This is an optimization exercise on Yosys and OpenROAD, whose aim is a short achievable clock period and few clock cycles, not a production implementation. At most, simulation tests tie the RTL to the original design; equivalence was not proved. The series may have gaps, and a smaller design here may also do less where the tests do not look. For runs 6 to 8, only the layout was checked, not whether the RTL still works.

### design.v
module tiny16 (
    input  CLK,             
    input  RST,             
    input  [7:0] IN,        
    output [7:0] OUT,       
    output OUT_EN,
    output USBPU,           
    output HALTED,          
    output [15:0] MEM_ADDR,   
    output MEM_WE,            
    output [15:0] MEM_WDATA,  
    input  [15:0] MEM_RDATA   
);
    assign USBPU = 0;
    wire kbd_out_en;
    wire [15:0] bus_out;
    wire dsp_in_en;
    wire clk_1mhz = CLK;
    wire mem_addr_en;
    wire mem_in_en;
    wire mem_out_en;
    wire [15:0] mem_out;
    memory mem (
        .clk(clk_1mhz),
        .addr_en(mem_addr_en),
        .addr(bus_out),
        .in_en(mem_in_en),
        .in(bus_out),
        .out_en(mem_out_en),
        .out(mem_out),
        .mem_addr(MEM_ADDR),
        .mem_we(MEM_WE),
        .mem_wdata(MEM_WDATA),
        .mem_rdata(MEM_RDATA)
    );
    wire reg_in_en;
    wire reg_up_en;
    wire reg_lo_en;
    wire reg_pc_inc;
    wire reg_sp_inc;
    wire reg_sp_dec;
    wire reg_out_en;
    wire [3:0] reg_src_sel;
    wire [3:0] reg_dst_sel;
    wire [15:0] src;
    wire [15:0] dst;
    wire [15:0] reg_out;
    registers regs (
        .clk(clk_1mhz),
        .rst(RST),
        .src_sel(reg_src_sel),
        .dst_sel(reg_dst_sel),
        .in_en(reg_in_en),
        .up_en(reg_up_en),
        .lo_en(reg_lo_en),
        .pc_inc(reg_pc_inc),
        .sp_inc(reg_sp_inc),
        .sp_dec(reg_sp_dec),
        .in(bus_out),
        .src(src),
        .dst(dst),
        .out_en(reg_out_en),
        .out(reg_out)
    );
    wire [3:0] alu_opcode;
    wire alu_out_en;
    wire [3:0] alu_flags;
    wire [15:0] alu_out;
    alu alu (
        .clk(clk_1mhz),
        .rst(RST),
        .opcode(alu_opcode),
        .src1(dst),
        .src2(src),
        .out_en(alu_out_en),
        .out(alu_out),
        .flags(alu_flags)
    );
    wire ctl_out_en;
    wire [15:0] ctl_out;
    controller ctrl (
        .clk(clk_1mhz),
        .rst(RST),
        .in(bus_out),
        .flags(alu_flags),
        .alu_opcode(alu_opcode),
        .alu_out_en(alu_out_en),
        .mem_addr_en(mem_addr_en),
        .mem_in_en(mem_in_en),
        .mem_out_en(mem_out_en),
        .reg_src_sel(reg_src_sel),
        .reg_dst_sel(reg_dst_sel),
        .reg_in_en(reg_in_en),
        .reg_up_en(reg_up_en),
        .reg_lo_en(reg_lo_en),
        .reg_pc_inc(reg_pc_inc),
        .reg_sp_inc(reg_sp_inc),
        .reg_sp_dec(reg_sp_dec),
        .reg_out_en(reg_out_en),
        .ctl_out_en(ctl_out_en),
        .kbd_out_en(kbd_out_en),
        .dsp_in_en(dsp_in_en),
        .halted(HALTED),
        .out(ctl_out)
    );
    wire [15:0] kbd_out;
    keyboard kbd (
        .clk(clk_1mhz),
        .rst(RST),
        .in(IN),
        .out_en(kbd_out_en),
        .out(kbd_out)
    );
    bus bs (
        .clk(clk_1mhz),
        .rst(RST),
        .alu_out_en(alu_out_en),
        .alu_out(alu_out),
        .mem_out_en(mem_out_en),
        .mem_out(mem_out),
        .reg_out_en(reg_out_en),
        .reg_out(reg_out),
        .ctl_out_en(ctl_out_en),
        .ctl_out(ctl_out),
        .kbd_out_en(kbd_out_en),
        .kbd_out(kbd_out),
        .out(bus_out)
    );
    wire [7:0] dsp_out;
    display dsp (
        .clk(clk_1mhz),
        .rst(RST),
        .in_en(dsp_in_en),
        .in(bus_out),
        .out(dsp_out),
        .trigger(OUT_EN)
    );
    assign OUT = RST ? 8'h55 : dsp_out;
endmodule
module memory (
  input clk,
  input addr_en,
  input [15:0] addr,
  input in_en,
  input [15:0] in,
  input out_en,
  output [15:0] out,
  output [15:0] mem_addr,
  output mem_we,
  output [15:0] mem_wdata,
  input [15:0] mem_rdata
);
  reg [15:0] mar;
  assign mem_addr = addr_en ? addr : mar;
  assign mem_we = in_en;
  assign mem_wdata = in;
  assign out = mem_rdata;
  always @(posedge clk) begin
    if (addr_en) begin
      mar <= addr;
    end
  end
endmodule
module registers (
  input clk,
  input rst,  
  input [3:0] src_sel,
  input [3:0] dst_sel,
  input in_en,
  input up_en,
  input lo_en,
  input pc_inc,
  input sp_inc,
  input sp_dec,
  input [15:0] in,
  input out_en,
  output [15:0] out,
  output [15:0] src,
  output [15:0] dst
);
  parameter PC = 4'b0001;  
  parameter SP = 4'b0010;  
  parameter BA = 4'b0011;  
  parameter RA = 4'b0100;  
  reg [15:0] gpr[0:15];
  assign out = gpr[src_sel];
  assign src = gpr[src_sel];
  assign dst = gpr[dst_sel];
  always @(posedge clk or posedge rst) begin
    if (rst) begin
      gpr[0]  <= 16'h0000;
      gpr[1]  <= 16'h0000;
      gpr[2]  <= 16'h0100;
      gpr[3]  <= 16'h0000;
      gpr[4]  <= 16'h0000;
      gpr[5]  <= 16'h0000;
      gpr[6]  <= 16'h0000;
      gpr[7]  <= 16'h0000;
      gpr[8]  <= 16'h0000;
      gpr[9]  <= 16'h0000;
      gpr[10] <= 16'h0000;
      gpr[11] <= 16'h0000;
      gpr[12] <= 16'h0000;
      gpr[13] <= 16'h0000;
      gpr[14] <= 16'h0000;
      gpr[15] <= 16'h0000;
    end else begin
      if (dst_sel != 0) begin
        if (in_en) begin
            gpr[dst_sel] <= in;
          end
        if (up_en) begin
          gpr[dst_sel][15:8] <= in[7:0];
        end
        if (lo_en) begin
          gpr[dst_sel][7:0] <= in[7:0];
        end
      end
      if (pc_inc) begin
        gpr[PC] <= gpr[PC] + 1;
      end
      if (sp_inc) begin
        gpr[SP] <= gpr[SP] + 1;
      end
      if (sp_dec) begin
        gpr[SP] <= gpr[SP] - 1;
      end
    end
  end
endmodule
module alu (
  input clk,
  input rst,  
  input [3:0] opcode,
  input [15:0] src1,
  input [15:0] src2,
  input out_en,
  output [15:0] out,
  output reg [3:0] flags  
);
  wire [16:0] result;
  assign result = (opcode == 4'b0000) ? src1 + src2 :  
                  (opcode == 4'b0001) ? src1 - src2 :  
                  (opcode == 4'b0010) ? src1 + src2 + flags[2] :  
                  (opcode == 4'b0011) ? src1 - src2 - ~flags[2] :  
                  (opcode == 4'b0100) ? src1 * src2 :  
                  (opcode == 4'b0101) ? ((src2 == 0) ? 17'h0FFFF : src1 / src2) :  
                  (opcode == 4'b0110) ? ((src2 == 0) ? {1'b0, src1} : src1 % src2) :  
                  (opcode == 4'b1000) ? src1 & src2 :  
                  (opcode == 4'b1001) ? src1 | src2 :  
                  (opcode == 4'b1010) ? src1 ^ src2 :  
                  (opcode == 4'b1011) ?      ~ src2 :  
                  (opcode == 4'b1100) ? src1 <<< src2 :  
                  (opcode == 4'b1101) ? src1 >>> src2 :  
                  (opcode == 4'b1110) ? src1 << src2 :  
                  (opcode == 4'b1111) ? src1 >> src2 :  
                  17'b0;  
  assign out = result[15:0];
  always @(posedge clk or posedge rst) begin
    if (rst) begin
      flags <= 4'b0000;
    end else if (out_en) begin
      flags[3] <= (src1[15] == src2[15] && result[15] != src1[15]);  
      flags[2] <= result[16];         
      flags[1] <= result[15];         
      flags[0] <= result[15:0] == 0;  
    end
  end
endmodule
module step (
  input clk,
  input rst,  
  input step_reset,
  output reg [2:0] counter
);
  always @(posedge clk or posedge rst) begin
    if (rst) begin
      counter <= 3'b0;
    end else if (step_reset) begin
      counter <= 3'b0;
    end else begin
      counter <= counter + 1;
    end
  end
endmodule
module controller (
  input clk,
  input rst,
  input [15:0] in,
  input [3:0] flags,
  output reg [3:0] alu_opcode,
  output reg [3:0] reg_src_sel,
  output reg [3:0] reg_dst_sel,
  output reg alu_out_en,
  output reg mem_addr_en,
  output reg mem_in_en,
  output reg mem_out_en,
  output reg reg_in_en,
  output reg reg_up_en,
  output reg reg_lo_en,
  output reg reg_pc_inc,
  output reg reg_sp_inc,
  output reg reg_sp_dec,
  output reg reg_out_en,
  output reg ctl_out_en,
  output reg kbd_out_en,
  output reg dsp_in_en,
  output halted,
  output [15:0] out
);
  parameter PC = 4'b0001;  
  parameter SP = 4'b0010;  
  parameter BA = 4'b0011;  
  parameter RA = 4'b0100;  
  parameter RES = 4'b1111;  
  parameter ADD = 4'b0000;  
  parameter SUB = 4'b0001;  
  wire [2:0] counter;
  reg [15:0] inst;
  wire [3:0] opcode;
  wire [3:0] funct;
  wire [3:0] dst;
  wire [3:0] src;
  wire [4:0] alu_funct;
  wire imm;
  wire ind;
  assign opcode = inst[15:12];
  assign funct = inst[11:8];
  assign dst = inst[7:4];
  assign src = inst[3:0];
  assign out = (inst[15:14] == 1) ? inst[3:0] : inst[7:0];
  assign alu_funct = inst[13:10];
  assign imm = inst[9];
  assign ind = inst[8];
  wire step_reset;
  reg halt;
  assign halted = halt;
  assign step_reset = ((counter == 7) || halt) ? 1 : 0;
  step step (
   .clk(clk),
   .rst(rst),
   .step_reset(step_reset),
   .counter(counter)
  );
  always @(posedge clk or posedge rst) begin
    if (rst) begin
      halt <= 0;
    end else begin
      if (counter == 1) begin
        inst <= in;  
      end
      if (counter >= 3 && opcode == 0 && funct == 15) begin
        halt <= 1;
      end
    end
  end
  always @(*) begin
    alu_opcode = 4'b0000;
    reg_src_sel = 4'b0000;
    reg_dst_sel = 4'b0000;
    alu_out_en = 0;
    mem_addr_en = 0;
    mem_in_en = 0;
    mem_out_en = 0;
    reg_in_en = 0;
    reg_up_en = 0;
    reg_lo_en = 0;
    reg_pc_inc = 0;
    reg_sp_inc = 0;
    reg_sp_dec = 0;
    reg_out_en = 0;
    ctl_out_en = 0;
    kbd_out_en = 0;
    dsp_in_en = 0;
    case (counter)
      0 : begin
        reg_src_sel = PC;  
        reg_out_en = 1;   
        mem_addr_en = 1;  
      end
      1 : begin
        mem_out_en = 1;  
        reg_pc_inc = 1;  
      end
      2 : begin
      end
      default: begin
        case (opcode)
          0 : begin  
            case (funct)
              0 : begin  
              end
              1 : begin  
                case (counter)
                  3: begin
                    reg_dst_sel = dst;
                    kbd_out_en = 1;
                    reg_in_en = 1;
                  end
                endcase
              end
              2 : begin  
                case (counter)
                  3: begin
                    reg_src_sel = dst;
                    reg_out_en = 1;
                    dsp_in_en = 1;
                  end
                endcase
              end
              3 : begin  
              end
              4 : begin  
              end
              14 : begin  
              end
              15 : begin  
              end
              default: begin
              end
            endcase
          end
          1 : begin  
            case (counter)
              3: begin
                reg_dst_sel = funct;
                ctl_out_en = 1;
                reg_lo_en = 1;
              end
            endcase
          end
          2 : begin  
              case (counter)
                3 : begin
                  reg_dst_sel = funct;
                  ctl_out_en = 1;
                  reg_up_en = 1;
                end
              endcase
          end
          3 : begin  
            case (funct)
              0 : begin  
                case (counter)
                  3 : begin
                    reg_src_sel = src;
                    reg_dst_sel = dst;
                    reg_out_en = 1;
                    reg_in_en = 1;
                  end
                endcase
              end
              1 : begin  
                case (counter)
                  3 : begin
                    reg_src_sel = dst;
                    reg_dst_sel = src;
                    reg_out_en = 1;
                    reg_in_en = 1;
                  end
                endcase
              end
              2 : begin  
                reg_src_sel = src;
                reg_dst_sel = dst;
                case (counter)
                  3 : begin
                    reg_out_en = 1;
                    mem_addr_en = 1;
                  end
                  4 : begin
                    mem_out_en = 1;
                    reg_in_en = 1;
                  end
                endcase
              end
              3 : begin  
                case (counter)
                  3 : begin
                    reg_src_sel = src;
                    reg_out_en = 1;
                    mem_addr_en = 1;
                  end
                  4 : begin
                    reg_src_sel = dst;
                    reg_out_en = 1;
                    mem_in_en = 1;
                  end
                endcase
              end
            endcase
          end
          4,5,6,7 : begin  
            alu_opcode = alu_funct;
            reg_src_sel = src;
            reg_dst_sel = dst;
            if (imm) begin
              case (counter)
                3 : begin
                  reg_dst_sel = RES;
                  ctl_out_en = 1;
                  reg_in_en = 1;
                end
                4 : begin
                  reg_src_sel = RES;
                  reg_dst_sel = dst;
                  alu_out_en = 1;
                  reg_in_en = 1;
                end
              endcase
            end else begin
              if (ind) begin
                case (counter)
                  3 : begin
                    reg_out_en = 1;
                    mem_addr_en = 1;
                  end
                  4 : begin
                    reg_dst_sel = RES;
                    mem_out_en = 1;
                    reg_in_en = 1;
                  end
                  5 : begin
                    reg_src_sel = RES;
                    alu_out_en = 1;
                    reg_in_en = 1;
                  end
                endcase
              end else begin
                case (counter)
                  3 : begin
                    alu_out_en = 1;
                    reg_in_en = 1;
                  end
                endcase
              end
            end
          end
          8 : begin  
            case (counter)
              3 : begin  
                reg_src_sel = PC;
                reg_dst_sel = dst;
                reg_out_en = 1;
                reg_in_en = 1;
              end
              4 : begin  
                reg_src_sel = src;
                reg_dst_sel = PC;
                reg_out_en = 1;
                reg_in_en = 1;
              end
            endcase
          end
          9 : begin  
            case (counter)
              3 : begin
                reg_src_sel = src;
                reg_dst_sel = dst;
                alu_opcode = SUB;  
                alu_out_en = 1;
              end
              4 : begin
                if ((funct == 0 && flags[0]) ||  
                    (funct == 1 && ~flags[0]) ||  
                    (funct == 2 && flags[1]) ||  
                    (funct == 3 && ~flags[1]) ||  
                    (funct == 4 && flags[2]) ||  
                    (funct == 5 && ~flags[2]) ||  
                    (funct == 6 && flags[3]) ||  
                    (funct == 7 && ~flags[3])) begin  
                      reg_src_sel = BA;  
                      reg_dst_sel = PC;  
                      reg_out_en = 1;
                      reg_in_en = 1;
                end
              end
            endcase
          end
          10 : begin  
            case (funct)
              0 : begin  
                case (counter)
                  3 : begin
                    reg_sp_dec = 1;
                  end
                  4 : begin
                    reg_src_sel = SP;
                    reg_out_en = 1;
                    mem_addr_en = 1;
                  end
                  5 : begin
                    reg_src_sel = dst;
                    reg_out_en = 1;
                    mem_in_en = 1;
                  end
                endcase
              end
              1 : begin  
                case (counter)
                  3 : begin
                    reg_src_sel = SP;
                    reg_out_en = 1;
                    mem_addr_en = 1;
                  end
                  4 : begin
                    mem_out_en = 1;
                    reg_dst_sel = dst;
                    reg_in_en = 1;
                  end
                  5 : begin
                    reg_sp_inc = 1;
                  end
                endcase
              end
            endcase
          end
        endcase
      end
    endcase
  end
endmodule
module bus (
  input clk,
  input rst,
  input alu_out_en,
  input [15:0] alu_out,
  input mem_out_en,
  input [15:0] mem_out,
  input reg_out_en,
  input [15:0] reg_out,
  input ctl_out_en,
  input [15:0] ctl_out,
  input kbd_out_en,
  input [15:0] kbd_out,
  output [15:0] out
);
  assign out = rst ? 16'h0000 :
               alu_out_en ? alu_out :
               mem_out_en ? mem_out :
               reg_out_en ? reg_out :
               ctl_out_en ? ctl_out :
               kbd_out_en ? kbd_out :
               16'h0000;
endmodule
module keyboard (
  input clk,
  input rst,
  input out_en,
  input [7:0] in,
  output [15:0] out
);
  assign out = in[7] ? {9'b0, in[6:0]} : 16'h0000;
endmodule
module display (
  input clk,
  input rst,  
  input in_en,
  input [15:0] in,
  output reg [7:0] out,
  output reg trigger
);
  always @(posedge clk or posedge rst) begin
    if (rst) begin
      trigger <= 0;
      out <= 0;
    end else begin
      if (in_en) begin
        out <= in[7:0];
        trigger <= 1;
      end else begin
        trigger <= 0;
      end
    end
  end
endmodule
### run.sh
#!/bin/bash
# synth_recipe.tcl (not shown) runs the flow's synth.tcl, then flattens the netlist and writes it again
# the make line also repeats each setting of config.mk as NAME=value (left out here)
make -C /OpenROAD-flow-scripts/flow DESIGN_CONFIG=/design/flow/config.mk WORK_HOME=/design/flow/orfs CLKGATE_MAP_FILE= SYNTH_SCRIPT=/design/flow/synth_recipe.tcl finish
### config.mk
export PLATFORM = sky130hd
export DESIGN_NAME = tiny16
export DESIGN_NICKNAME = tiny16
export VERILOG_FILES = /design/flow/design.v
export SDC_FILE = /design/flow/constraint.sdc
export NUM_CORES = 4
export LEC_CHECK = 0
export CAP_MARGIN = 20
export CORE_MARGIN = 2
export CORE_UTILIZATION = 40
export SLEW_MARGIN = 20
### constraint.sdc
create_clock -name core_clock -period 52.0 [get_ports {CLK}]
set_input_delay 10.4000 -clock core_clock [delete_from_list [all_inputs] [get_ports {CLK}]]
set_output_delay 10.4000 -clock core_clock [all_outputs]
set_load 0.01 [all_outputs]
Fig. 1: run 1, power grid
Pins as bars on the die edge.
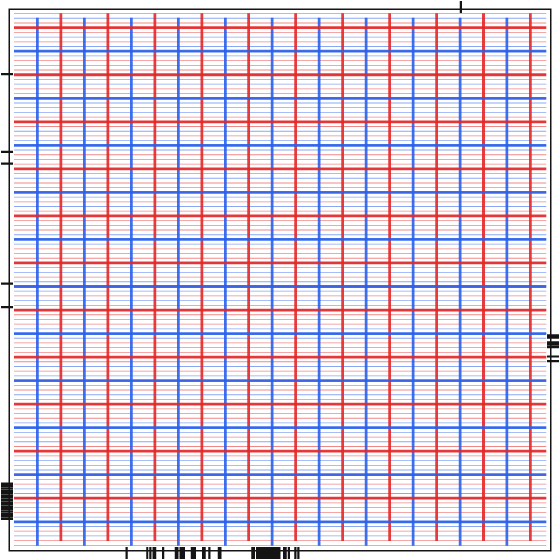
color	net
blue	VSS
red	VDD
met5 straps	22
signal pins	70
core region area: 94600 um^2
Die H: 312 um
Die Width: 312 um

Fig. 2: run 1, cell sizes after repair
Scale bar: 100 um.
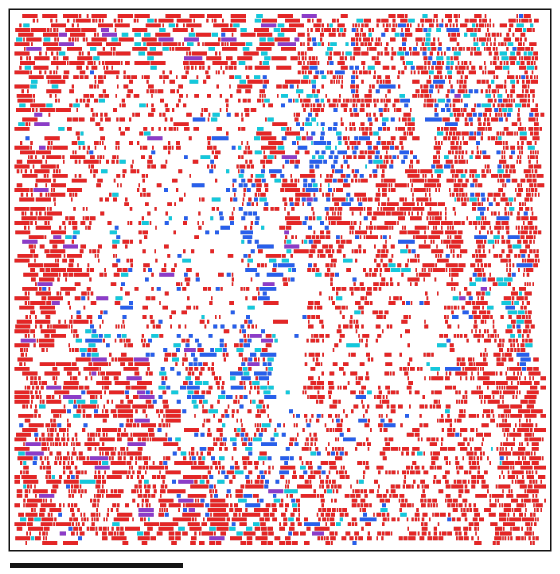
color	size	cells	most used
red	drive 1 or less	4254	nand2_1
purple	drive 6 and up	63	clkbuf_16
cyan	drive 2	333	mux2_2
blue	drive 3 to 4	462	buf_4

Fig. 3: run 1, full-chip view from the flow's report step
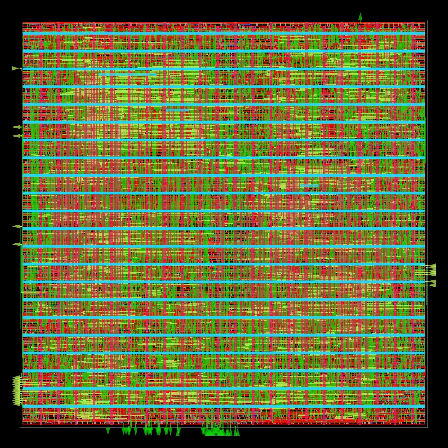
final instance area: 44400 um^2
Routed WL: 231000 um

==> impl_metrics.json, run 1 <==
{
  "setup_viol": 0,
  "routabilityCongestion": 1.10,
  "rows": 113,
  "path_depth": 194,
  "layout.cells.non_filler": 6382,
  "fin_crit_sh": 0.971,
  "insertedDiodeCount": 5,
  "synth_commonest_cells": "nand2_1, nor2_1, a21oi_1",
  "grt_pass1_wl_um": 321000,
  "inv_count": 267,
  "path_clk_slew_ns": 0.06,
  "whs_path_depth": 0,
  "overflow": 0,
  "hold_viol": 0,
  "path_delay_family": "compound AO/OA/AOI/OAI gates",
  "clockBufferDepth": 3,
  "multi_input_cells": 4018,
  "finClkSkew_ns": 0.0315,
  "cp_slowest_cell": "a22oi_1",
  "ctsHoldBuffers": 0,
  "async_flop_share": 0.895,
  "crit_top_cell": "o21a_1",
  "viasPerCell": 6.92,
  "cts-root-buf": "clkbuf_16",
  "fillCellCount": 9465,
  "gr-usage-met3": 0.101,
  "synth_compound_area_frac": 0.285,
  "grt-busiest-layer": "met2",
  "postCtsSetupBuffers": 11,
  "rr_worst_depth": 195,
  "critical_path_class": "reg2out",
  "port_buffers": 68,
  "worstSetupStartpointType": "register",
  "area_growth_pct": 17.0,
  "start_util": 0.402,
  "ant_nets": 0,
  "drv_slew": 0,
  "cts_tree": "built",
  "fp.dieArea_um2": 97400,
  "cts_resized": 58,
  "utilization": 0.470,
  "worstSetupEndpoint": "MEM_ADDR[9]",
  "drt_pass1_iterations": 9,
  "nNonClkBuffers": 466,
  "fin_tns_setup_ns": 0,
  "worstSkewPairLatency_ns": 0.62,
  "max_freq_mhz": 19.8,
  "avgSynthCellArea_um2": 7.74,
  "synth_top_family_by_area": "compound AO/OA/AOI/OAI gates",
  "status": "no timing/DRC/antenna violations",
  "syn_inst": 4904,
  "antenna_found_initial": 10,
  "worstMarginPinSlew_ns": 1.23,
  "use_met2": 0.707,
  "dpl-instance-area_um2": 42000,
  "post_route_cells_drive_above_1_share": 0.168,
  "final_cell_mix": "nand2_1, nor2_1, buf_4, a21oi_1, dfrtp_1",
  "synthXorXnorAreaFrac": 0.0383,
  "grt_usage": 0.458,
  "synth_top_area_frac": 0.179,
  "slew_headroom": 0.174,
  "largest_class": "multi-input gates",
  "tapcell.inserted": 1265
}
Testbench counts for the RTL of run 1, summed over its fixed seeds: cycles 229,616.
--- run 2 (changed files replaced; the others as in run 1) ---
==> design.v <==
module tiny16 (
    input  CLK,
    input  RST,
    input  [7:0] IN,
    output [7:0] OUT,
    output OUT_EN,
    output USBPU,
    output HALTED,
    output [15:0] MEM_ADDR,
    output MEM_WE,
    output [15:0] MEM_WDATA,
    input  [15:0] MEM_RDATA
);
  assign USBPU = 1'b0;
  localparam DK = 4;             
  localparam DN = 16 / DK;       
  reg [15:0] maddr;              
  reg        mwe;
  reg [15:0] mwdata;
  reg [15:0] fpc;                
  reg        fv;                 
  reg        arr_v;              
  reg [15:0] q0, q1;             
  reg        q0v, q1v;
  reg [15:0] ir;                 
  reg        ir_v;
  reg [15:0] pce;                
  reg [1:0]  ph;                 
  reg [2:0]  dcnt;               
  reg [15:0] ldr;                
  reg [3:0]  flags;              
  reg        halt;
  reg [7:0]  out_r;
  reg        out_en;
  reg [7:0]  in_r;
  reg [15:0] gpr [2:15];
  reg [15:0] dq, dr, db;         
  assign MEM_ADDR  = maddr;
  assign MEM_WE    = mwe;
  assign MEM_WDATA = mwdata;
  assign OUT       = out_r;
  assign OUT_EN    = out_en;
  assign HALTED    = halt;
  wire [3:0] op = ir[15:12];
  wire [3:0] fn = ir[11:8];
  wire [3:0] rd = ir[7:4];
  wire [3:0] rs = ir[3:0];
  wire is_alu   = (op[3:2] == 2'b01);
  wire alu_imm  = fn[1];
  wire alu_mem  = !fn[1] && fn[0];
  wire [3:0] aop_i = {op[1:0], fn[3:2]};
  wire is_div   = is_alu && (aop_i == 4'd5 || aop_i == 4'd6);
  wire is_ldm   = (op == 4'd3 && fn == 4'd2);
  wire is_stm   = (op == 4'd3 && fn == 4'd3);
  wire is_push  = (op == 4'd10 && fn == 4'd0);
  wire is_pop   = (op == 4'd10 && fn == 4'd1);
  wire is_ld    = is_ldm || is_pop || (is_alu && alu_mem);
  wire is_st    = is_stm || is_push;
  wire is_in    = (op == 4'd0 && fn == 4'd1);
  wire is_out   = (op == 4'd0 && fn == 4'd2);
  wire is_hlt   = (op == 4'd0 && fn == 4'd15);
  wire is_lli   = (op == 4'd1);
  wire is_lui   = (op == 4'd2);
  wire is_mov0  = (op == 4'd3 && fn == 4'd0);
  wire is_mov1  = (op == 4'd3 && fn == 4'd1);
  wire is_jalr  = (op == 4'd8);
  wire is_br    = (op == 4'd9);
  wire [15:0] rpc = pce + 16'd1;            
  wire [15:0] rv [0:15];
  assign rv[0] = 16'h0000;
  assign rv[1] = rpc;
  genvar gi;
  generate for (gi = 2; gi < 16; gi = gi + 1) begin : rvg
    assign rv[gi] = gpr[gi];
  end endgenerate
  wire alu_step = is_alu && (alu_mem ? (ph == 2'd3) : (ph == 2'd0));
  wire [3:0] rb_sel = (is_alu && alu_mem && ph == 2'd3) ? 4'd15 : rs;
  wire [15:0] ra_v = rv[rd];
  wire [15:0] rb_v = rv[rb_sel];
  wire [15:0] sp   = gpr[2];
  wire [15:0] a_op = (is_alu && alu_imm && rd == 4'd15) ? {12'b0, rs} : ra_v;
  wire [15:0] b_op = (is_alu && alu_imm) ? {12'b0, rs} : rb_v;
  wire [3:0]  aop  = is_alu ? aop_i : 4'd1;
  reg [15:0] nq, nr;
  reg [16:0] t;
  integer k;
  always @(*) begin
    nq = dq;
    nr = dr;
    for (k = 0; k < DK; k = k + 1) begin
      t = {nr, nq[15]};
      nq = {nq[14:0], 1'b0};
      if (t >= {1'b0, db}) begin
        t = t - {1'b0, db};
        nq[0] = 1'b1;
      end
      nr = t[15:0];
    end
  end
  wire [16:0] A = {1'b0, a_op};
  wire [16:0] B = {1'b0, b_op};
  reg  [16:0] res;
  always @(*) begin
    case (aop)
      4'd0:  res = A + B;
      4'd1:  res = A - B;
      4'd2:  res = A + B + {16'b0, flags[2]};
      4'd3:  res = A - B - ~{16'b0, flags[2]};
      4'd4:  res = A * B;
      4'd5:  res = {1'b0, nq};
      4'd6:  res = {1'b0, nr};
      4'd7:  res = 17'h0;
      4'd8:  res = A & B;
      4'd9:  res = A | B;
      4'd10: res = A ^ B;
      4'd11: res = ~B;
      4'd12, 4'd14: res = (b_op >= 16'd17) ? 17'h0 : (A << b_op[4:0]);
      default:      res = (b_op >= 16'd17) ? 17'h0 : (A >> b_op[4:0]);
    endcase
  end
  wire [3:0] nflags = {(a_op[15] == b_op[15]) && (res[15] != a_op[15]),
                       res[16], res[15], res[15:0] == 16'h0};
  reg br_take;
  always @(*) begin
    case (fn)
      4'd0: br_take = nflags[0];
      4'd1: br_take = !nflags[0];
      4'd2: br_take = nflags[1];
      4'd3: br_take = !nflags[1];
      4'd4: br_take = nflags[2];
      4'd5: br_take = !nflags[2];
      4'd6: br_take = nflags[3];
      4'd7: br_take = !nflags[3];
      default: br_take = 1'b0;
    endcase
  end
  wire run = ir_v && !halt;
  wire div_fin = (dcnt == DN);
  wire alu_done = alu_step && (!is_div || div_fin);
  wire [15:0] sp_m1 = sp - 16'd1;
  wire [15:0] sp_p1 = sp + 16'd1;
  wire [15:0] st_addr = is_push ? sp_m1 : rb_v;
  wire [15:0] st_data = (is_push && rd == 4'd2) ? sp_m1 : ra_v;
  wire [15:0] ld_addr = is_pop ? sp : rb_v;
  wire [15:0] smc_d = st_addr - rpc;
  wire smc = (smc_d[15:2] == 14'd0);       
  wire ld_post = (is_alu && alu_mem) || ((is_ldm || is_pop) && rd == 4'd1) || (is_pop && rd == 4'd2);
  reg        done;
  reg        we_lo, we_hi;
  reg [3:0]  wa;
  reg [15:0] wd;
  reg        w15;                
  reg        fl_we;
  reg        redir_x;            
  reg [15:0] tx;
  reg        dacc, dwe;
  reg [15:0] dadr, ddat;
  reg        ld_arr;             
  always @(*) begin
    done = 1'b0;
    we_lo = 1'b0; we_hi = 1'b0; wa = rd; wd = res[15:0];
    w15 = 1'b0; fl_we = 1'b0;
    redir_x = 1'b0; tx = rpc;
    dacc = 1'b0; dwe = 1'b0; dadr = ld_addr; ddat = st_data;
    ld_arr = 1'b0;
    if (run) begin
      if (is_ld) begin
        case (ph)
          2'd0: begin
            dacc = 1'b1;
            if (is_pop) begin we_lo = 1'b1; we_hi = 1'b1; wa = 4'd2; wd = sp_p1; end
          end
          2'd1: ;
          2'd2: begin
            ld_arr = 1'b1;
            done = !ld_post;
            if (!(is_ldm || is_pop) || rd != 4'd1) begin
              we_lo = 1'b1; we_hi = 1'b1;
              wa = alu_mem && is_alu ? 4'd15 : rd;
              wd = MEM_RDATA;
            end
          end
          default: begin
            if (is_alu) begin
              done = alu_done;
              fl_we = alu_done;
              we_lo = alu_done; we_hi = alu_done;
            end else if (rd == 4'd1) begin
              done = 1'b1; we_lo = 1'b1; we_hi = 1'b1; wa = 4'd1; wd = ldr;
            end else begin
              done = 1'b1; we_lo = 1'b1; we_hi = 1'b1; wa = 4'd2; wd = sp_p1;
            end
          end
        endcase
      end else if (is_st) begin
        if (ph == 2'd0) begin
          dacc = 1'b1; dwe = 1'b1; dadr = st_addr;
          done = !smc;
          if (is_push) begin we_lo = 1'b1; we_hi = 1'b1; wa = 4'd2; wd = sp_m1; end
        end else begin
          done = 1'b1; redir_x = 1'b1; tx = rpc;
        end
      end else if (is_alu) begin
        done = alu_done;
        fl_we = alu_done;
        we_lo = alu_done; we_hi = alu_done;
        w15 = alu_imm;
      end else begin
        done = 1'b1;
        if (is_in) begin
          we_lo = 1'b1; we_hi = 1'b1; wd = in_r[7] ? {9'b0, in_r[6:0]} : 16'h0;
        end else if (is_lli || is_lui) begin
          we_lo = is_lli; we_hi = is_lui; wa = fn; wd = {ir[7:0], ir[7:0]};
        end else if (is_mov0) begin
          we_lo = 1'b1; we_hi = 1'b1; wd = rb_v;
        end else if (is_mov1) begin
          we_lo = 1'b1; we_hi = 1'b1; wa = rs; wd = ra_v;
        end else if (is_jalr) begin
          we_lo = 1'b1; we_hi = 1'b1; wd = rpc;
          redir_x = 1'b1;
          tx = (rs == rd && rd != 4'd0) ? rpc : rb_v;
        end else if (is_br) begin
          fl_we = 1'b1;
          redir_x = br_take;
          tx = gpr[3];
        end
      end
    end
  end
  wire wr_pc = (we_lo || we_hi) && wa == 4'd1 && !redir_x;
  wire [15:0] tpc = {we_hi ? wd[15:8] : rpc[15:8], we_lo ? wd[7:0] : rpc[7:0]};
  wire redirect = done && (redir_x || wr_pc);
  wire [15:0] target = redir_x ? tx : tpc;
  wire take = done || !ir_v;
  reg [15:0] ir_n, q0_n, q1_n;
  reg ir_v_n, q0v_n, q1v_n;
  always @(*) begin
    ir_n = ir; q0_n = q0; q1_n = q1;
    ir_v_n = ir_v; q0v_n = q0v; q1v_n = q1v;
    if (redirect || halt) begin
      ir_v_n = 1'b0; q0v_n = 1'b0; q1v_n = 1'b0;
    end else if (take) begin
      if (q0v) begin
        ir_n = q0; ir_v_n = 1'b1;
        if (q1v) begin
          q0_n = q1; q0v_n = 1'b1;
          q1_n = MEM_RDATA; q1v_n = arr_v;
        end else begin
          q0_n = MEM_RDATA; q0v_n = arr_v;
          q1v_n = 1'b0;
        end
      end else begin
        ir_n = MEM_RDATA; ir_v_n = arr_v;
      end
    end else if (arr_v) begin
      if (!q0v) begin q0_n = MEM_RDATA; q0v_n = 1'b1; end
      else      begin q1_n = MEM_RDATA; q1v_n = 1'b1; end
    end
  end
  wire [1:0] qn = {1'b0, q0v_n} + {1'b0, q1v_n} + {1'b0, fv};
  wire can_issue = (qn <= 2'd1);
  integer i;
  always @(posedge CLK or posedge RST) begin
    if (RST) begin
      maddr <= 16'h0000; mwe <= 1'b0; fpc <= 16'h0000; fv <= 1'b1;
      arr_v <= 1'b0; q0v <= 1'b0; q1v <= 1'b0; ir_v <= 1'b0;
      pce <= 16'h0000; ph <= 2'd0; dcnt <= 3'd0;
      flags <= 4'h0; halt <= 1'b0; out_r <= 8'h55; out_en <= 1'b0;
      for (i = 2; i < 16; i = i + 1) gpr[i] <= (i == 2) ? 16'h0100 : 16'h0000;
    end else begin
      mwe <= 1'b0;
      arr_v <= fv && !redirect && !halt;
      if (halt || (run && is_hlt)) begin
        fv <= 1'b0;
      end else if (redirect) begin
        maddr <= target; fpc <= target; fv <= 1'b1;
      end else if (dacc) begin
        maddr <= dadr; mwe <= dwe; fv <= 1'b0;
      end else if (can_issue) begin
        maddr <= fpc + 16'd1; fpc <= fpc + 16'd1; fv <= 1'b1;
      end else begin
        fv <= 1'b0;
      end
      ir_v <= ir_v_n; q0v <= q0v_n; q1v <= q1v_n;
      if (run) begin
        if (done) begin
          pce <= redirect ? target : pce + 16'd1;
          ph <= 2'd0;
        end else if (!(alu_step && is_div)) begin
          ph <= ph + 2'd1;
        end
        if (alu_step && is_div) dcnt <= div_fin ? 3'd0 : dcnt + 3'd1;
        if (fl_we) flags <= nflags;
        if (is_hlt) halt <= 1'b1;
        if (w15) gpr[15] <= {12'b0, rs};
        for (i = 2; i < 16; i = i + 1) begin
          if (wa == i && we_lo) gpr[i][7:0] <= wd[7:0];
          if (wa == i && we_hi) gpr[i][15:8] <= wd[15:8];
        end
      end
      out_en <= run && is_out;
      if (run && is_out) out_r <= ra_v[7:0];
    end
  end
  always @(posedge CLK) begin
    ir <= ir_n; q0 <= q0_n; q1 <= q1_n;
    in_r <= IN;
    if (dacc && dwe) mwdata <= ddat;
    if (ld_arr) ldr <= MEM_RDATA;
    if (alu_step && is_div) begin
      if (dcnt == 3'd0) begin
        dq <= a_op; dr <= 16'h0; db <= b_op;
      end else begin
        dq <= nq; dr <= nr;
      end
    end
  end
endmodule
==> run 2 against run 1 <==
Net effect:
- still clean on timing, DRC and antenna
- fmax grew to 3.2 times the previous value
- area after synthesis is 12% higher
- synthesized cell count is 2.0% higher
- first-iteration DRC count is 3.4% higher
- clock-buffer cell count is 24 higher
==> impl_metrics.json, run 2 <==
{
  "status": "no timing/DRC/antenna violations",
  "ant_nets": 0,
  "worstSetupEndpoint": "fpc[8]$_DFFE_PP0P_",
  "critical_path_class": "reg2reg",
  "whs_path_depth": 1,
  "largest_class": "multi-input gates",
  "antenna_found_initial": 17,
  "viasPerCell": 6.76,
  "seqCellArea_um2": 11400,
  "fin_tns_setup_ns": 0,
  "grt_pass1_wl_um": 301000,
  "postCtsSetupBuffers": 0,
  "path_delay_family": "compound AO/OA/AOI/OAI gates",
  "inv_count": 290,
  "crit_top_cell": "ha_1",
  "cp_slowest_cell": "o41ai_1",
  "worstMarginPinSlew_ns": 1.28,
  "cts_tree": "built",
  "cts_resized": 0,
  "worstSetupStartpointType": "register",
  "fin_crit_sh": 0.303,
  "crit_buf_inv": 3,
  "avgSynthCellArea_um2": 8.46,
  "routabilityCongestion": 1.07,
  "port_buffers": 68,
  "syn_inst": 5004,
  "synth_top_family_by_area": "compound AO/OA/AOI/OAI gates",
  "synth.distinct_cells": 125,
  "synth_compound_area_frac": 0.241,
  "drv_slew": 0,
  "start_util": 0.403,
  "hold-worst-slack_ns": 0.505,
  "grt_usage": 0.383,
  "dpl-instance-area_um2": 44800,
  "fp.dieArea_um2": 109000,
  "final_nets": 5300,
  "clockBufferDepth": 3,
  "utilization": 0.443,
  "rows": 119,
  "ctsHoldBuffers": 0,
  "max_freq_mhz": 63.6,
  "path_depth": 51,
  "finClkSkew_ns": 0.0415,
  "buf_share": 0.0432,
  "slew_headroom": 0.138,
  "async_flop_share": 0.684,
  "grt-busiest-layer": "met2",
  "drt_pass1_iterations": 12,
  "worstSkewPairLatency_ns": 0.70,
  "post_route_cells_drive_above_1_share": 0.126,
  "cts-root-buf": "clkbuf_16",
  "tapcell.inserted": 1391,
  "overflow": 0,
  "final_cell_mix": "nand2_1, nor2_1, a21oi_1, dfrtp_1, o21ai_0",
  "synth_top_area_frac": 0.170,
  "multi_input_cells": 3965,
  "insertedDiodeCount": 8,
  "synthXorXnorAreaFrac": 0.0397,
  "muxShareOfSynthArea": 0.102,
  "rr_worst_depth": 51,
  "layout.cells.non_filler": 6424,
  "synth_commonest_cells": "nand2_1, nor2_1, a21oi_1",
  "hold_viol": 0,
  "setup_viol": 0,
  "holdPathEnd": "maddr[1]$_DFFE_PP0P_",
  "fillCellCount": 10561
}
Testbench counts for the RTL of run 2, summed over its fixed seeds: cycles 41,700.
Fig. 4: run 2, cell sizes after repair
Scale bar: 100 um.
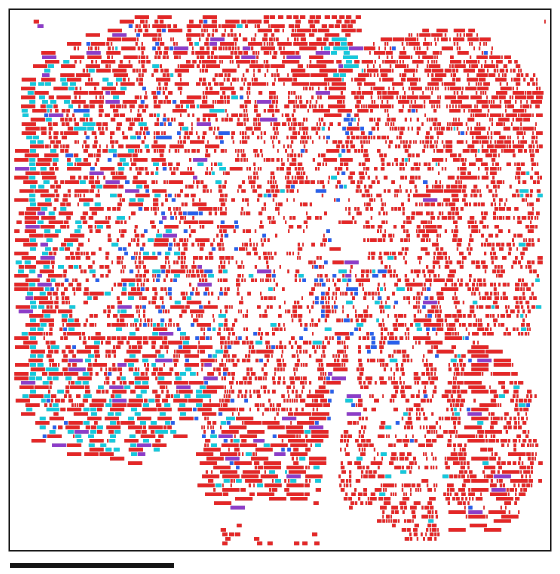
color	size	cells	most used
blue	drive 3 to 4	196	buf_4
purple	drive 6 and up	77	clkbuf_16
cyan	drive 2	361	mux2_2
red	drive 1 or less	4391	nand2_1
final instance area: 46600 um^2
post-route setup slack: 36.27 ns
Synth-to-Final Area Change: 10.0%
bufs w/o clock: 242

Fig. 5: run 2, power grid
Pins as bars on the die edge.
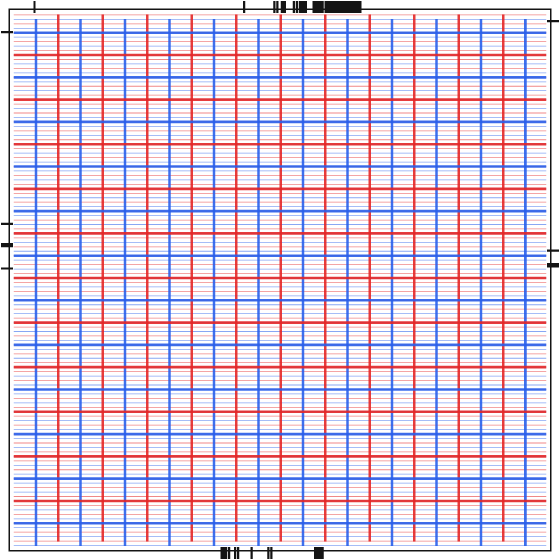
color	net
red	VDD
blue	VSS
rows	119
signal pins	70
met1 rails	120
Die Width: 329 um
core region area: 105000 um^2
Die H: 329 um

Fig. 6: run 2, metal 1
Scale bar: 100 um. Supply wires on this layer in gray. Cells faint in the background.
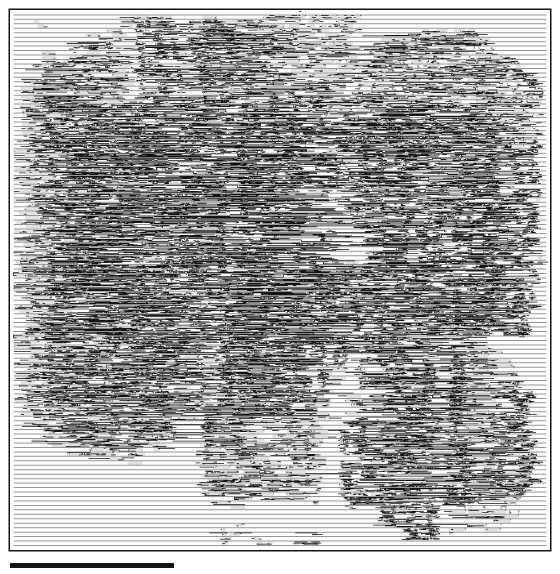
longest straight run	107 um
nets with wire on the layer	4974
main direction	horizontal
share of all routed wire	37%
met1 usage: 0.466
vias: 43396
Routed WL: 212000 um

Fig. 7: run 2, metal 3
Scale bar: 100 um.
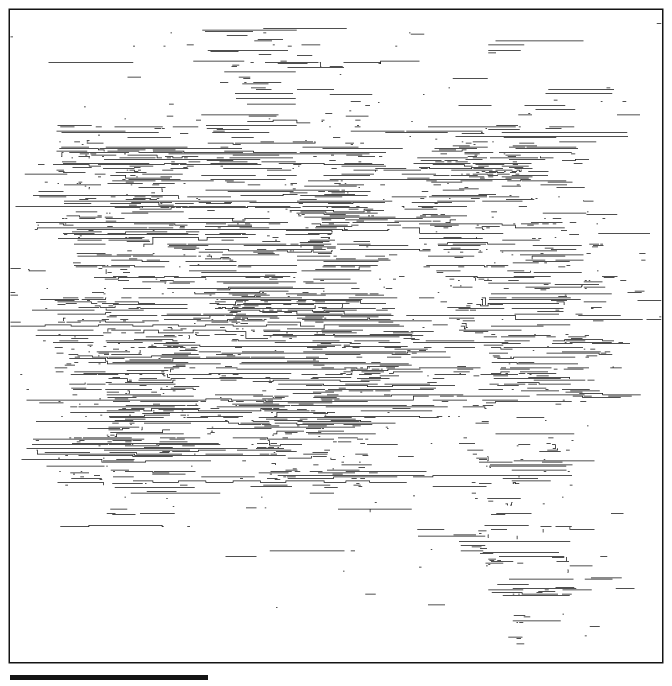
wire length on this layer	22.3 mm
nets with wire on the layer	812
main direction	horizontal
share of all routed wire	11%
met3 GRT Util: 0.100

Fig. 8: run 2, full-chip view from the flow's report step
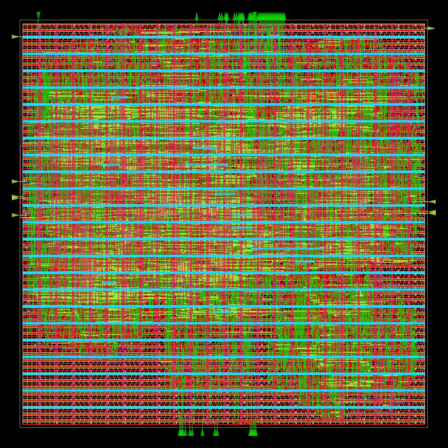

==> run 3: a larger rewrite; changed files in full <==
removed: run.sh
==> design.v <==
module tiny16 (
    input  CLK,
    input  RST,
    input  [7:0] IN,
    output [7:0] OUT,
    output OUT_EN,
    output USBPU,
    output HALTED,
    output [15:0] MEM_ADDR,
    output MEM_WE,
    output [15:0] MEM_WDATA,
    input  [15:0] MEM_RDATA
);
  assign USBPU = 1'b0;
  localparam DN = 3;             
  reg [15:0] maddr;              
  reg        mwe;
  reg [15:0] mwdata;
  reg [15:0] fpc;                
  reg        fv;                 
  reg        arr_v;              
  reg [15:0] q0, q1;             
  reg        q0v, q1v;
  reg [15:0] ir;                 
  reg        ir_v;
  reg [15:0] pce;                
  reg [1:0]  ph;                 
  reg [2:0]  dcnt;               
  reg [15:0] ldr;                
  reg        jl;                 
  reg [3:0]  flags;              
  reg        halt;
  reg [7:0]  out_r;
  reg        out_en;
  reg [7:0]  in_r;
  reg [15:0] gpr [2:15];
  reg [15:0] dq, dr, db;         
  reg [17:0] d3;                 
  assign MEM_ADDR  = maddr;
  assign MEM_WE    = mwe;
  assign MEM_WDATA = mwdata;
  assign OUT       = out_r;
  assign OUT_EN    = out_en;
  assign HALTED    = halt;
  wire [3:0] op = ir[15:12];
  wire [3:0] fn = ir[11:8];
  wire [3:0] rd = ir[7:4];
  wire [3:0] rs = ir[3:0];
  wire is_alu   = (op[3:2] == 2'b01);
  wire alu_imm  = fn[1];
  wire alu_mem  = !fn[1] && fn[0];
  wire [3:0] aop_i = {op[1:0], fn[3:2]};
  wire is_div   = is_alu && (aop_i == 4'd5 || aop_i == 4'd6);
  wire is_ldm   = (op == 4'd3 && fn == 4'd2);
  wire is_stm   = (op == 4'd3 && fn == 4'd3);
  wire is_push  = (op == 4'd10 && fn == 4'd0);
  wire is_pop   = (op == 4'd10 && fn == 4'd1);
  wire is_ld    = is_ldm || is_pop || (is_alu && alu_mem);
  wire is_st    = is_stm || is_push;
  wire is_in    = (op == 4'd0 && fn == 4'd1);
  wire is_out   = (op == 4'd0 && fn == 4'd2);
  wire is_hlt   = (op == 4'd0 && fn == 4'd15);
  wire is_lli   = (op == 4'd1);
  wire is_lui   = (op == 4'd2);
  wire is_mov0  = (op == 4'd3 && fn == 4'd0);
  wire is_mov1  = (op == 4'd3 && fn == 4'd1);
  wire is_jalr  = (op == 4'd8);
  wire is_br    = (op == 4'd9);
  wire [15:0] rpc = pce + 16'd1;            
  wire [15:0] rv [0:15];
  assign rv[0] = 16'h0000;
  assign rv[1] = rpc;
  genvar gi;
  generate for (gi = 2; gi < 16; gi = gi + 1) begin : rvg
    assign rv[gi] = gpr[gi];
  end endgenerate
  wire alu_step = !jl && is_alu && (alu_mem ? (ph == 2'd3) : (ph == 2'd0));
  wire [3:0] rb_sel = (is_alu && alu_mem && ph == 2'd3) ? 4'd15 : rs;
  wire [15:0] ra_v = rv[rd];
  wire [15:0] rb_v = rv[rb_sel];
  wire [15:0] sp   = gpr[2];
  wire [15:0] a_op = (is_alu && alu_imm && rd == 4'd15) ? {12'b0, rs} : ra_v;
  wire [15:0] b_op = (is_alu && alu_imm) ? {12'b0, rs} : rb_v;
  wire [3:0]  aop  = is_alu ? aop_i : 4'd1;
  reg [3:0] fq;
  reg [4:0] fr, ft;
  integer k;
  always @(*) begin
    fr = 5'd0;
    for (k = 0; k < 4; k = k + 1) begin
      ft = {fr[3:0], a_op[15 - k]};
      if ({11'b0, ft} >= b_op) begin
        fr = ft - b_op[4:0];
        fq[3 - k] = 1'b1;
      end else begin
        fr = ft;
        fq[3 - k] = 1'b0;
      end
    end
  end
  wire [17:0] d3_n = {2'b0, b_op} + {1'b0, b_op, 1'b0};
  reg [15:0] nq, nr;
  reg [17:0] t;
  reg [18:0] s1, s2, s3;
  always @(*) begin
    nq = dq;
    nr = dr;
    for (k = 0; k < 2; k = k + 1) begin
      t = {nr, nq[15:14]};
      nq = {nq[13:0], 2'b00};
      s1 = {1'b0, t} - {3'b0, db};
      s2 = {1'b0, t} - {2'b0, db, 1'b0};
      s3 = {1'b0, t} - {1'b0, d3};
      if (!s3[18]) begin nr = s3[15:0]; nq[1:0] = 2'd3; end
      else if (!s2[18]) begin nr = s2[15:0]; nq[1:0] = 2'd2; end
      else if (!s1[18]) begin nr = s1[15:0]; nq[1:0] = 2'd1; end
      else nr = t[15:0];
    end
  end
  wire [16:0] A = {1'b0, a_op};
  wire [16:0] B = {1'b0, b_op};
  reg  [16:0] res;
  always @(*) begin
    case (aop)
      4'd0:  res = A + B;
      4'd1:  res = A - B;
      4'd2:  res = A + B + {16'b0, flags[2]};
      4'd3:  res = A - B - ~{16'b0, flags[2]};
      4'd4:  res = A * B;
      4'd5:  res = {1'b0, nq};
      4'd6:  res = {1'b0, nr};
      4'd7:  res = 17'h0;
      4'd8:  res = A & B;
      4'd9:  res = A | B;
      4'd10: res = A ^ B;
      4'd11: res = ~B;
      4'd12, 4'd14: res = (b_op >= 16'd17) ? 17'h0 : (A << b_op[4:0]);
      default:      res = (b_op >= 16'd17) ? 17'h0 : (A >> b_op[4:0]);
    endcase
  end
  wire [3:0] nflags = {(a_op[15] == b_op[15]) && (res[15] != a_op[15]),
                       res[16], res[15], res[15:0] == 16'h0};
  wire [16:0] bres = {1'b0, ra_v} - {1'b0, rb_v};
  wire [3:0] bflags = {(ra_v[15] == rb_v[15]) && (bres[15] != ra_v[15]),
                       bres[16], bres[15], bres[15:0] == 16'h0};
  reg br_take;
  always @(*) begin
    case (fn)
      4'd0: br_take = bflags[0];
      4'd1: br_take = !bflags[0];
      4'd2: br_take = bflags[1];
      4'd3: br_take = !bflags[1];
      4'd4: br_take = bflags[2];
      4'd5: br_take = !bflags[2];
      4'd6: br_take = bflags[3];
      4'd7: br_take = !bflags[3];
      default: br_take = 1'b0;
    endcase
  end
  wire run = ir_v && !halt;
  wire div_fin = (dcnt == DN);
  wire alu_done = alu_step && (!is_div || div_fin);
  wire [15:0] sp_m1 = sp - 16'd1;
  wire [15:0] sp_p1 = sp + 16'd1;
  wire [15:0] st_addr = is_push ? sp_m1 : rb_v;
  wire [15:0] st_data = (is_push && rd == 4'd2) ? sp_m1 : ra_v;
  wire [15:0] ld_addr = is_pop ? sp : rb_v;
  wire [15:0] smc_d = st_addr - rpc;
  wire smc = (smc_d[15:2] == 14'd0);       
  wire ld_post = (is_alu && alu_mem) || (is_pop && rd == 4'd2);
  reg        done;
  reg        we_lo, we_hi;
  reg [3:0]  wa;
  reg [15:0] wd;
  reg        w15;                
  reg        fl_we;
  reg        redir_x;            
  reg [15:0] tx;
  reg        dacc, dwe;
  reg [15:0] dadr, ddat;
  reg        ld_arr;             
  reg        set_jl;             
  always @(*) begin
    done = 1'b0;
    we_lo = 1'b0; we_hi = 1'b0; wa = rd; wd = res[15:0];
    w15 = 1'b0; fl_we = 1'b0;
    redir_x = 1'b0; tx = rpc;
    dacc = 1'b0; dwe = 1'b0; dadr = ld_addr; ddat = st_data;
    ld_arr = 1'b0;
    set_jl = 1'b0;
    if (run && jl) begin
      done = 1'b1; redir_x = 1'b1; tx = ldr;
    end else if (run) begin
      if (is_ld) begin
        case (ph)
          2'd0: begin
            dacc = 1'b1;
            if (is_pop) begin we_lo = 1'b1; we_hi = 1'b1; wa = 4'd2; wd = sp_p1; end
          end
          2'd1: ;
          2'd2: begin
            ld_arr = 1'b1;
            set_jl = (is_ldm || is_pop) && rd == 4'd1;
            done = !ld_post && !set_jl;
            if (!set_jl) begin
              we_lo = 1'b1; we_hi = 1'b1;
              wa = alu_mem && is_alu ? 4'd15 : rd;
            end
          end
          default: begin
            if (is_alu) begin
              done = alu_done && rd != 4'd1;
              set_jl = alu_done && rd == 4'd1;
              fl_we = alu_done;
              we_lo = done; we_hi = done;
            end else begin
              done = 1'b1; we_lo = 1'b1; we_hi = 1'b1; wa = 4'd2; wd = sp_p1;
            end
          end
        endcase
      end else if (is_st) begin
        if (ph == 2'd0) begin
          dacc = 1'b1; dwe = 1'b1; dadr = st_addr;
          done = !smc;
          if (is_push) begin we_lo = 1'b1; we_hi = 1'b1; wa = 4'd2; wd = sp_m1; end
        end else begin
          done = 1'b1; redir_x = 1'b1; tx = rpc;
        end
      end else if (is_alu) begin
        done = alu_done && rd != 4'd1;
        set_jl = alu_done && rd == 4'd1;
        fl_we = alu_done;
        we_lo = done; we_hi = done;
        w15 = alu_imm;
      end else begin
        done = 1'b1;
        if (is_in) begin
          we_lo = 1'b1; we_hi = 1'b1; wd = in_r[7] ? {9'b0, in_r[6:0]} : 16'h0;
        end else if (is_lli || is_lui) begin
          we_lo = is_lli; we_hi = is_lui; wa = fn; wd = {ir[7:0], ir[7:0]};
        end else if (is_mov0) begin
          we_lo = 1'b1; we_hi = 1'b1; wd = rb_v;
        end else if (is_mov1) begin
          we_lo = 1'b1; we_hi = 1'b1; wa = rs; wd = ra_v;
        end else if (is_jalr) begin
          we_lo = 1'b1; we_hi = 1'b1; wd = rpc;
          redir_x = 1'b1;
          tx = (rs == rd && rd != 4'd0) ? rpc : rb_v;
        end else if (is_br) begin
          fl_we = 1'b1;
          redir_x = br_take;
          tx = gpr[3];
        end
      end
    end
  end
  wire wr_pc = (we_lo || we_hi) && wa == 4'd1 && !redir_x;
  wire [15:0] tpc = {we_hi ? wd[15:8] : rpc[15:8], we_lo ? wd[7:0] : rpc[7:0]};
  wire redirect = done && (redir_x || wr_pc);
  wire [15:0] target = redir_x ? tx : tpc;
  wire take = done || !ir_v;
  reg [15:0] ir_a, q0_a;
  reg ir_v_n, q0v_n, q1v_n;
  reg ir_ld, q0_ld, q1_ld;        
  reg ir_en, q0_en;               
  always @(*) begin
    ir_a = q0; q0_a = q1;
    ir_v_n = ir_v; q0v_n = q0v; q1v_n = q1v;
    ir_ld = 1'b0; q0_ld = 1'b0; q1_ld = 1'b0;
    ir_en = 1'b0; q0_en = 1'b0;
    if (redirect || halt) begin
      ir_v_n = 1'b0; q0v_n = 1'b0; q1v_n = 1'b0;
    end else if (take) begin
      if (q0v) begin
        ir_en = 1'b1; ir_v_n = 1'b1;
        if (q1v) begin
          q0_en = 1'b1; q0v_n = 1'b1;
          q1_ld = 1'b1; q1v_n = arr_v;
        end else begin
          q0_ld = 1'b1; q0v_n = arr_v;
          q1v_n = 1'b0;
        end
      end else begin
        ir_ld = 1'b1; ir_v_n = arr_v;
      end
    end else if (arr_v) begin
      if (!q0v) begin q0_ld = 1'b1; q0v_n = 1'b1; end
      else      begin q1_ld = 1'b1; q1v_n = 1'b1; end
    end
  end
  wire [15:0] wdf = ld_arr ? MEM_RDATA : wd;
  wire [1:0] qn = {1'b0, q0v_n} + {1'b0, q1v_n} + {1'b0, fv};
  wire can_issue = (qn <= 2'd1);
  integer i;
  always @(posedge CLK or posedge RST) begin
    if (RST) begin
      maddr <= 16'h0000; mwe <= 1'b0; fpc <= 16'h0000; fv <= 1'b1;
      arr_v <= 1'b0; q0v <= 1'b0; q1v <= 1'b0; ir_v <= 1'b0;
      pce <= 16'h0000; ph <= 2'd0; dcnt <= 3'd0; jl <= 1'b0;
      flags <= 4'h0; halt <= 1'b0; out_r <= 8'h55; out_en <= 1'b0;
      for (i = 2; i < 16; i = i + 1) gpr[i] <= (i == 2) ? 16'h0100 : 16'h0000;
    end else begin
      mwe <= 1'b0;
      arr_v <= fv && !redirect && !halt;
      if (halt || (run && is_hlt)) begin
        fv <= 1'b0;
      end else if (redirect) begin
        maddr <= target; fpc <= target; fv <= 1'b1;
      end else if (dacc) begin
        maddr <= dadr; mwe <= dwe; fv <= 1'b0;
      end else if (can_issue) begin
        maddr <= fpc + 16'd1; fpc <= fpc + 16'd1; fv <= 1'b1;
      end else begin
        fv <= 1'b0;
      end
      ir_v <= ir_v_n; q0v <= q0v_n; q1v <= q1v_n;
      if (run) begin
        jl <= set_jl;
        if (done) begin
          pce <= redirect ? target : pce + 16'd1;
          ph <= 2'd0;
        end else if (!(alu_step && is_div)) begin
          ph <= ph + 2'd1;
        end
        if (alu_step && is_div) dcnt <= div_fin ? 3'd0 : dcnt + 3'd1;
        if (fl_we) flags <= is_br ? bflags : nflags;
        if (is_hlt && !jl) halt <= 1'b1;
        if (w15) gpr[15] <= {12'b0, rs};
        for (i = 2; i < 16; i = i + 1) begin
          if (wa == i && we_lo) gpr[i][7:0] <= wdf[7:0];
          if (wa == i && we_hi) gpr[i][15:8] <= wdf[15:8];
        end
      end
      out_en <= run && is_out;
      if (run && is_out) out_r <= ra_v[7:0];
    end
  end
  always @(posedge CLK) begin
    if (ir_ld) ir <= MEM_RDATA; else if (ir_en) ir <= ir_a;
    if (q0_ld) q0 <= MEM_RDATA; else if (q0_en) q0 <= q0_a;
    if (q1_ld) q1 <= MEM_RDATA;
    in_r <= IN;
    if (dacc && dwe) mwdata <= ddat;
    if (ld_arr) ldr <= MEM_RDATA;
    else if (set_jl) ldr <= res[15:0];
    if (alu_step && is_div) begin
      if (dcnt == 3'd0) begin
        dq <= {a_op[11:0], fq}; dr <= {12'h0, fr[3:0]}; db <= b_op; d3 <= d3_n;
      end else begin
        dq <= nq; dr <= nr;
      end
    end
  end
endmodule
==> flow/run.sh <==
#!/bin/bash
# The standard layout (standard.sh, unchanged), with two ORFS settings
# passed through the environment:
#  - port buffers use a stronger buffer than the default choice.
export SETUP_SLACK_MARGIN=40.5
export BUFFER_PORTS_ARGS="-buffer_cell sky130_fd_sc_hd__buf_4"
bash standard.sh > standard.log 2>&1
==> standard.sh <==
#!/bin/bash
# synth_recipe.tcl (not shown) runs the flow's synth.tcl, then flattens the netlist and writes it again
# the make line also repeats each setting of config.mk as NAME=value (left out here)
make -C /OpenROAD-flow-scripts/flow DESIGN_CONFIG=/design/flow/config.mk WORK_HOME=/design/flow/orfs CLKGATE_MAP_FILE= SYNTH_SCRIPT=/design/flow/synth_recipe.tcl "${@:-finish}"
Fig. 9: run 3, full-chip view from the flow's report step
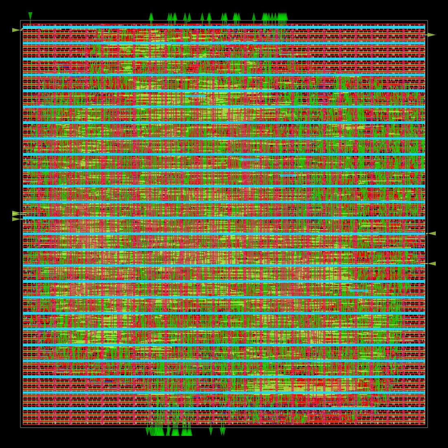
post-route insts no fill: 7137
Die H: 349 um
# rows: 126
Routed WL: 236000 um
final instance area: 52200 um^2

Fig. 10: run 3, metal 1
Scale bar: 100 um. Supply wires on this layer in gray. Cells faint in the background.
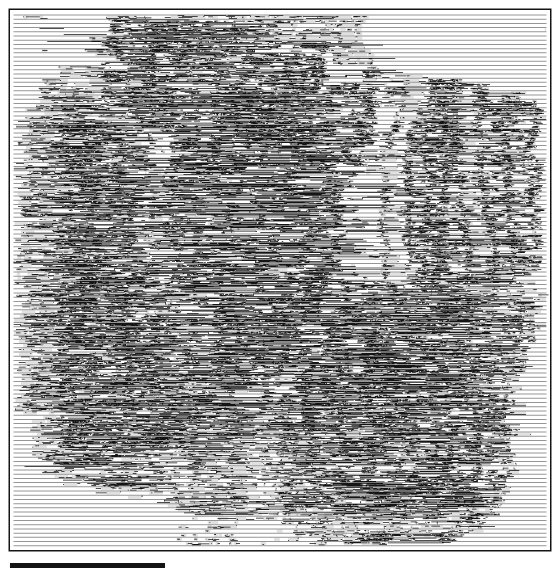
nets with wire on the layer	5628
share of all routed wire	38%
main direction	horizontal
longest straight run	88.3 um

Fig. 11: run 3, cell sizes after repair
Scale bar: 100 um.
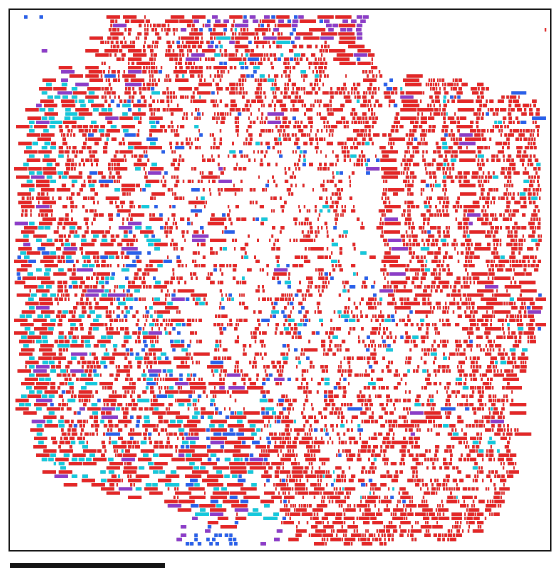
color	size	cells	most used
blue	drive 3 to 4	287	buf_4
cyan	drive 2	432	mux2_2
purple	drive 6 and up	122	clkbuf_16
red	drive 1 or less	4755	nand2_1
bufs w/o clock: 274
Synth-to-Final Area Change: 9.90%
post-route setup slack: 40.24 ns

Fig. 12: run 3, metal 3
Scale bar: 100 um.
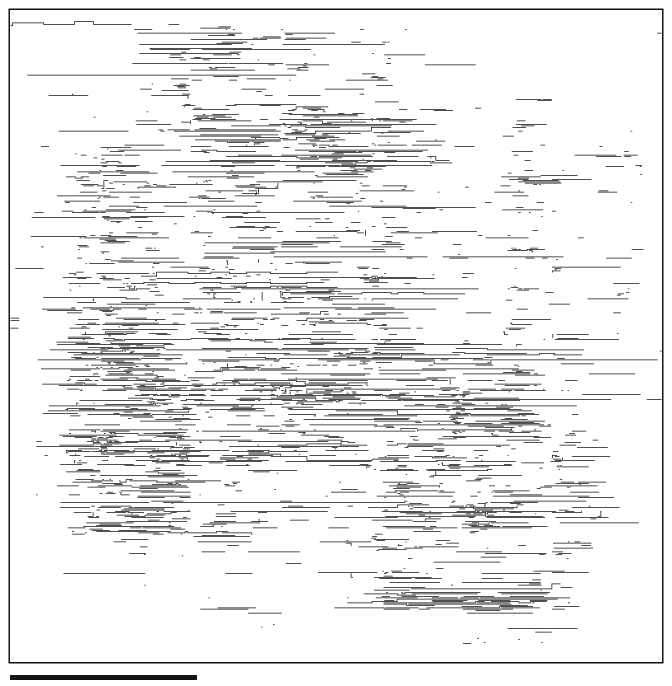
longest straight run	144 um
share of all routed wire	10%
main direction	horizontal

==> run 3 against run 2 <==
Net effect:
- still clean on timing, DRC and antenna
- fmax grew 34%
- sequential cell count increased by 18
- synthesized cell count grew 11%
- critical path type is now reg2out
==> impl_metrics.json, run 3 <==
{
  "fin_crit_sh": 0.226,
  "start_util": 0.403,
  "buf_share": 0.0436,
  "cts_tree": "built",
  "cp_slowest_cell": "dfstp_2",
  "async_flop_share": 0.658,
  "synth.distinct_cells": 152,
  "via_count": 48058,
  "grt_usage": 0.378,
  "port_buffers": 68,
  "critical_path_class": "reg2out",
  "hold-worst-slack_ns": 0.509,
  "status": "no timing/DRC/antenna violations",
  "insertedDiodeCount": 5,
  "synth_commonest_cells": "nand2_1, nor2_1, a21oi_1",
  "worstSetupEndpoint": "OUT[0]",
  "viasPerCell": 6.73,
  "cts-root-buf": "clkbuf_16",
  "seqCellArea_um2": 11900,
  "drt_pass1_iterations": 6,
  "hold_viol": 0,
  "largest_class": "multi-input gates",
  "syn_inst": 5544,
  "coreArea_um2": 118000,
  "path_clk_slew_ns": 0.06,
  "die_x_um": 349,
  "holdPathEnd": "gpr[5][0]$_DFFE_PP0P_",
  "post_route_cells_drive_above_1_share": 0.150,
  "fin_tns_setup_ns": 0,
  "path_delay_family": "flip-flops",
  "worstSetupStartpointType": "register",
  "use_met2": 0.577,
  "routabilityCongestion": 1.08,
  "synth_compound_area_frac": 0.244,
  "finClkSkew_ns": 0.0710,
  "grt_pass1_wl_um": 334000,
  "cts_resized": 37,
  "slew_headroom": 0.168,
  "ctsHoldBuffers": 0,
  "final_cell_mix": "nand2_1, nor2_1, inv_1, a21oi_1, o21ai_0",
  "grt_use_met1": 0.462,
  "avgSynthCellArea_um2": 8.57,
  "path_depth": 1,
  "muxShareOfSynthArea": 0.0936,
  "final_nets": 5980,
  "multi_input_cells": 4421,
  "crit_buf_inv": 1,
  "inv_count": 350
}
Testbench counts for the RTL of run 3, summed over its fixed seeds: cycles 40,999.
==> run 4: changes to the inputs <==
==> run.sh (new file) <==
#!/bin/bash
# synth_recipe.tcl (not shown) runs the flow's synth.tcl, then flattens the netlist and writes it again
# the make line also repeats each setting of config.mk as NAME=value (left out here)
make -C /OpenROAD-flow-scripts/flow DESIGN_CONFIG=/design/flow/config.mk WORK_HOME=/design/flow/orfs CLKGATE_MAP_FILE= SYNTH_SCRIPT=/design/flow/synth_recipe.tcl finish
removed: flow/run.sh
removed: standard.sh
==> run 4 against run 3 <==
Net effect:
- clock-buffer cell count is 9 higher
- global-route usage rose by 1.4 points
- non-clock buffer count decreased by 5
- clock skew is 0.029 ns lower
- first-iteration DRC count rose by 1.1%
- utilization about the same
==> impl_metrics.json, run 4 <==
{
  "crit_buf_inv": 1,
  "start_util": 0.403,
  "cp_slowest_cell": "dfrtp_1",
  "holdPathEnd": "maddr[0]$_DFFE_PP0P_",
  "clk_share": 0.0397,
  "drt_pass1_iterations": 6,
  "rows": 126,
  "synthXorXnorAreaFrac": 0.0393,
  "drv_slew": 0,
  "multi_input_cells": 4421,
  "largest_class": "multi-input gates",
  "syn_inst": 5544,
  "gr-usage-met3": 0.0897,
  "path_depth": 1,
  "fin_tns_setup_ns": 0,
  "ant_nets": 0,
  "ff2ff_setup_slack_ns": 39.93,
  "seq_cells": 448,
  "cts-root-buf": "clkbuf_16",
  "avgSynthCellArea_um2": 8.57,
  "cts_tree": "built",
  "syn_area_um2": 47500,
  "synth_compound_area_frac": 0.244,
  "tapcell.inserted": 1536,
  "whs_path_depth": 1,
  "synth_most_common_cell": "nand2_1",
  "post_route_cells_drive_above_1_share": 0.136,
  "seqCellArea_um2": 11900,
  "worstSetupEndpoint": "HALTED",
  "worstMarginPinSlew_ns": 1.28,
  "port_buffers": 68,
  "max_freq_mhz": 80.9,
  "synth.distinct_cells": 152,
  "layout.cells.non_filler": 7131,
  "antenna_found_initial": 9,
  "path_delay_family": "flip-flops",
  "overflow": 0,
  "grt_usage": 0.391,
  "synth_commonest_cells": "nand2_1, nor2_1, a21oi_1",
  "insertedDiodeCount": 5,
  "viasPerCell": 6.74,
  "async_flop_share": 0.658,
  "finClkSkew_ns": 0.0419,
  "clockBufferDepth": 3,
  "dpl-instance-area_um2": 50000,
  "final_cell_mix": "nand2_1, nor2_1, inv_1, a21oi_1, o21ai_0",
  "slew_headroom": 0.145,
  "use_met2": 0.591,
  "synth_top_family_by_area": "compound AO/OA/AOI/OAI gates",
  "synthSimpleGateAreaFrac": 0.185,
  "cts_resized": 0,
  "synth_top_area_frac": 0.152,
  "hold-worst-slack_ns": 0.510,
  "synth.area.top_cells": "dfrtp_1, edfxtp_1, ha_1",
  "cp_slowest_stage_delay_ns": 0.65,
  "nNonClkBuffers": 269,
  "grt_pass1_wl_um": 343000,
  "drc": 0,
  "utilization": 0.443,
  "grt-busiest-layer": "met2",
  "crit_start": "halt$_DFFE_PP0P_",
  "wl_met1_um": 91500,
  "crit_chain": "clkdlybuf4s50_1",
  "muxShareOfSynthArea": 0.0936,
  "min_period_ns": 12.36,
  "ys.flop_type": "dfrtp_1",
  "min-delay-start": "maddr[0]$_DFFE_PP0P_",
  "path_clk_slew_ns": 0.06,
  "fin_crit_sh": 0.238,
  "ctsHoldBuffers": 0,
  "worstSkewPairLatency_ns": 0.70,
  "postCtsSetupBuffers": 0,
  "hold_viol": 0,
  "critical_path_class": "reg2out",
  "worstSetupStartpointType": "register",
  "rr_worst_depth": 31,
  "cts.htree.levels": 2,
  "dp_hpwl_um": 185000,
  "setup_viol": 0,
  "final_nets": 5974,
  "worstHoldPathType": "reg2reg",
  "cp.required_ns": 41.60,
  "synth_area_leader_cell": "dfrtp_1",
  "fillCellCount": 11783,
  "nClkBuffers": 71,
  "buf_share": 0.0426,
  "dpl.cell_count": 7022,
  "end_kind": "output port",
  "first_global_vias": 45689,
  "routabilityCongestion": 1.07,
  "status": "no timing/DRC/antenna violations",
  "inv_count": 349
}
Fig. 13: run 4, full-chip view from the flow's report step
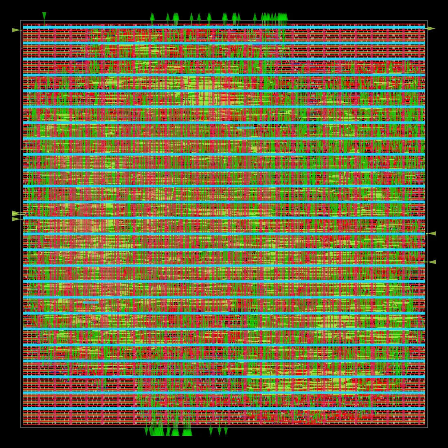
Die Footprint: 122000 um^2
boundary pin count: 70
Routed WL: 244000 um
Die Width: 349 um
final instance area: 52200 um^2

Fig. 14: run 4, metal 1
Scale bar: 100 um. Supply wires on this layer in gray. Cells faint in the background.
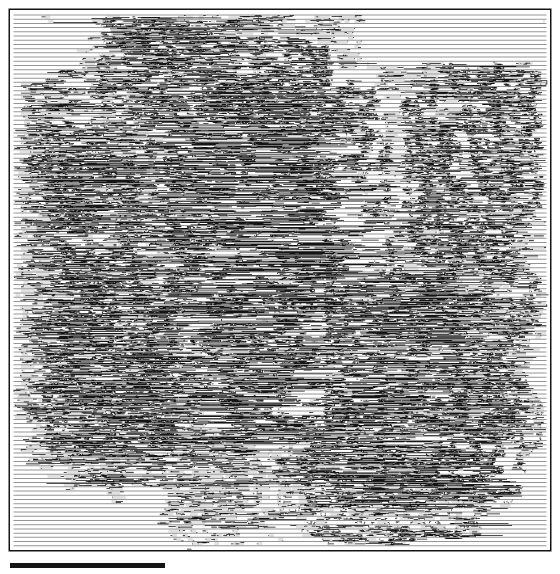
share of all routed wire	37%
nets with wire on the layer	5664
wire length on this layer	91.5 mm
longest straight run	138 um
main direction	horizontal
vias: 48043
met1 usage: 0.477

Fig. 15: run 4, cell sizes after repair
Scale bar: 100 um.
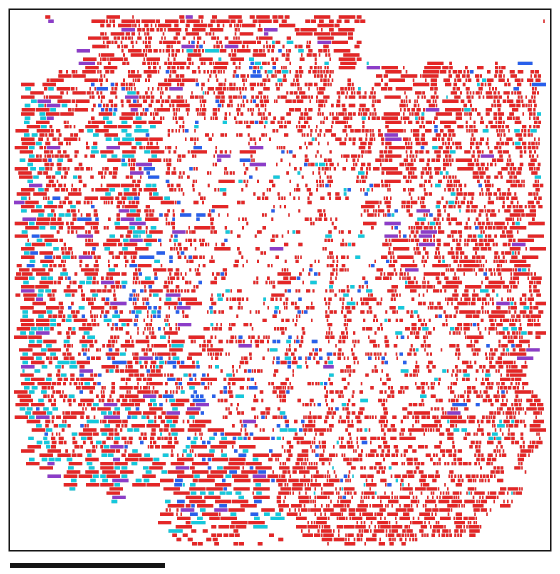
color	size	cells	most used
cyan	drive 2	427	mux2_2
red	drive 1 or less	4828	nand2_1
blue	drive 3 to 4	252	buf_4
purple	drive 6 and up	83	clkbuf_16
Synth-to-Final Area Change: 9.83%
post-route setup slack: 39.64 ns

Fig. 16: run 4, power grid
Pins as bars on the die edge.
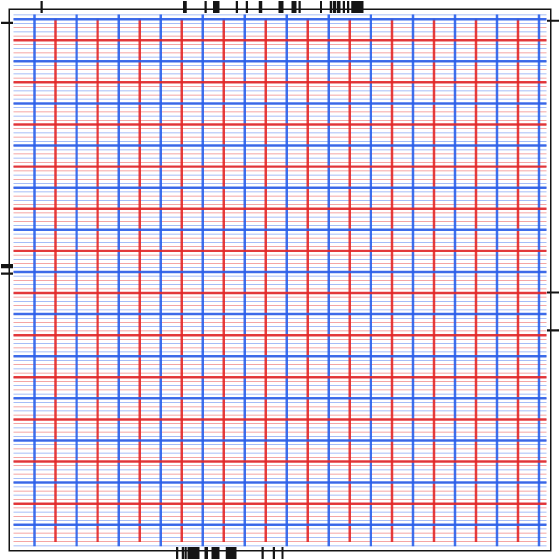
color	net
blue	VSS
red	VDD
rows	126
signal pins	70
met4 straps	25
met5 straps	25
core region area: 118000 um^2

Fig. 17: run 4, metal 3
Scale bar: 100 um.
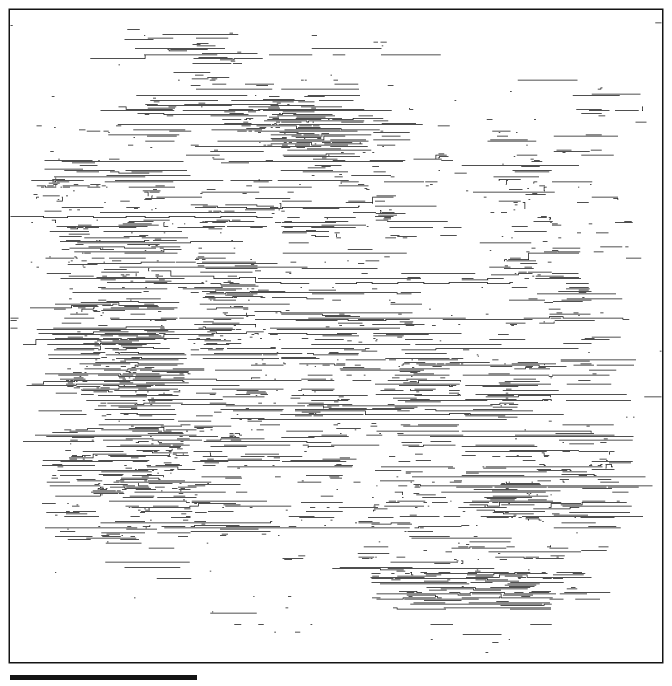

==> run 5: changes to the inputs <==
--- a/design.v
+++ b/design.v
@@ -14,3 +14,3 @@
   assign USBPU = 1'b0;
-  localparam DN = 3;             
+  localparam DN = 2;             
   reg [15:0] maddr;              
@@ -21,4 +21,5 @@
   reg        arr_v;              
-  reg [15:0] q0, q1;             
-  reg        q0v, q1v;
+  localparam QD = 4;             
+  reg [15:0] q [0:QD-1];         
+  reg [2:0]  qc;                 
   reg [15:0] ir;                 
@@ -107,3 +108,3 @@
     nr = dr;
-    for (k = 0; k < 2; k = k + 1) begin
+    for (k = 0; k < 3; k = k + 1) begin
       t = {nr, nq[15:14]};
@@ -168,3 +169,3 @@
   wire [15:0] smc_d = st_addr - rpc;
-  wire smc = (smc_d[15:2] == 14'd0);       
+  wire smc = (smc_d[15:3] == 13'd0);       
   wire ld_post = (is_alu && alu_mem) || (is_pop && rd == 4'd2);
@@ -261,23 +262,22 @@
   wire take = done || !ir_v;
-  reg [15:0] ir_a, q0_a;
-  reg ir_v_n, q0v_n, q1v_n;
-  reg ir_ld, q0_ld, q1_ld;        
-  reg ir_en, q0_en;               
+  reg [2:0] qc_n;                
+  reg ir_v_n;
+  reg ir_ld, ir_en;              
+  reg [QD-1:0] q_ld, q_sh;       
+  integer j;
   always @(*) begin
-    ir_a = q0; q0_a = q1;
-    ir_v_n = ir_v; q0v_n = q0v; q1v_n = q1v;
-    ir_ld = 1'b0; q0_ld = 1'b0; q1_ld = 1'b0;
-    ir_en = 1'b0; q0_en = 1'b0;
+    ir_v_n = ir_v; qc_n = qc;
+    ir_ld = 1'b0; ir_en = 1'b0;
+    q_ld = {QD{1'b0}}; q_sh = {QD{1'b0}};
     if (redirect || halt) begin
-      ir_v_n = 1'b0; q0v_n = 1'b0; q1v_n = 1'b0;
+      ir_v_n = 1'b0; qc_n = 3'd0;
     end else if (take) begin
-      if (q0v) begin
+      if (qc != 3'd0) begin
         ir_en = 1'b1; ir_v_n = 1'b1;
-        if (q1v) begin
-          q0_en = 1'b1; q0v_n = 1'b1;
-          q1_ld = 1'b1; q1v_n = arr_v;
-        end else begin
-          q0_ld = 1'b1; q0v_n = arr_v;
-          q1v_n = 1'b0;
+        qc_n = qc - 3'd1 + {2'b0, arr_v};
+        for (j = 0; j < QD - 1; j = j + 1) begin
+          q_sh[j] = (j + 1 < qc);
+          q_ld[j] = (j + 1 == qc);
         end
+        q_ld[QD-1] = (qc == QD);
       end else begin
@@ -285,5 +285,5 @@
       end
-    end else if (arr_v) begin
-      if (!q0v) begin q0_ld = 1'b1; q0v_n = 1'b1; end
-      else      begin q1_ld = 1'b1; q1v_n = 1'b1; end
+    end else begin
+      qc_n = qc + {2'b0, arr_v};
+      for (j = 0; j < QD; j = j + 1) q_ld[j] = (j == qc);
     end
@@ -291,4 +291,4 @@
   wire [15:0] wdf = ld_arr ? MEM_RDATA : wd;
-  wire [1:0] qn = {1'b0, q0v_n} + {1'b0, q1v_n} + {1'b0, fv};
-  wire can_issue = (qn <= 2'd1);
+  wire [2:0] qn = qc_n + {2'b0, fv};
+  wire can_issue = (qn <= QD - 1);
   integer i;
@@ -297,3 +297,3 @@
       maddr <= 16'h0000; mwe <= 1'b0; fpc <= 16'h0000; fv <= 1'b1;
-      arr_v <= 1'b0; q0v <= 1'b0; q1v <= 1'b0; ir_v <= 1'b0;
+      arr_v <= 1'b0; qc <= 3'd0; ir_v <= 1'b0;
       pce <= 16'h0000; ph <= 2'd0; dcnt <= 3'd0; jl <= 1'b0;
@@ -315,3 +315,3 @@
       end
-      ir_v <= ir_v_n; q0v <= q0v_n; q1v <= q1v_n;
+      ir_v <= ir_v_n; qc <= qc_n;
       if (run) begin
@@ -338,5 +338,5 @@
   always @(posedge CLK) begin
-    if (ir_ld) ir <= MEM_RDATA; else if (ir_en) ir <= ir_a;
-    if (q0_ld) q0 <= MEM_RDATA; else if (q0_en) q0 <= q0_a;
-    if (q1_ld) q1 <= MEM_RDATA;
+    if (ir_ld) ir <= MEM_RDATA; else if (ir_en) ir <= q[0];
+    for (i = 0; i < QD; i = i + 1)
+      if (q_ld[i]) q[i] <= MEM_RDATA; else if (q_sh[i] && i + 1 < QD) q[i] <= q[(i + 1) % QD];
     in_r <= IN;
==> flow/run.sh (new file) <==
#!/bin/bash
# The standard layout (standard.sh, unchanged), with two ORFS settings
# passed through the environment:
#  - port buffers use a stronger buffer than the default choice.
export SETUP_SLACK_MARGIN=40.5
export BUFFER_PORTS_ARGS="-buffer_cell sky130_fd_sc_hd__buf_4"
bash standard.sh > standard.log 2>&1
==> standard.sh (new file) <==
#!/bin/bash
# synth_recipe.tcl (not shown) runs the flow's synth.tcl, then flattens the netlist and writes it again
# the make line also repeats each setting of config.mk as NAME=value (left out here)
make -C /OpenROAD-flow-scripts/flow DESIGN_CONFIG=/design/flow/config.mk WORK_HOME=/design/flow/orfs CLKGATE_MAP_FILE= SYNTH_SCRIPT=/design/flow/synth_recipe.tcl "${@:-finish}"
removed: run.sh
Fig. 18: run 5, metal 3
Scale bar: 100 um.
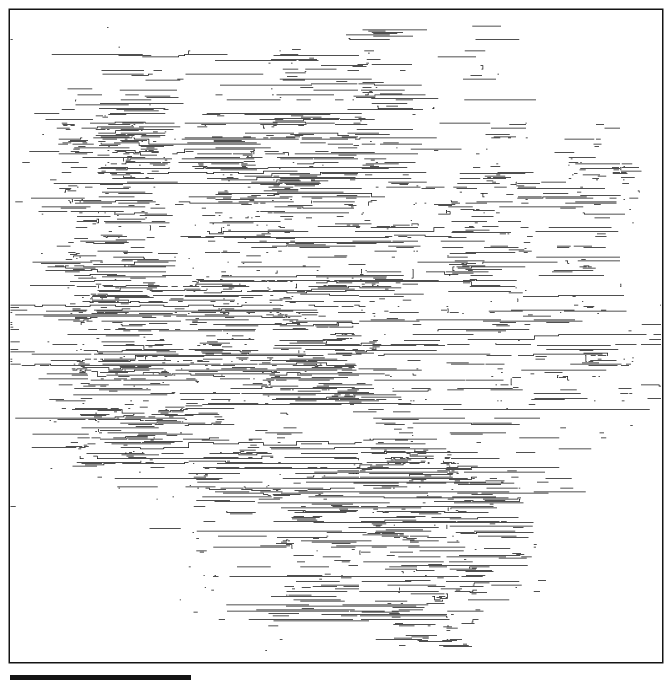
main direction	horizontal
longest straight run	141 um
wire length on this layer	27.1 mm

Fig. 19: run 5, cell sizes after repair
Scale bar: 100 um.
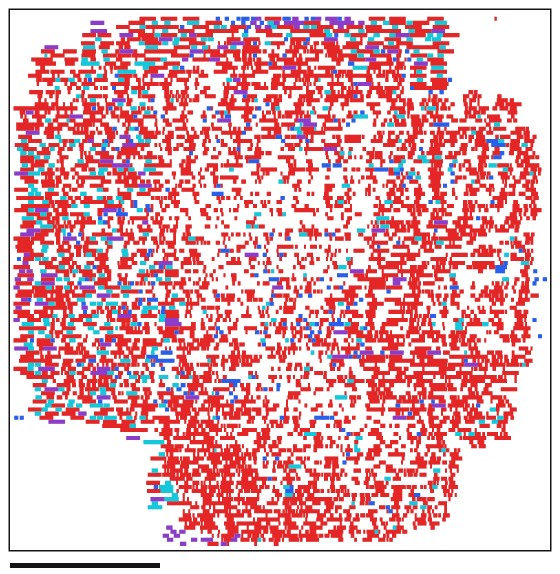
color	size	cells	most used
red	drive 1 or less	5283	nor2_1
blue	drive 3 to 4	271	buf_4
purple	drive 6 and up	129	clkbuf_16
cyan	drive 2	427	mux2_2

Fig. 20: run 5, power grid
Pins as bars on the die edge.
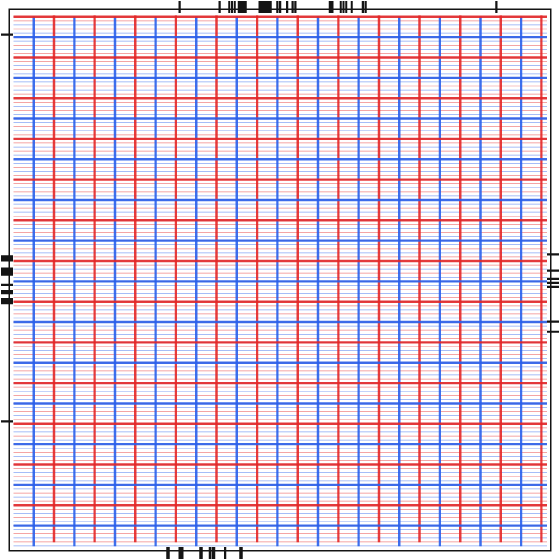
color	net
blue	VSS
red	VDD
met4 straps	26
met1 rails	131
rows	130
met5 straps	26
signal pins	70
Die H: 361 um
core region area: 126000 um^2
Die Width: 361 um

Fig. 21: run 5, full-chip view from the flow's report step
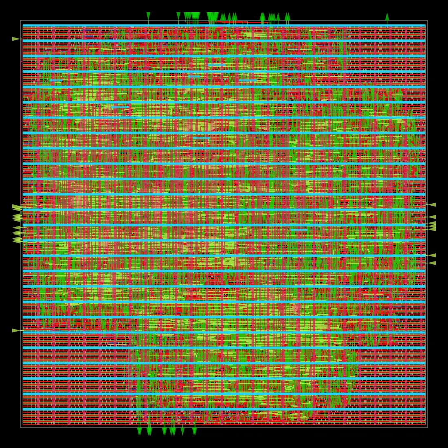
Core Util, Final: 0.447
final instance area: 56300 um^2
Die Footprint: 130000 um^2
Routed WL: 247000 um

==> run 5 against run 4 <==
Net effect:
- still clean
- register-to-register slack improved by 0.71 ns
- fmax increased by 4.9%
- die area increased by 7.1%
- sequential share of layout area increased by 0.082 points
- clock-buffer cell count increased by 7
- critical path depth unchanged
- critical path type unchanged
- critical endpoint is now OUT[2]
- largest cell class unchanged
==> impl_metrics.json, run 5 <==
{
  "cp.required_ns": 41.60,
  "ant_nets": 0,
  "fin_crit_sh": 0.226,
  "layout_setup_ws_ns": 40.22,
  "synth.distinct_cells": 120,
  "dpl.cell_count": 7631,
  "finClkSkew_ns": 0.106,
  "dpl-instance-area_um2": 53600,
  "worstMarginPinSlew_ns": 1.21,
  "overflow": 0,
  "syn_inst": 6075,
  "grt_usage": 0.368,
  "ff2ff_setup_slack_ns": 40.64,
  "worstSkewPairLatency_ns": 0.73,
  "status": "no timing/DRC/antenna violations",
  "post_route_cells_drive_above_1_share": 0.135,
  "multi_input_cells": 4883,
  "cts.htree.levels": 2,
  "fin_tns_setup_ns": 0,
  "inv_count": 365,
  "muxShareOfSynthArea": 0.0912,
  "layout.cells.non_filler": 7762,
  "ys.flop_type": "dfrtp_1",
  "hold_viol": 0,
  "avgSynthCellArea_um2": 8.39,
  "rows": 130,
  "postCtsSetupBuffers": 13,
  "hold-worst-slack_ns": 0.502,
  "worstSetupEndpoint": "OUT[2]",
  "synth_area_leader_cell": "dfrtp_1",
  "buf_share": 0.0419,
  "area_growth_pct": 10.5,
  "fillCellCount": 12451,
  "io_pins": 70,
  "insertedDiodeCount": 2,
  "min_period_ns": 11.78,
  "rr_worst_depth": 31,
  "gr-usage-met3": 0.0864,
  "dp_hpwl_um": 187000,
  "holdPathEnd": "gpr[10][0]$_DFFE_PP0P_",
  "routabilityCongestion": 1.05,
  "start_util": 0.404,
  "nClkBuffers": 78,
  "crit_chain": "buf_6",
  "cts_resized": 64,
  "largest_class": "multi-input gates",
  "end_kind": "output port",
  "wl_met1_um": 97300,
  "grt-busiest-layer": "met2",
  "path_clk_slew_ns": 0.07,
  "clockBufferDepth": 3,
  "drv_slew": 0,
  "path_delay_family": "flip-flops",
  "ctsHoldBuffers": 0,
  "nNonClkBuffers": 274,
  "synthXorXnorAreaFrac": 0.0435,
  "clk_share": 0.0352,
  "seqCellArea_um2": 12900,
  "grt_pass1_wl_um": 353000
}
Testbench counts for the RTL of run 5, summed over its fixed seeds: cycles 39,665.
==> run 6: changes to the inputs <==
--- a/design.v
+++ b/design.v
@@ -31,2 +31,3 @@
   reg        jl;                 
+  reg        jpre;               
   reg [3:0]  flags;              
@@ -196,7 +197,4 @@
         case (ph)
-          2'd0: begin
-            dacc = 1'b1;
-            if (is_pop) begin we_lo = 1'b1; we_hi = 1'b1; wa = 4'd2; wd = sp_p1; end
-          end
-          2'd1: ;
+          2'd0: dacc = 1'b1;
+          2'd1: if (is_pop) begin we_lo = 1'b1; we_hi = 1'b1; wa = 4'd2; wd = sp_p1; end
           2'd2: begin
@@ -259,3 +257,4 @@
   wire [15:0] tpc = {we_hi ? wd[15:8] : rpc[15:8], we_lo ? wd[7:0] : rpc[7:0]};
-  wire redirect = done && (redir_x || wr_pc);
+  wire redirect_pc = done && (redir_x || wr_pc);
+  wire redirect = redirect_pc && !(is_jalr && jpre && !jl);
   wire [15:0] target = redir_x ? tx : tpc;
@@ -290,5 +289,53 @@
   end
-  wire [15:0] wdf = ld_arr ? MEM_RDATA : wd;
+  wire nxt_ok = ir_v_n && (ir_ld || ir_en);
+  wire port_free = !redirect && !dacc && !halt && !(run && is_hlt);
+  wire [15:0] hazv;
+  generate for (gi = 0; gi < 16; gi = gi + 1) begin : hzg
+    assign hazv[gi] = ((we_lo || we_hi) && wa == gi) || (w15 && gi == 15) || gi == 1;
+  end endgenerate
+  wire [255:0] rvals;
+  generate for (gi = 0; gi < 16; gi = gi + 1) begin : rvb
+    assign rvals[16 * gi +: 16] = rv[gi];
+  end endgenerate
   wire [2:0] qn = qc_n + {2'b0, fv};
   wire can_issue = (qn <= QD - 1);
+  reg [15:0] maddr_e, fpc_e;
+  reg fv_e, mwe_e;
+  reg [1:0] ph_e;
+  always @(*) begin
+    maddr_e = maddr; fpc_e = fpc; fv_e = 1'b0; mwe_e = 1'b0;
+    if (halt || (run && is_hlt)) begin
+      fv_e = 1'b0;
+    end else if (redirect) begin
+      maddr_e = target; fpc_e = target; fv_e = 1'b1;
+    end else if (dacc) begin
+      maddr_e = dadr; mwe_e = dwe;
+    end else if (can_issue) begin
+      maddr_e = fpc + 16'd1; fpc_e = fpc + 16'd1; fv_e = 1'b1;
+    end
+    ph_e = ph;
+    if (run) begin
+      if (done) ph_e = 2'd0;
+      else if (!(alu_step && is_div)) ph_e = ph + 2'd1;
+    end
+  end
+  wire arr_e = fv && !redirect && !halt;
+  wire [15:0] maddr_d, fpc_d, wdf, ldr_d, ir_d;
+  wire [16*QD-1:0] q_all, q_d;
+  generate for (gi = 0; gi < QD; gi = gi + 1) begin : qb
+    assign q_all[16 * gi +: 16] = q[gi];
+  end endgenerate
+  wire fv_d, arr_d, jpre_d;
+  wire [2:0] qc_d;
+  wire [1:0] ph_d;
+  tiny16_late late (
+    .rdata(MEM_RDATA), .ir_ld(ir_ld), .ir_en(ir_en), .ir(ir), .q(q_all),
+    .q_ld(q_ld), .q_sh(q_sh), .nxt_ok(nxt_ok), .port_free(port_free),
+    .hazv(hazv), .rvals(rvals),
+    .maddr_e(maddr_e), .fpc_e(fpc_e), .fpc_q(fpc), .fv_e(fv_e), .arr_e(arr_e), .qc_e(qc_n),
+    .ph_e(ph_e), .jpre(jpre), .ld_arr(ld_arr), .wd(wd), .set_jl(set_jl),
+    .res(res[15:0]), .ldr(ldr),
+    .maddr_d(maddr_d), .fpc_d(fpc_d), .fv_d(fv_d), .arr_d(arr_d), .qc_d(qc_d),
+    .ph_d(ph_d), .jpre_d(jpre_d), .wdf(wdf), .ldr_d(ldr_d), .ir_d(ir_d), .q_d(q_d)
+  );
   integer i;
@@ -298,3 +345,3 @@
       arr_v <= 1'b0; qc <= 3'd0; ir_v <= 1'b0;
-      pce <= 16'h0000; ph <= 2'd0; dcnt <= 3'd0; jl <= 1'b0;
+      pce <= 16'h0000; ph <= 2'd0; dcnt <= 3'd0; jl <= 1'b0; jpre <= 1'b0;
       flags <= 4'h0; halt <= 1'b0; out_r <= 8'h55; out_en <= 1'b0;
@@ -302,24 +349,11 @@
     end else begin
-      mwe <= 1'b0;
-      arr_v <= fv && !redirect && !halt;
-      if (halt || (run && is_hlt)) begin
-        fv <= 1'b0;
-      end else if (redirect) begin
-        maddr <= target; fpc <= target; fv <= 1'b1;
-      end else if (dacc) begin
-        maddr <= dadr; mwe <= dwe; fv <= 1'b0;
-      end else if (can_issue) begin
-        maddr <= fpc + 16'd1; fpc <= fpc + 16'd1; fv <= 1'b1;
-      end else begin
-        fv <= 1'b0;
-      end
-      ir_v <= ir_v_n; qc <= qc_n;
+      mwe <= mwe_e;
+      arr_v <= arr_d;
+      maddr <= maddr_d; fpc <= fpc_d; fv <= fv_d;
+      ir_v <= ir_v_n; qc <= qc_d;
+      jpre <= jpre_d;
+      ph <= ph_d;
       if (run) begin
         jl <= set_jl;
-        if (done) begin
-          pce <= redirect ? target : pce + 16'd1;
-          ph <= 2'd0;
-        end else if (!(alu_step && is_div)) begin
-          ph <= ph + 2'd1;
-        end
+        if (done) pce <= redirect_pc ? target : pce + 16'd1;
         if (alu_step && is_div) dcnt <= div_fin ? 3'd0 : dcnt + 3'd1;
@@ -338,9 +372,7 @@
   always @(posedge CLK) begin
-    if (ir_ld) ir <= MEM_RDATA; else if (ir_en) ir <= q[0];
-    for (i = 0; i < QD; i = i + 1)
-      if (q_ld[i]) q[i] <= MEM_RDATA; else if (q_sh[i] && i + 1 < QD) q[i] <= q[(i + 1) % QD];
+    ir <= ir_d;
+    for (i = 0; i < QD; i = i + 1) q[i] <= q_d[16 * i +: 16];
     in_r <= IN;
     if (dacc && dwe) mwdata <= ddat;
-    if (ld_arr) ldr <= MEM_RDATA;
-    else if (set_jl) ldr <= res[15:0];
+    ldr <= ldr_d;
     if (alu_step && is_div) begin
@@ -354 +386,58 @@
 endmodule
+module tiny16_late (
+  input  [15:0] rdata,
+  input         ir_ld, ir_en,
+  input  [15:0] ir,
+  input  [63:0] q,
+  input  [3:0]  q_ld, q_sh,
+  input         nxt_ok, port_free,
+  input  [15:0] hazv,
+  input  [255:0] rvals,
+  input  [15:0] maddr_e, fpc_e, fpc_q,
+  input         fv_e, arr_e,
+  input  [2:0]  qc_e,
+  input  [1:0]  ph_e,
+  input         jpre,
+  input         ld_arr,
+  input  [15:0] wd,
+  input         set_jl,
+  input  [15:0] res, ldr,
+  output [15:0] maddr_d, fpc_d,
+  output        fv_d, arr_d,
+  output [2:0]  qc_d,
+  output [1:0]  ph_d,
+  output        jpre_d,
+  output [15:0] wdf, ldr_d, ir_d,
+  output [63:0] q_d
+);
+  localparam QD = 4;             
+  wire [15:0] nxt = ir_ld ? rdata : q[15:0];
+  wire [3:0] n_s = nxt[3:0];
+  wire n_pop = (nxt[15:8] == 8'hA1);
+  wire n_ldm = (nxt[15:8] == 8'h32);
+  wire n_alum = (nxt[15:14] == 2'b01) && (nxt[9:8] == 2'b01);
+  wire n_jalr = (nxt[15:12] == 4'h8) && (n_s != nxt[7:4] || nxt[7:4] == 4'd0);
+  wire h_s = hazv[n_s];
+  wire pre = nxt_ok && port_free && (n_pop ? !hazv[2] : ((n_ldm || n_alum) && !h_s));
+  wire jp = nxt_ok && port_free && n_jalr && !h_s;
+  wire [15:0] r_s = rvals[16 * n_s +: 16];
+  wire [15:0] paddr = n_pop ? rvals[47:32] : r_s;
+  assign maddr_d = pre ? paddr : jp ? r_s : maddr_e;
+  assign fpc_d = pre ? fpc_q : jp ? r_s : fpc_e;
+  assign fv_d = pre ? 1'b0 : jp ? 1'b1 : fv_e;
+  assign arr_d = arr_e && !jp;
+  assign qc_d = jp ? 3'd0 : qc_e;
+  assign ph_d = pre ? 2'd1 : ph_e;
+  assign jpre_d = nxt_ok ? jp : jpre;
+  assign wdf = ld_arr ? rdata : wd;
+  assign ldr_d = ld_arr ? rdata : set_jl ? res : ldr;
+  assign ir_d = ir_ld ? rdata : ir_en ? q[15:0] : ir;
+  genvar g;
+  generate for (g = 0; g < QD; g = g + 1) begin : qg
+    if (g + 1 < QD) begin : mid
+      assign q_d[16 * g +: 16] = q_ld[g] ? rdata : q_sh[g] ? q[16 * (g + 1) +: 16] : q[16 * g +: 16];
+    end else begin : last
+      assign q_d[16 * g +: 16] = q_ld[g] ? rdata : q[16 * g +: 16];
+    end
+  end endgenerate
+endmodule
==> flow/run.sh (replaced) <==
#!/bin/bash
# The standard layout (standard.sh, unchanged), with three ORFS
# settings passed through the environment:
#  - port buffers use a stronger buffer than the default choice;
#  - the purely combinational module tiny16_late (the logic after MEM_RDATA)
#    is mapped by ABC on its own, so that it stays shallow; synth_recipe.tcl
#    flattens it afterwards. It holds no registers.
export SETUP_SLACK_MARGIN=40.5
export BUFFER_PORTS_ARGS="-buffer_cell sky130_fd_sc_hd__buf_4"
export SYNTH_KEEP_MODULES=tiny16_late
bash standard.sh > standard.log 2>&1
Fig. 22: run 6, metal 1
Scale bar: 100 um. Supply wires on this layer in gray. Cells faint in the background.
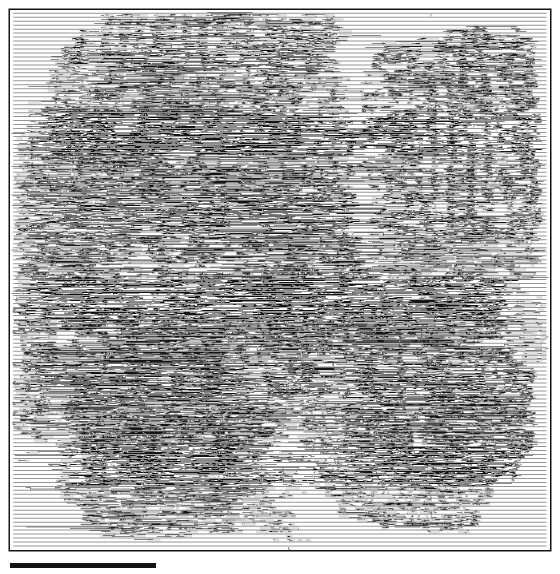
wire length on this layer	108 mm
nets with wire on the layer	6808
longest straight run	91.1 um
share of all routed wire	37%
main direction	horizontal

Fig. 23: run 6, power grid
Pins as bars on the die edge.
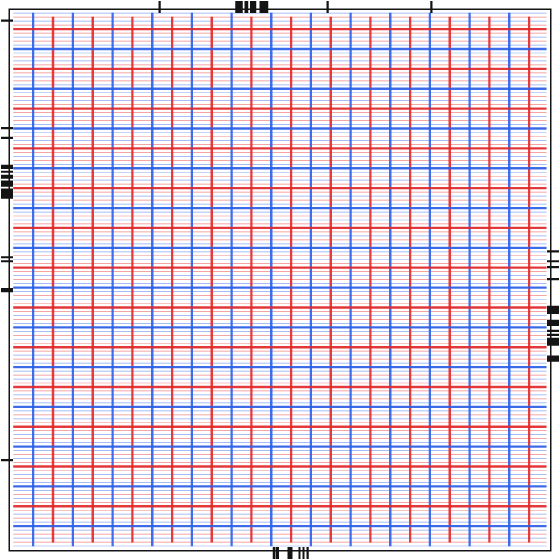
color	net
blue	VSS
red	VDD
met4 straps	26
signal pins	70
met1 rails	135
met5 straps	26
rows	134

==> run 6 against run 5 <==
Net effect:
- still clean on timing, DRC and antenna
- critical path depth grew 11
- fmax shrank 4.6%
- die area grew 4.8%
- global-route usage grew 4.3 points
- clock-buffer cell count shrank 4
- register-to-register slack lost 0.37 ns
==> impl_metrics.json, run 6 <==
{
  "final_cell_mix": "nand2_1, nor2_1, o21ai_0, inv_1, a21oi_1",
  "synthSimpleGateAreaFrac": 0.182,
  "start_util": 0.402,
  "buf_share": 0.0562,
  "hold_viol": 0,
  "worstSetupEndpoint": "maddr[2]$_DFF_PP0_",
  "nClkBuffers": 74,
  "setup_viol": 0,
  "grt_usage": 0.411,
  "io_pins": 70,
  "whs_path_depth": 1,
  "wl_met1_um": 108000,
  "seqCellArea_um2": 12000,
  "synth_commonest_cells": "nand2_1, o21ai_0, nor2_1",
  "first_global_vias": 53783,
  "crit_chain": "buf_8, mux2i_4, buf_4, buf_4, bufbuf_16, mux2i_1, mux4_2, nand2_1, o31ai_1, buf_4, o21ai_0, mux2_2",
  "via_count": 57039,
  "routabilityCongestion": 1.09,
  "crit_buf_inv": 5,
  "final_nets": 7213,
  "use_met2": 0.600,
  "cp.required_ns": 52.58,
  "avgSynthCellArea_um2": 7.99,
  "muxShareOfSynthArea": 0.121,
  "max_freq_mhz": 81.0,
  "clk_share": 0.0351,
  "tapcell.inserted": 1768,
  "viasPerCell": 6.66,
  "holdPathEnd": "q[3][6]$_DFF_P_",
  "ant_nets": 0,
  "synth_top_area_frac": 0.136,
  "post_route_cells_drive_above_1_share": 0.140,
  "synth.area.top_cells": "dfrtp_1, ha_1, mux2i_1",
  "drt_pass1_iterations": 7,
  "multi_input_cells": 5393,
  "path_clk_slew_ns": 0.06,
  "rr_worst_depth": 32,
  "fin_tns_setup_ns": 0,
  "clockBufferDepth": 3,
  "coreArea_um2": 133000,
  "cts_tree": "built",
  "ff2ff_setup_slack_ns": 40.27,
  "fillCellCount": 13281,
  "inv_count": 429,
  "syn_area_um2": 53400,
  "dpl.cell_count": 8370,
  "async_flop_share": 0.616,
  "drc": 0,
  "syn_inst": 6687,
  "ctsHoldBuffers": 0,
  "cp_slowest_cell": "bufbuf_16",
  "status": "no timing/DRC/antenna violations",
  "cts-root-buf": "clkbuf_16",
  "synth.distinct_cells": 107,
  "dpl-instance-area_um2": 56600,
  "fin_crit_sh": 0.238,
  "drv_slew": 0,
  "synth_most_common_cell": "nand2_1",
  "chipHeight_um": 369,
  "die_x_um": 369,
  "insertedDiodeCount": 12
}
Fig. 24: run 6, full-chip view from the flow's report step
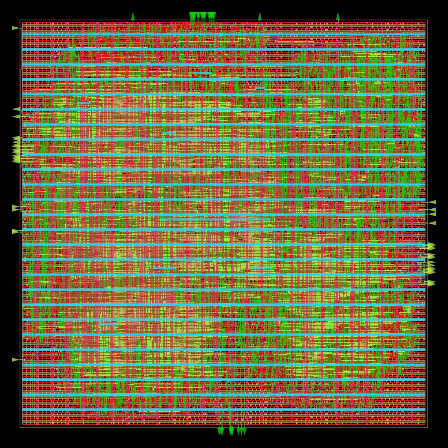
Die Footprint: 136000 um^2
final instance area: 60500 um^2
Routed WL: 288000 um
Core Util, Final: 0.455

Fig. 25: run 6, cell sizes after repair
Scale bar: 100 um.
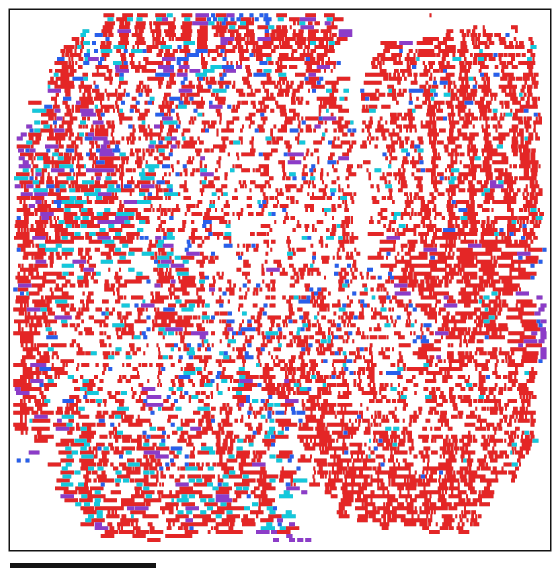
color	size	cells	most used
blue	drive 3 to 4	343	buf_4
purple	drive 6 and up	177	clkbuf_16
cyan	drive 2	426	mux2_2
red	drive 1 or less	5833	nand2_1
bufs w/o clock: 364
Synth-to-Final Area Change: 13.2%
post-route setup slack: 39.65 ns

==> run 7: changes to the inputs <==
--- a/design.v
+++ b/design.v
@@ -19,2 +19,3 @@
   reg [15:0] fpc;                
+  reg        ovr_r, jp_r;        
   reg        fv;                 
@@ -291,6 +292,2 @@
   wire port_free = !redirect && !dacc && !halt && !(run && is_hlt);
-  wire [15:0] hazv;
-  generate for (gi = 0; gi < 16; gi = gi + 1) begin : hzg
-    assign hazv[gi] = ((we_lo || we_hi) && wa == gi) || (w15 && gi == 15) || gi == 1;
-  end endgenerate
   wire [255:0] rvals;
@@ -301,2 +298,3 @@
   wire can_issue = (qn <= QD - 1);
+  wire [15:0] fpc_x = jp_r ? maddr : ovr_r ? fpc - 16'd1 : fpc;
   reg [15:0] maddr_e, fpc_e;
@@ -305,3 +303,3 @@
   always @(*) begin
-    maddr_e = maddr; fpc_e = fpc; fv_e = 1'b0; mwe_e = 1'b0;
+    maddr_e = maddr; fpc_e = fpc_x; fv_e = 1'b0; mwe_e = 1'b0;
     if (halt || (run && is_hlt)) begin
@@ -313,3 +311,3 @@
     end else if (can_issue) begin
-      maddr_e = fpc + 16'd1; fpc_e = fpc + 16'd1; fv_e = 1'b1;
+      maddr_e = fpc_x + 16'd1; fpc_e = fpc_x + 16'd1; fv_e = 1'b1;
     end
@@ -322,3 +320,4 @@
   wire arr_e = fv && !redirect && !halt;
-  wire [15:0] maddr_d, fpc_d, wdf, ldr_d, ir_d;
+  wire [15:0] maddr_d, wdf, ldr_d, ir_d;
+  wire pre, jp;
   wire [16*QD-1:0] q_all, q_d;
@@ -333,7 +332,7 @@
     .q_ld(q_ld), .q_sh(q_sh), .nxt_ok(nxt_ok), .port_free(port_free),
-    .hazv(hazv), .rvals(rvals),
-    .maddr_e(maddr_e), .fpc_e(fpc_e), .fpc_q(fpc), .fv_e(fv_e), .arr_e(arr_e), .qc_e(qc_n),
+    .hwe(we_lo || we_hi), .hwa(wa), .w15(w15), .rvals(rvals),
+    .maddr_e(maddr_e), .fv_e(fv_e), .arr_e(arr_e), .qc_e(qc_n),
     .ph_e(ph_e), .jpre(jpre), .ld_arr(ld_arr), .wd(wd), .set_jl(set_jl),
     .res(res[15:0]), .ldr(ldr),
-    .maddr_d(maddr_d), .fpc_d(fpc_d), .fv_d(fv_d), .arr_d(arr_d), .qc_d(qc_d),
+    .maddr_d(maddr_d), .fv_d(fv_d), .pre(pre), .jp(jp), .arr_d(arr_d), .qc_d(qc_d),
     .ph_d(ph_d), .jpre_d(jpre_d), .wdf(wdf), .ldr_d(ldr_d), .ir_d(ir_d), .q_d(q_d)
@@ -343,3 +342,3 @@
     if (RST) begin
-      maddr <= 16'h0000; mwe <= 1'b0; fpc <= 16'h0000; fv <= 1'b1;
+      maddr <= 16'h0000; mwe <= 1'b0; fpc <= 16'h0000; fv <= 1'b1; ovr_r <= 1'b0; jp_r <= 1'b0;
       arr_v <= 1'b0; qc <= 3'd0; ir_v <= 1'b0;
@@ -351,3 +350,4 @@
       arr_v <= arr_d;
-      maddr <= maddr_d; fpc <= fpc_d; fv <= fv_d;
+      maddr <= maddr_d; fpc <= fpc_e; fv <= fv_d;
+      ovr_r <= pre && fv_e; jp_r <= jp;
       ir_v <= ir_v_n; qc <= qc_d;
@@ -393,5 +393,6 @@
   input         nxt_ok, port_free,
-  input  [15:0] hazv,
+  input         hwe, w15,
+  input  [3:0]  hwa,
   input  [255:0] rvals,
-  input  [15:0] maddr_e, fpc_e, fpc_q,
+  input  [15:0] maddr_e,
   input         fv_e, arr_e,
@@ -404,3 +405,4 @@
   input  [15:0] res, ldr,
-  output [15:0] maddr_d, fpc_d,
+  output [15:0] maddr_d,
+  output        pre, jp,
   output        fv_d, arr_d,
@@ -413,15 +415,30 @@
   localparam QD = 4;             
-  wire [15:0] nxt = ir_ld ? rdata : q[15:0];
-  wire [3:0] n_s = nxt[3:0];
-  wire n_pop = (nxt[15:8] == 8'hA1);
-  wire n_ldm = (nxt[15:8] == 8'h32);
-  wire n_alum = (nxt[15:14] == 2'b01) && (nxt[9:8] == 2'b01);
-  wire n_jalr = (nxt[15:12] == 4'h8) && (n_s != nxt[7:4] || nxt[7:4] == 4'd0);
-  wire h_s = hazv[n_s];
-  wire pre = nxt_ok && port_free && (n_pop ? !hazv[2] : ((n_ldm || n_alum) && !h_s));
-  wire jp = nxt_ok && port_free && n_jalr && !h_s;
-  wire [15:0] r_s = rvals[16 * n_s +: 16];
+  function [2:0] dec;            
+    input [15:0] w;
+    begin
+      dec[2] = (w[15:8] == 8'h32) || ((w[15:14] == 2'b01) && (w[9:8] == 2'b01));
+      dec[1] = (w[15:8] == 8'hA1);
+      dec[0] = (w[15:12] == 4'h8) && (w[3:0] != w[7:4] || w[7:4] == 4'd0);
+    end
+  endfunction
+  wire [2:0] d_r = dec(rdata);
+  wire [2:0] d_q = dec(q[15:0]);
+  function haz;
+    input [3:0] x;
+    haz = (hwe && hwa == x) || (w15 && x == 4'd15) || x == 4'd1;
+  endfunction
+  wire h_r = haz(rdata[3:0]);
+  wire h_q = haz(q[3:0]);
+  wire h_2 = haz(4'd2);
+  wire ok = nxt_ok && port_free;
+  wire pre_r = d_r[1] ? !h_2 : (d_r[2] && !h_r);
+  wire pre_q = d_q[1] ? !h_2 : (d_q[2] && !h_q);
+  assign pre = ok && (ir_ld ? pre_r : pre_q);
+  assign jp = ok && (ir_ld ? (d_r[0] && !h_r) : (d_q[0] && !h_q));
+  wire [15:0] r_r = rvals[16 * rdata[3:0] +: 16];
+  wire [15:0] r_q = rvals[16 * q[3:0] +: 16];
+  wire [15:0] r_s = ir_ld ? r_r : r_q;
+  wire n_pop = ir_ld ? d_r[1] : d_q[1];
   wire [15:0] paddr = n_pop ? rvals[47:32] : r_s;
   assign maddr_d = pre ? paddr : jp ? r_s : maddr_e;
-  assign fpc_d = pre ? fpc_q : jp ? r_s : fpc_e;
   assign fv_d = pre ? 1'b0 : jp ? 1'b1 : fv_e;
Fig. 26: run 7, metal 3
Scale bar: 100 um.
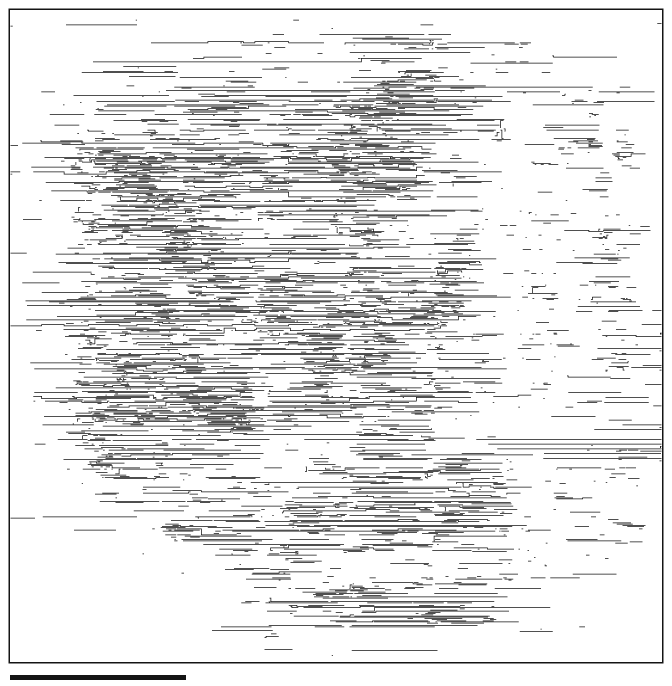
main direction	horizontal
wire length on this layer	37.6 mm
longest straight run	153 um

Fig. 27: run 7, cell sizes after repair
Scale bar: 100 um.
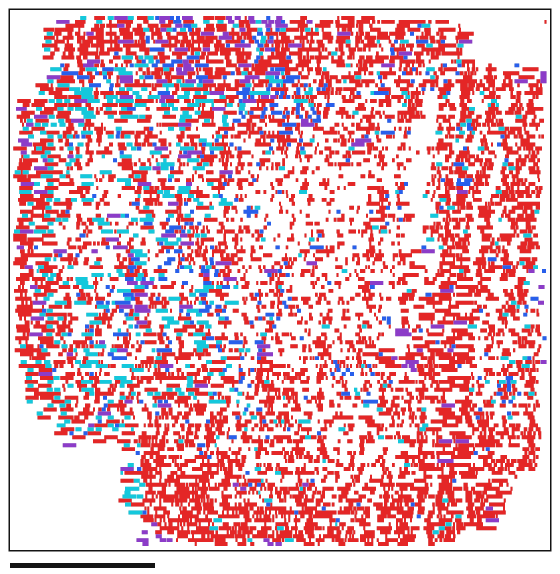
color	size	cells	most used
red	drive 1 or less	5575	nand2_1
purple	drive 6 and up	175	clkbuf_16
cyan	drive 2	554	mux2_2
blue	drive 3 to 4	417	buf_4
final instance area: 61500 um^2
Synth-to-Final Area Change: 14.0%
post-route setup slack: 40.07 ns

==> run 7 against run 6 <==
Net effect:
- still clean on timing, DRC and antenna
- via count rose by 1.9%
- register-to-register slack improved by 0.21 ns
- fmax up 3.5%
- first-iteration DRC count up 13%
- clock-buffer cell count grew 15
- critical path type is now reg2out
- critical endpoint is now MEM_ADDR[3]
==> impl_metrics.json, run 7 <==
{
  "status": "no timing/DRC/antenna violations",
  "chipHeight_um": 371,
  "synth.distinct_cells": 130,
  "gr-usage-met3": 0.150,
  "crit_buf_inv": 1,
  "cp.required_ns": 41.60,
  "path_delay_family": "flip-flops",
  "multi_input_cells": 5273,
  "antenna_found_initial": 31,
  "ys.flop_type": "dfrtp_1",
  "avgSynthCellArea_um2": 8.23,
  "whs_path_depth": 1,
  "synth_top_family_by_area": "compound AO/OA/AOI/OAI gates",
  "grt_pass1_wl_um": 423000,
  "dpl.cell_count": 8283,
  "cp_slowest_stage_delay_ns": 0.62,
  "worstSetupStartpointType": "register",
  "dpl-instance-area_um2": 57200,
  "buf_share": 0.0623,
  "port_buffers": 68,
  "overflow": 0,
  "tapcell.inserted": 1768,
  "start_util": 0.404,
  "coreArea_um2": 134000,
  "final_nets": 7155,
  "cts_resized": 189,
  "first_global_vias": 54323,
  "postCtsSetupBuffers": 49,
  "dp_hpwl_um": 230000,
  "async_flop_share": 0.618,
  "synth_edf_count": 81,
  "routabilityCongestion": 1.13,
  "crit_start": "maddr[3]$_DFF_PP0_",
  "largest_class": "multi-input gates",
  "insertedDiodeCount": 22,
  "clk_share": 0.0346,
  "utilization": 0.460,
  "synth_area_leader_cell": "dfrtp_1",
  "min_period_ns": 11.93,
  "end_kind": "output port",
  "cts_tree": "built",
  "max_freq_mhz": 83.8,
  "synthXorXnorAreaFrac": 0.0492,
  "drt_pass1_iterations": 9,
  "inv_count": 430,
  "seqCellArea_um2": 12100,
  "path_depth": 1,
  "grt-busiest-layer": "met2",
  "nNonClkBuffers": 420,
  "fillCellCount": 13272,
  "final_cell_mix": "nand2_1, nor2_1, o21ai_0, a21oi_1, inv_1",
  "clockBufferDepth": 3,
  "synth_top_area_frac": 0.136,
  "viasPerCell": 6.83,
  "ant_nets": 0,
  "synth_commonest_cells": "nand2_1, nor2_1, o21ai_0",
  "hold-worst-slack_ns": 0.481,
  "synth_most_common_cell": "nand2_1",
  "rr_worst_depth": 37,
  "r2r_start": "ir[5]$_DFF_P_",
  "setup_viol": 0,
  "cp_slowest_cell": "dfrtp_4",
  "crit_chain": "buf_6",
  "holdPathEnd": "q[3][6]$_DFF_P_",
  "grt_usage": 0.433,
  "drc": 0,
  "syn_inst": 6557,
  "nClkBuffers": 89,
  "worstMarginPinSlew_ns": 1.17,
  "hold_viol": 0,
  "wl_met1_um": 113000,
  "fin_tns_setup_ns": 0,
  "worstHoldPathType": "reg2reg",
  "drv_slew": 0,
  "muxShareOfSynthArea": 0.126,
  "critical_path_class": "reg2out",
  "cts-root-buf": "clkbuf_16",
  "fin_crit_sh": 0.229,
  "synthSimpleGateAreaFrac": 0.176,
  "post_route_cells_drive_above_1_share": 0.171,
  "syn_area_um2": 54000,
  "use_met2": 0.628
}
Fig. 28: run 7, full-chip view from the flow's report step
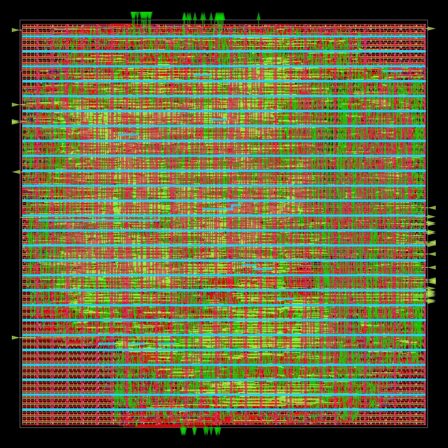
Die Footprint: 138000 um^2
# rows: 134
post-route insts no fill: 8511

Fig. 29: run 7, metal 1
Scale bar: 100 um. Supply wires on this layer in gray. Cells faint in the background.
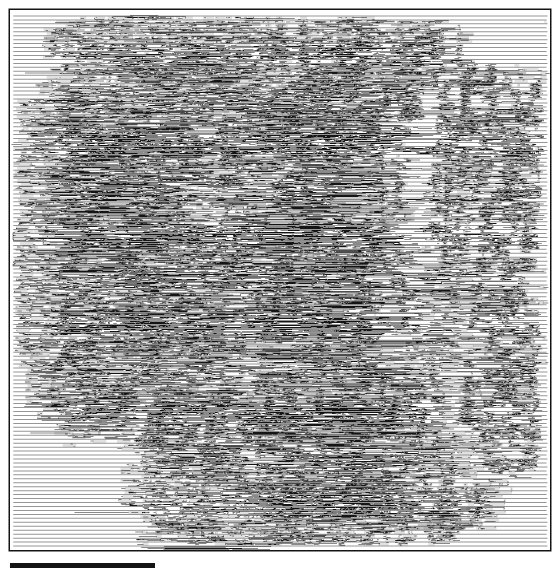
nets with wire on the layer	6759
longest straight run	96.6 um
vias: 58118
met1 usage: 0.522
Routed WL: 306000 um

--- run 8: outline of the changes from run 7 ---
design.v: 460 -> 478 lines; modules unchanged: 0
  tiny16: edited, 386 -> 404 lines
  tiny16_late: edited, 74 -> 74 lines
Fig. 30: run 8, metal 1
Scale bar: 100 um. Supply wires on this layer in gray. Cells faint in the background.
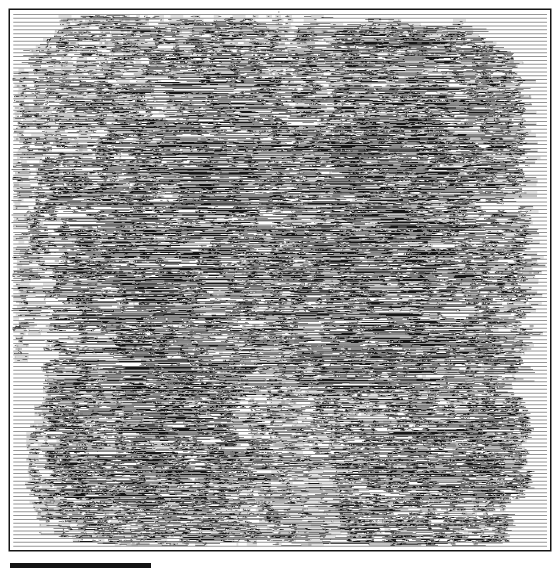
nets with wire on the layer	7497
share of all routed wire	40%
wire length on this layer	136 mm
main direction	horizontal
met1 usage: 0.595
vias: 65604
Routed WL: 342000 um

Fig. 31: run 8, cell sizes after repair
Scale bar: 100 um.
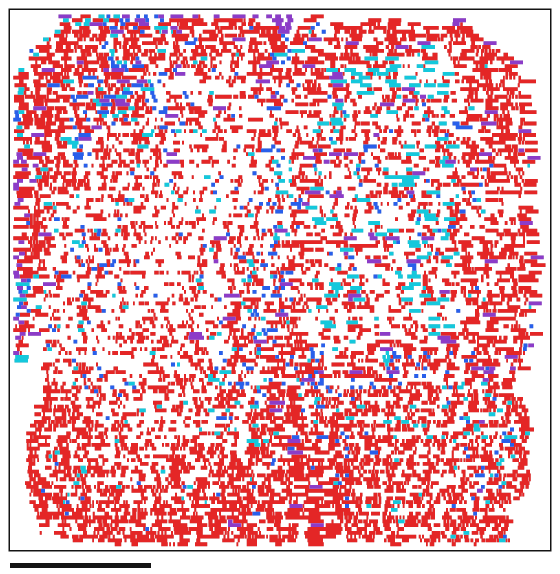
color	size	cells	most used
purple	drive 6 and up	174	clkbuf_16
red	drive 1 or less	6593	nand2_1
cyan	drive 2	380	mux4_2
blue	drive 3 to 4	389	buf_4

==> run 8 against run 7 <==
Net effect:
- clock-buffer cell count shrank 10
- largest cell class unchanged
- routed wire length rose by 11%
- final cell count up 11%
- sequential cell count grew 7
- first-iteration DRC count rose by 16%
- clock skew up 0.016 ns
- non-clock buffer count shrank 2
==> impl_metrics.json, run 8 <==
{
  "cp_slowest_stage_delay_ns": 0.58,
  "synthXorXnorAreaFrac": 0.0456,
  "hold_viol": 0,
  "start_util": 0.403,
  "use_met2": 0.611,
  "postCtsSetupBuffers": 36,
  "muxShareOfSynthArea": 0.0858,
  "port_buffers": 68,
  "io_pins": 70,
  "drt_pass1_iterations": 7,
  "dpl.cell_count": 9259,
  "drc": 0,
  "clk_share": 0.0325,
  "insertedDiodeCount": 11,
  "status": "no timing/DRC/antenna violations",
  "grt-busiest-layer": "met2",
  "coreArea_um2": 143000,
  "max_freq_mhz": 83.8,
  "syn_area_um2": 57800,
  "cp_slowest_cell": "dfrtp_2",
  "dp_hpwl_um": 254000,
  "synth_most_common_cell": "nand2_1",
  "fin_crit_sh": 0.230,
  "cts.htree.levels": 2,
  "cts-root-buf": "clkbuf_16",
  "synth_top_family_by_area": "compound AO/OA/AOI/OAI gates",
  "buf_share": 0.0583,
  "synth.distinct_cells": 128,
  "clockBufferDepth": 3,
  "fillCellCount": 14526,
  "worstSetupEndpoint": "MEM_ADDR[6]",
  "grt_usage": 0.447,
  "whs_path_depth": 1,
  "syn_inst": 7478,
  "min_period_ns": 11.94,
  "viasPerCell": 6.94,
  "worstHoldPathType": "reg2reg",
  "seqCellArea_um2": 12100
}
Fig. 32: run 8, full-chip view from the flow's report step
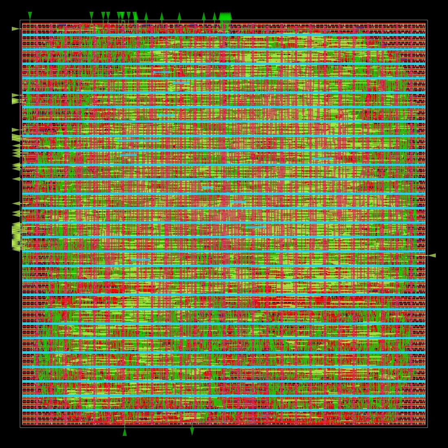
post-route insts no fill: 9450
Die Footprint: 147000 um^2

Fig. 33: run 8, metal 3
Scale bar: 100 um.
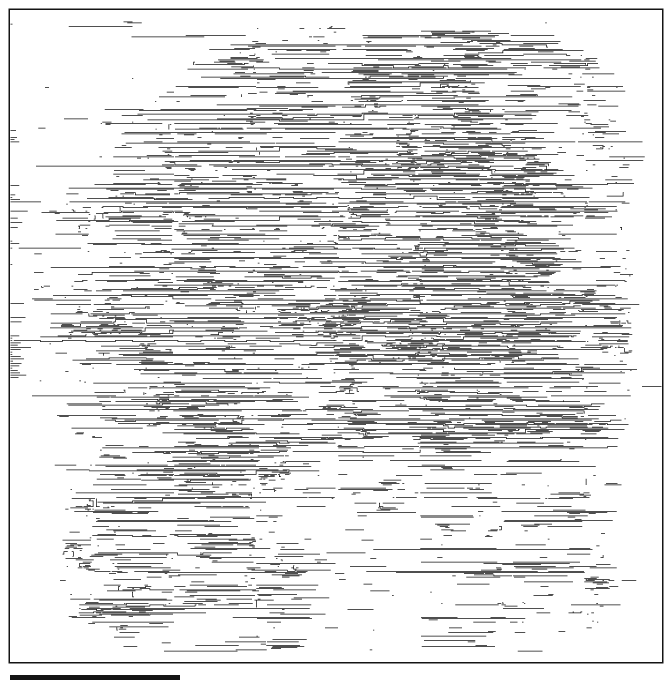
longest straight run	172 um
nets with wire on the layer	1248
share of all routed wire	14%


==> layout pictures side by side <==
Power grid.
Pins as bars on the die edge.
Plate I
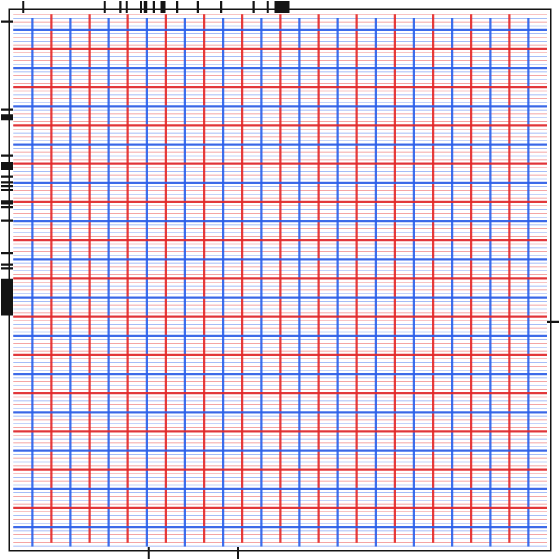
Plate II
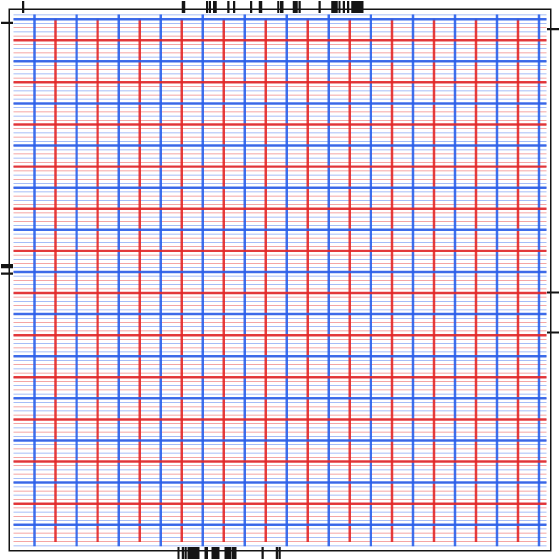
Plate III
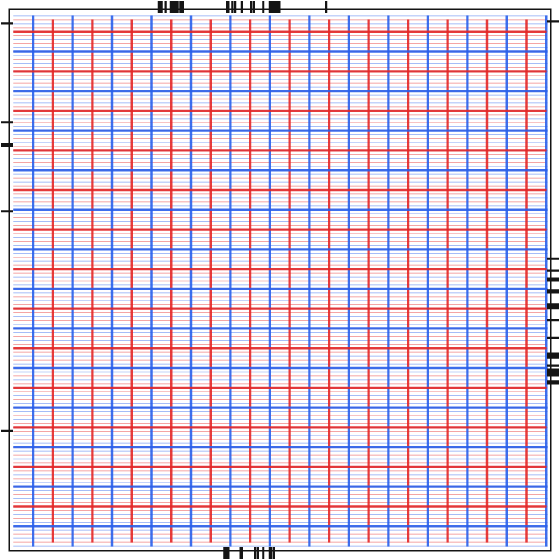
| from | picture |
|---|---|
| run 3 | Plate II |
| run 8 | Plate I |
| run 7 | Plate III |

Key to Plate III:
color	net
blue	VSS
red	VDD
met4 straps	27
rows	134

[port drivers added, routing unchanged]
How much do the figures lean on ideal ports? The routed layouts below were timed once more, with nothing changed but the port constraints.
Step 1 assumes that a clkbuf_16 drives the clock port and a buf_2 every other input.
Step 2 adds t to the input delays and takes it off the output delays; t is the mean of the earliest and latest rising clock arrival at the registers after step 1. Input paths then give back, and output paths get back, about the clock's delay inside the block.
Three values: ideal ports, drivers, drivers and shift; two values: the first two.
run	t (ns)	slack for setup (ns)	clock arrival spread, ns
run 1	0.668	1.492 / 1.429 / 2.097	0.031 / 0.032
run 2	0.749	36.266 / 36.266 / 36.266	0.042 / 0.042
run 3	0.768	40.240 / 40.157 / 40.043	0.071 / 0.071
run 4	0.758	39.642 / 39.564 / 39.323	0.042 / 0.042
run 5	0.743	40.224 / 40.153 / 39.963	0.106 / 0.106
run 6	0.772	39.650 / 39.681 / 38.909	0.055 / 0.054
run 7	0.788	40.067 / 39.989 / 39.540	0.069 / 0.069
run 8	0.829	40.061 / 39.975 / 39.607	0.085 / 0.086
After both steps setup and hold are still met in every run listed. For run 6, which loses most, drivers alone change the setup slack by +0.031 ns; drivers and shift together by -0.741 ns. Setup slack includes reset recovery checks.
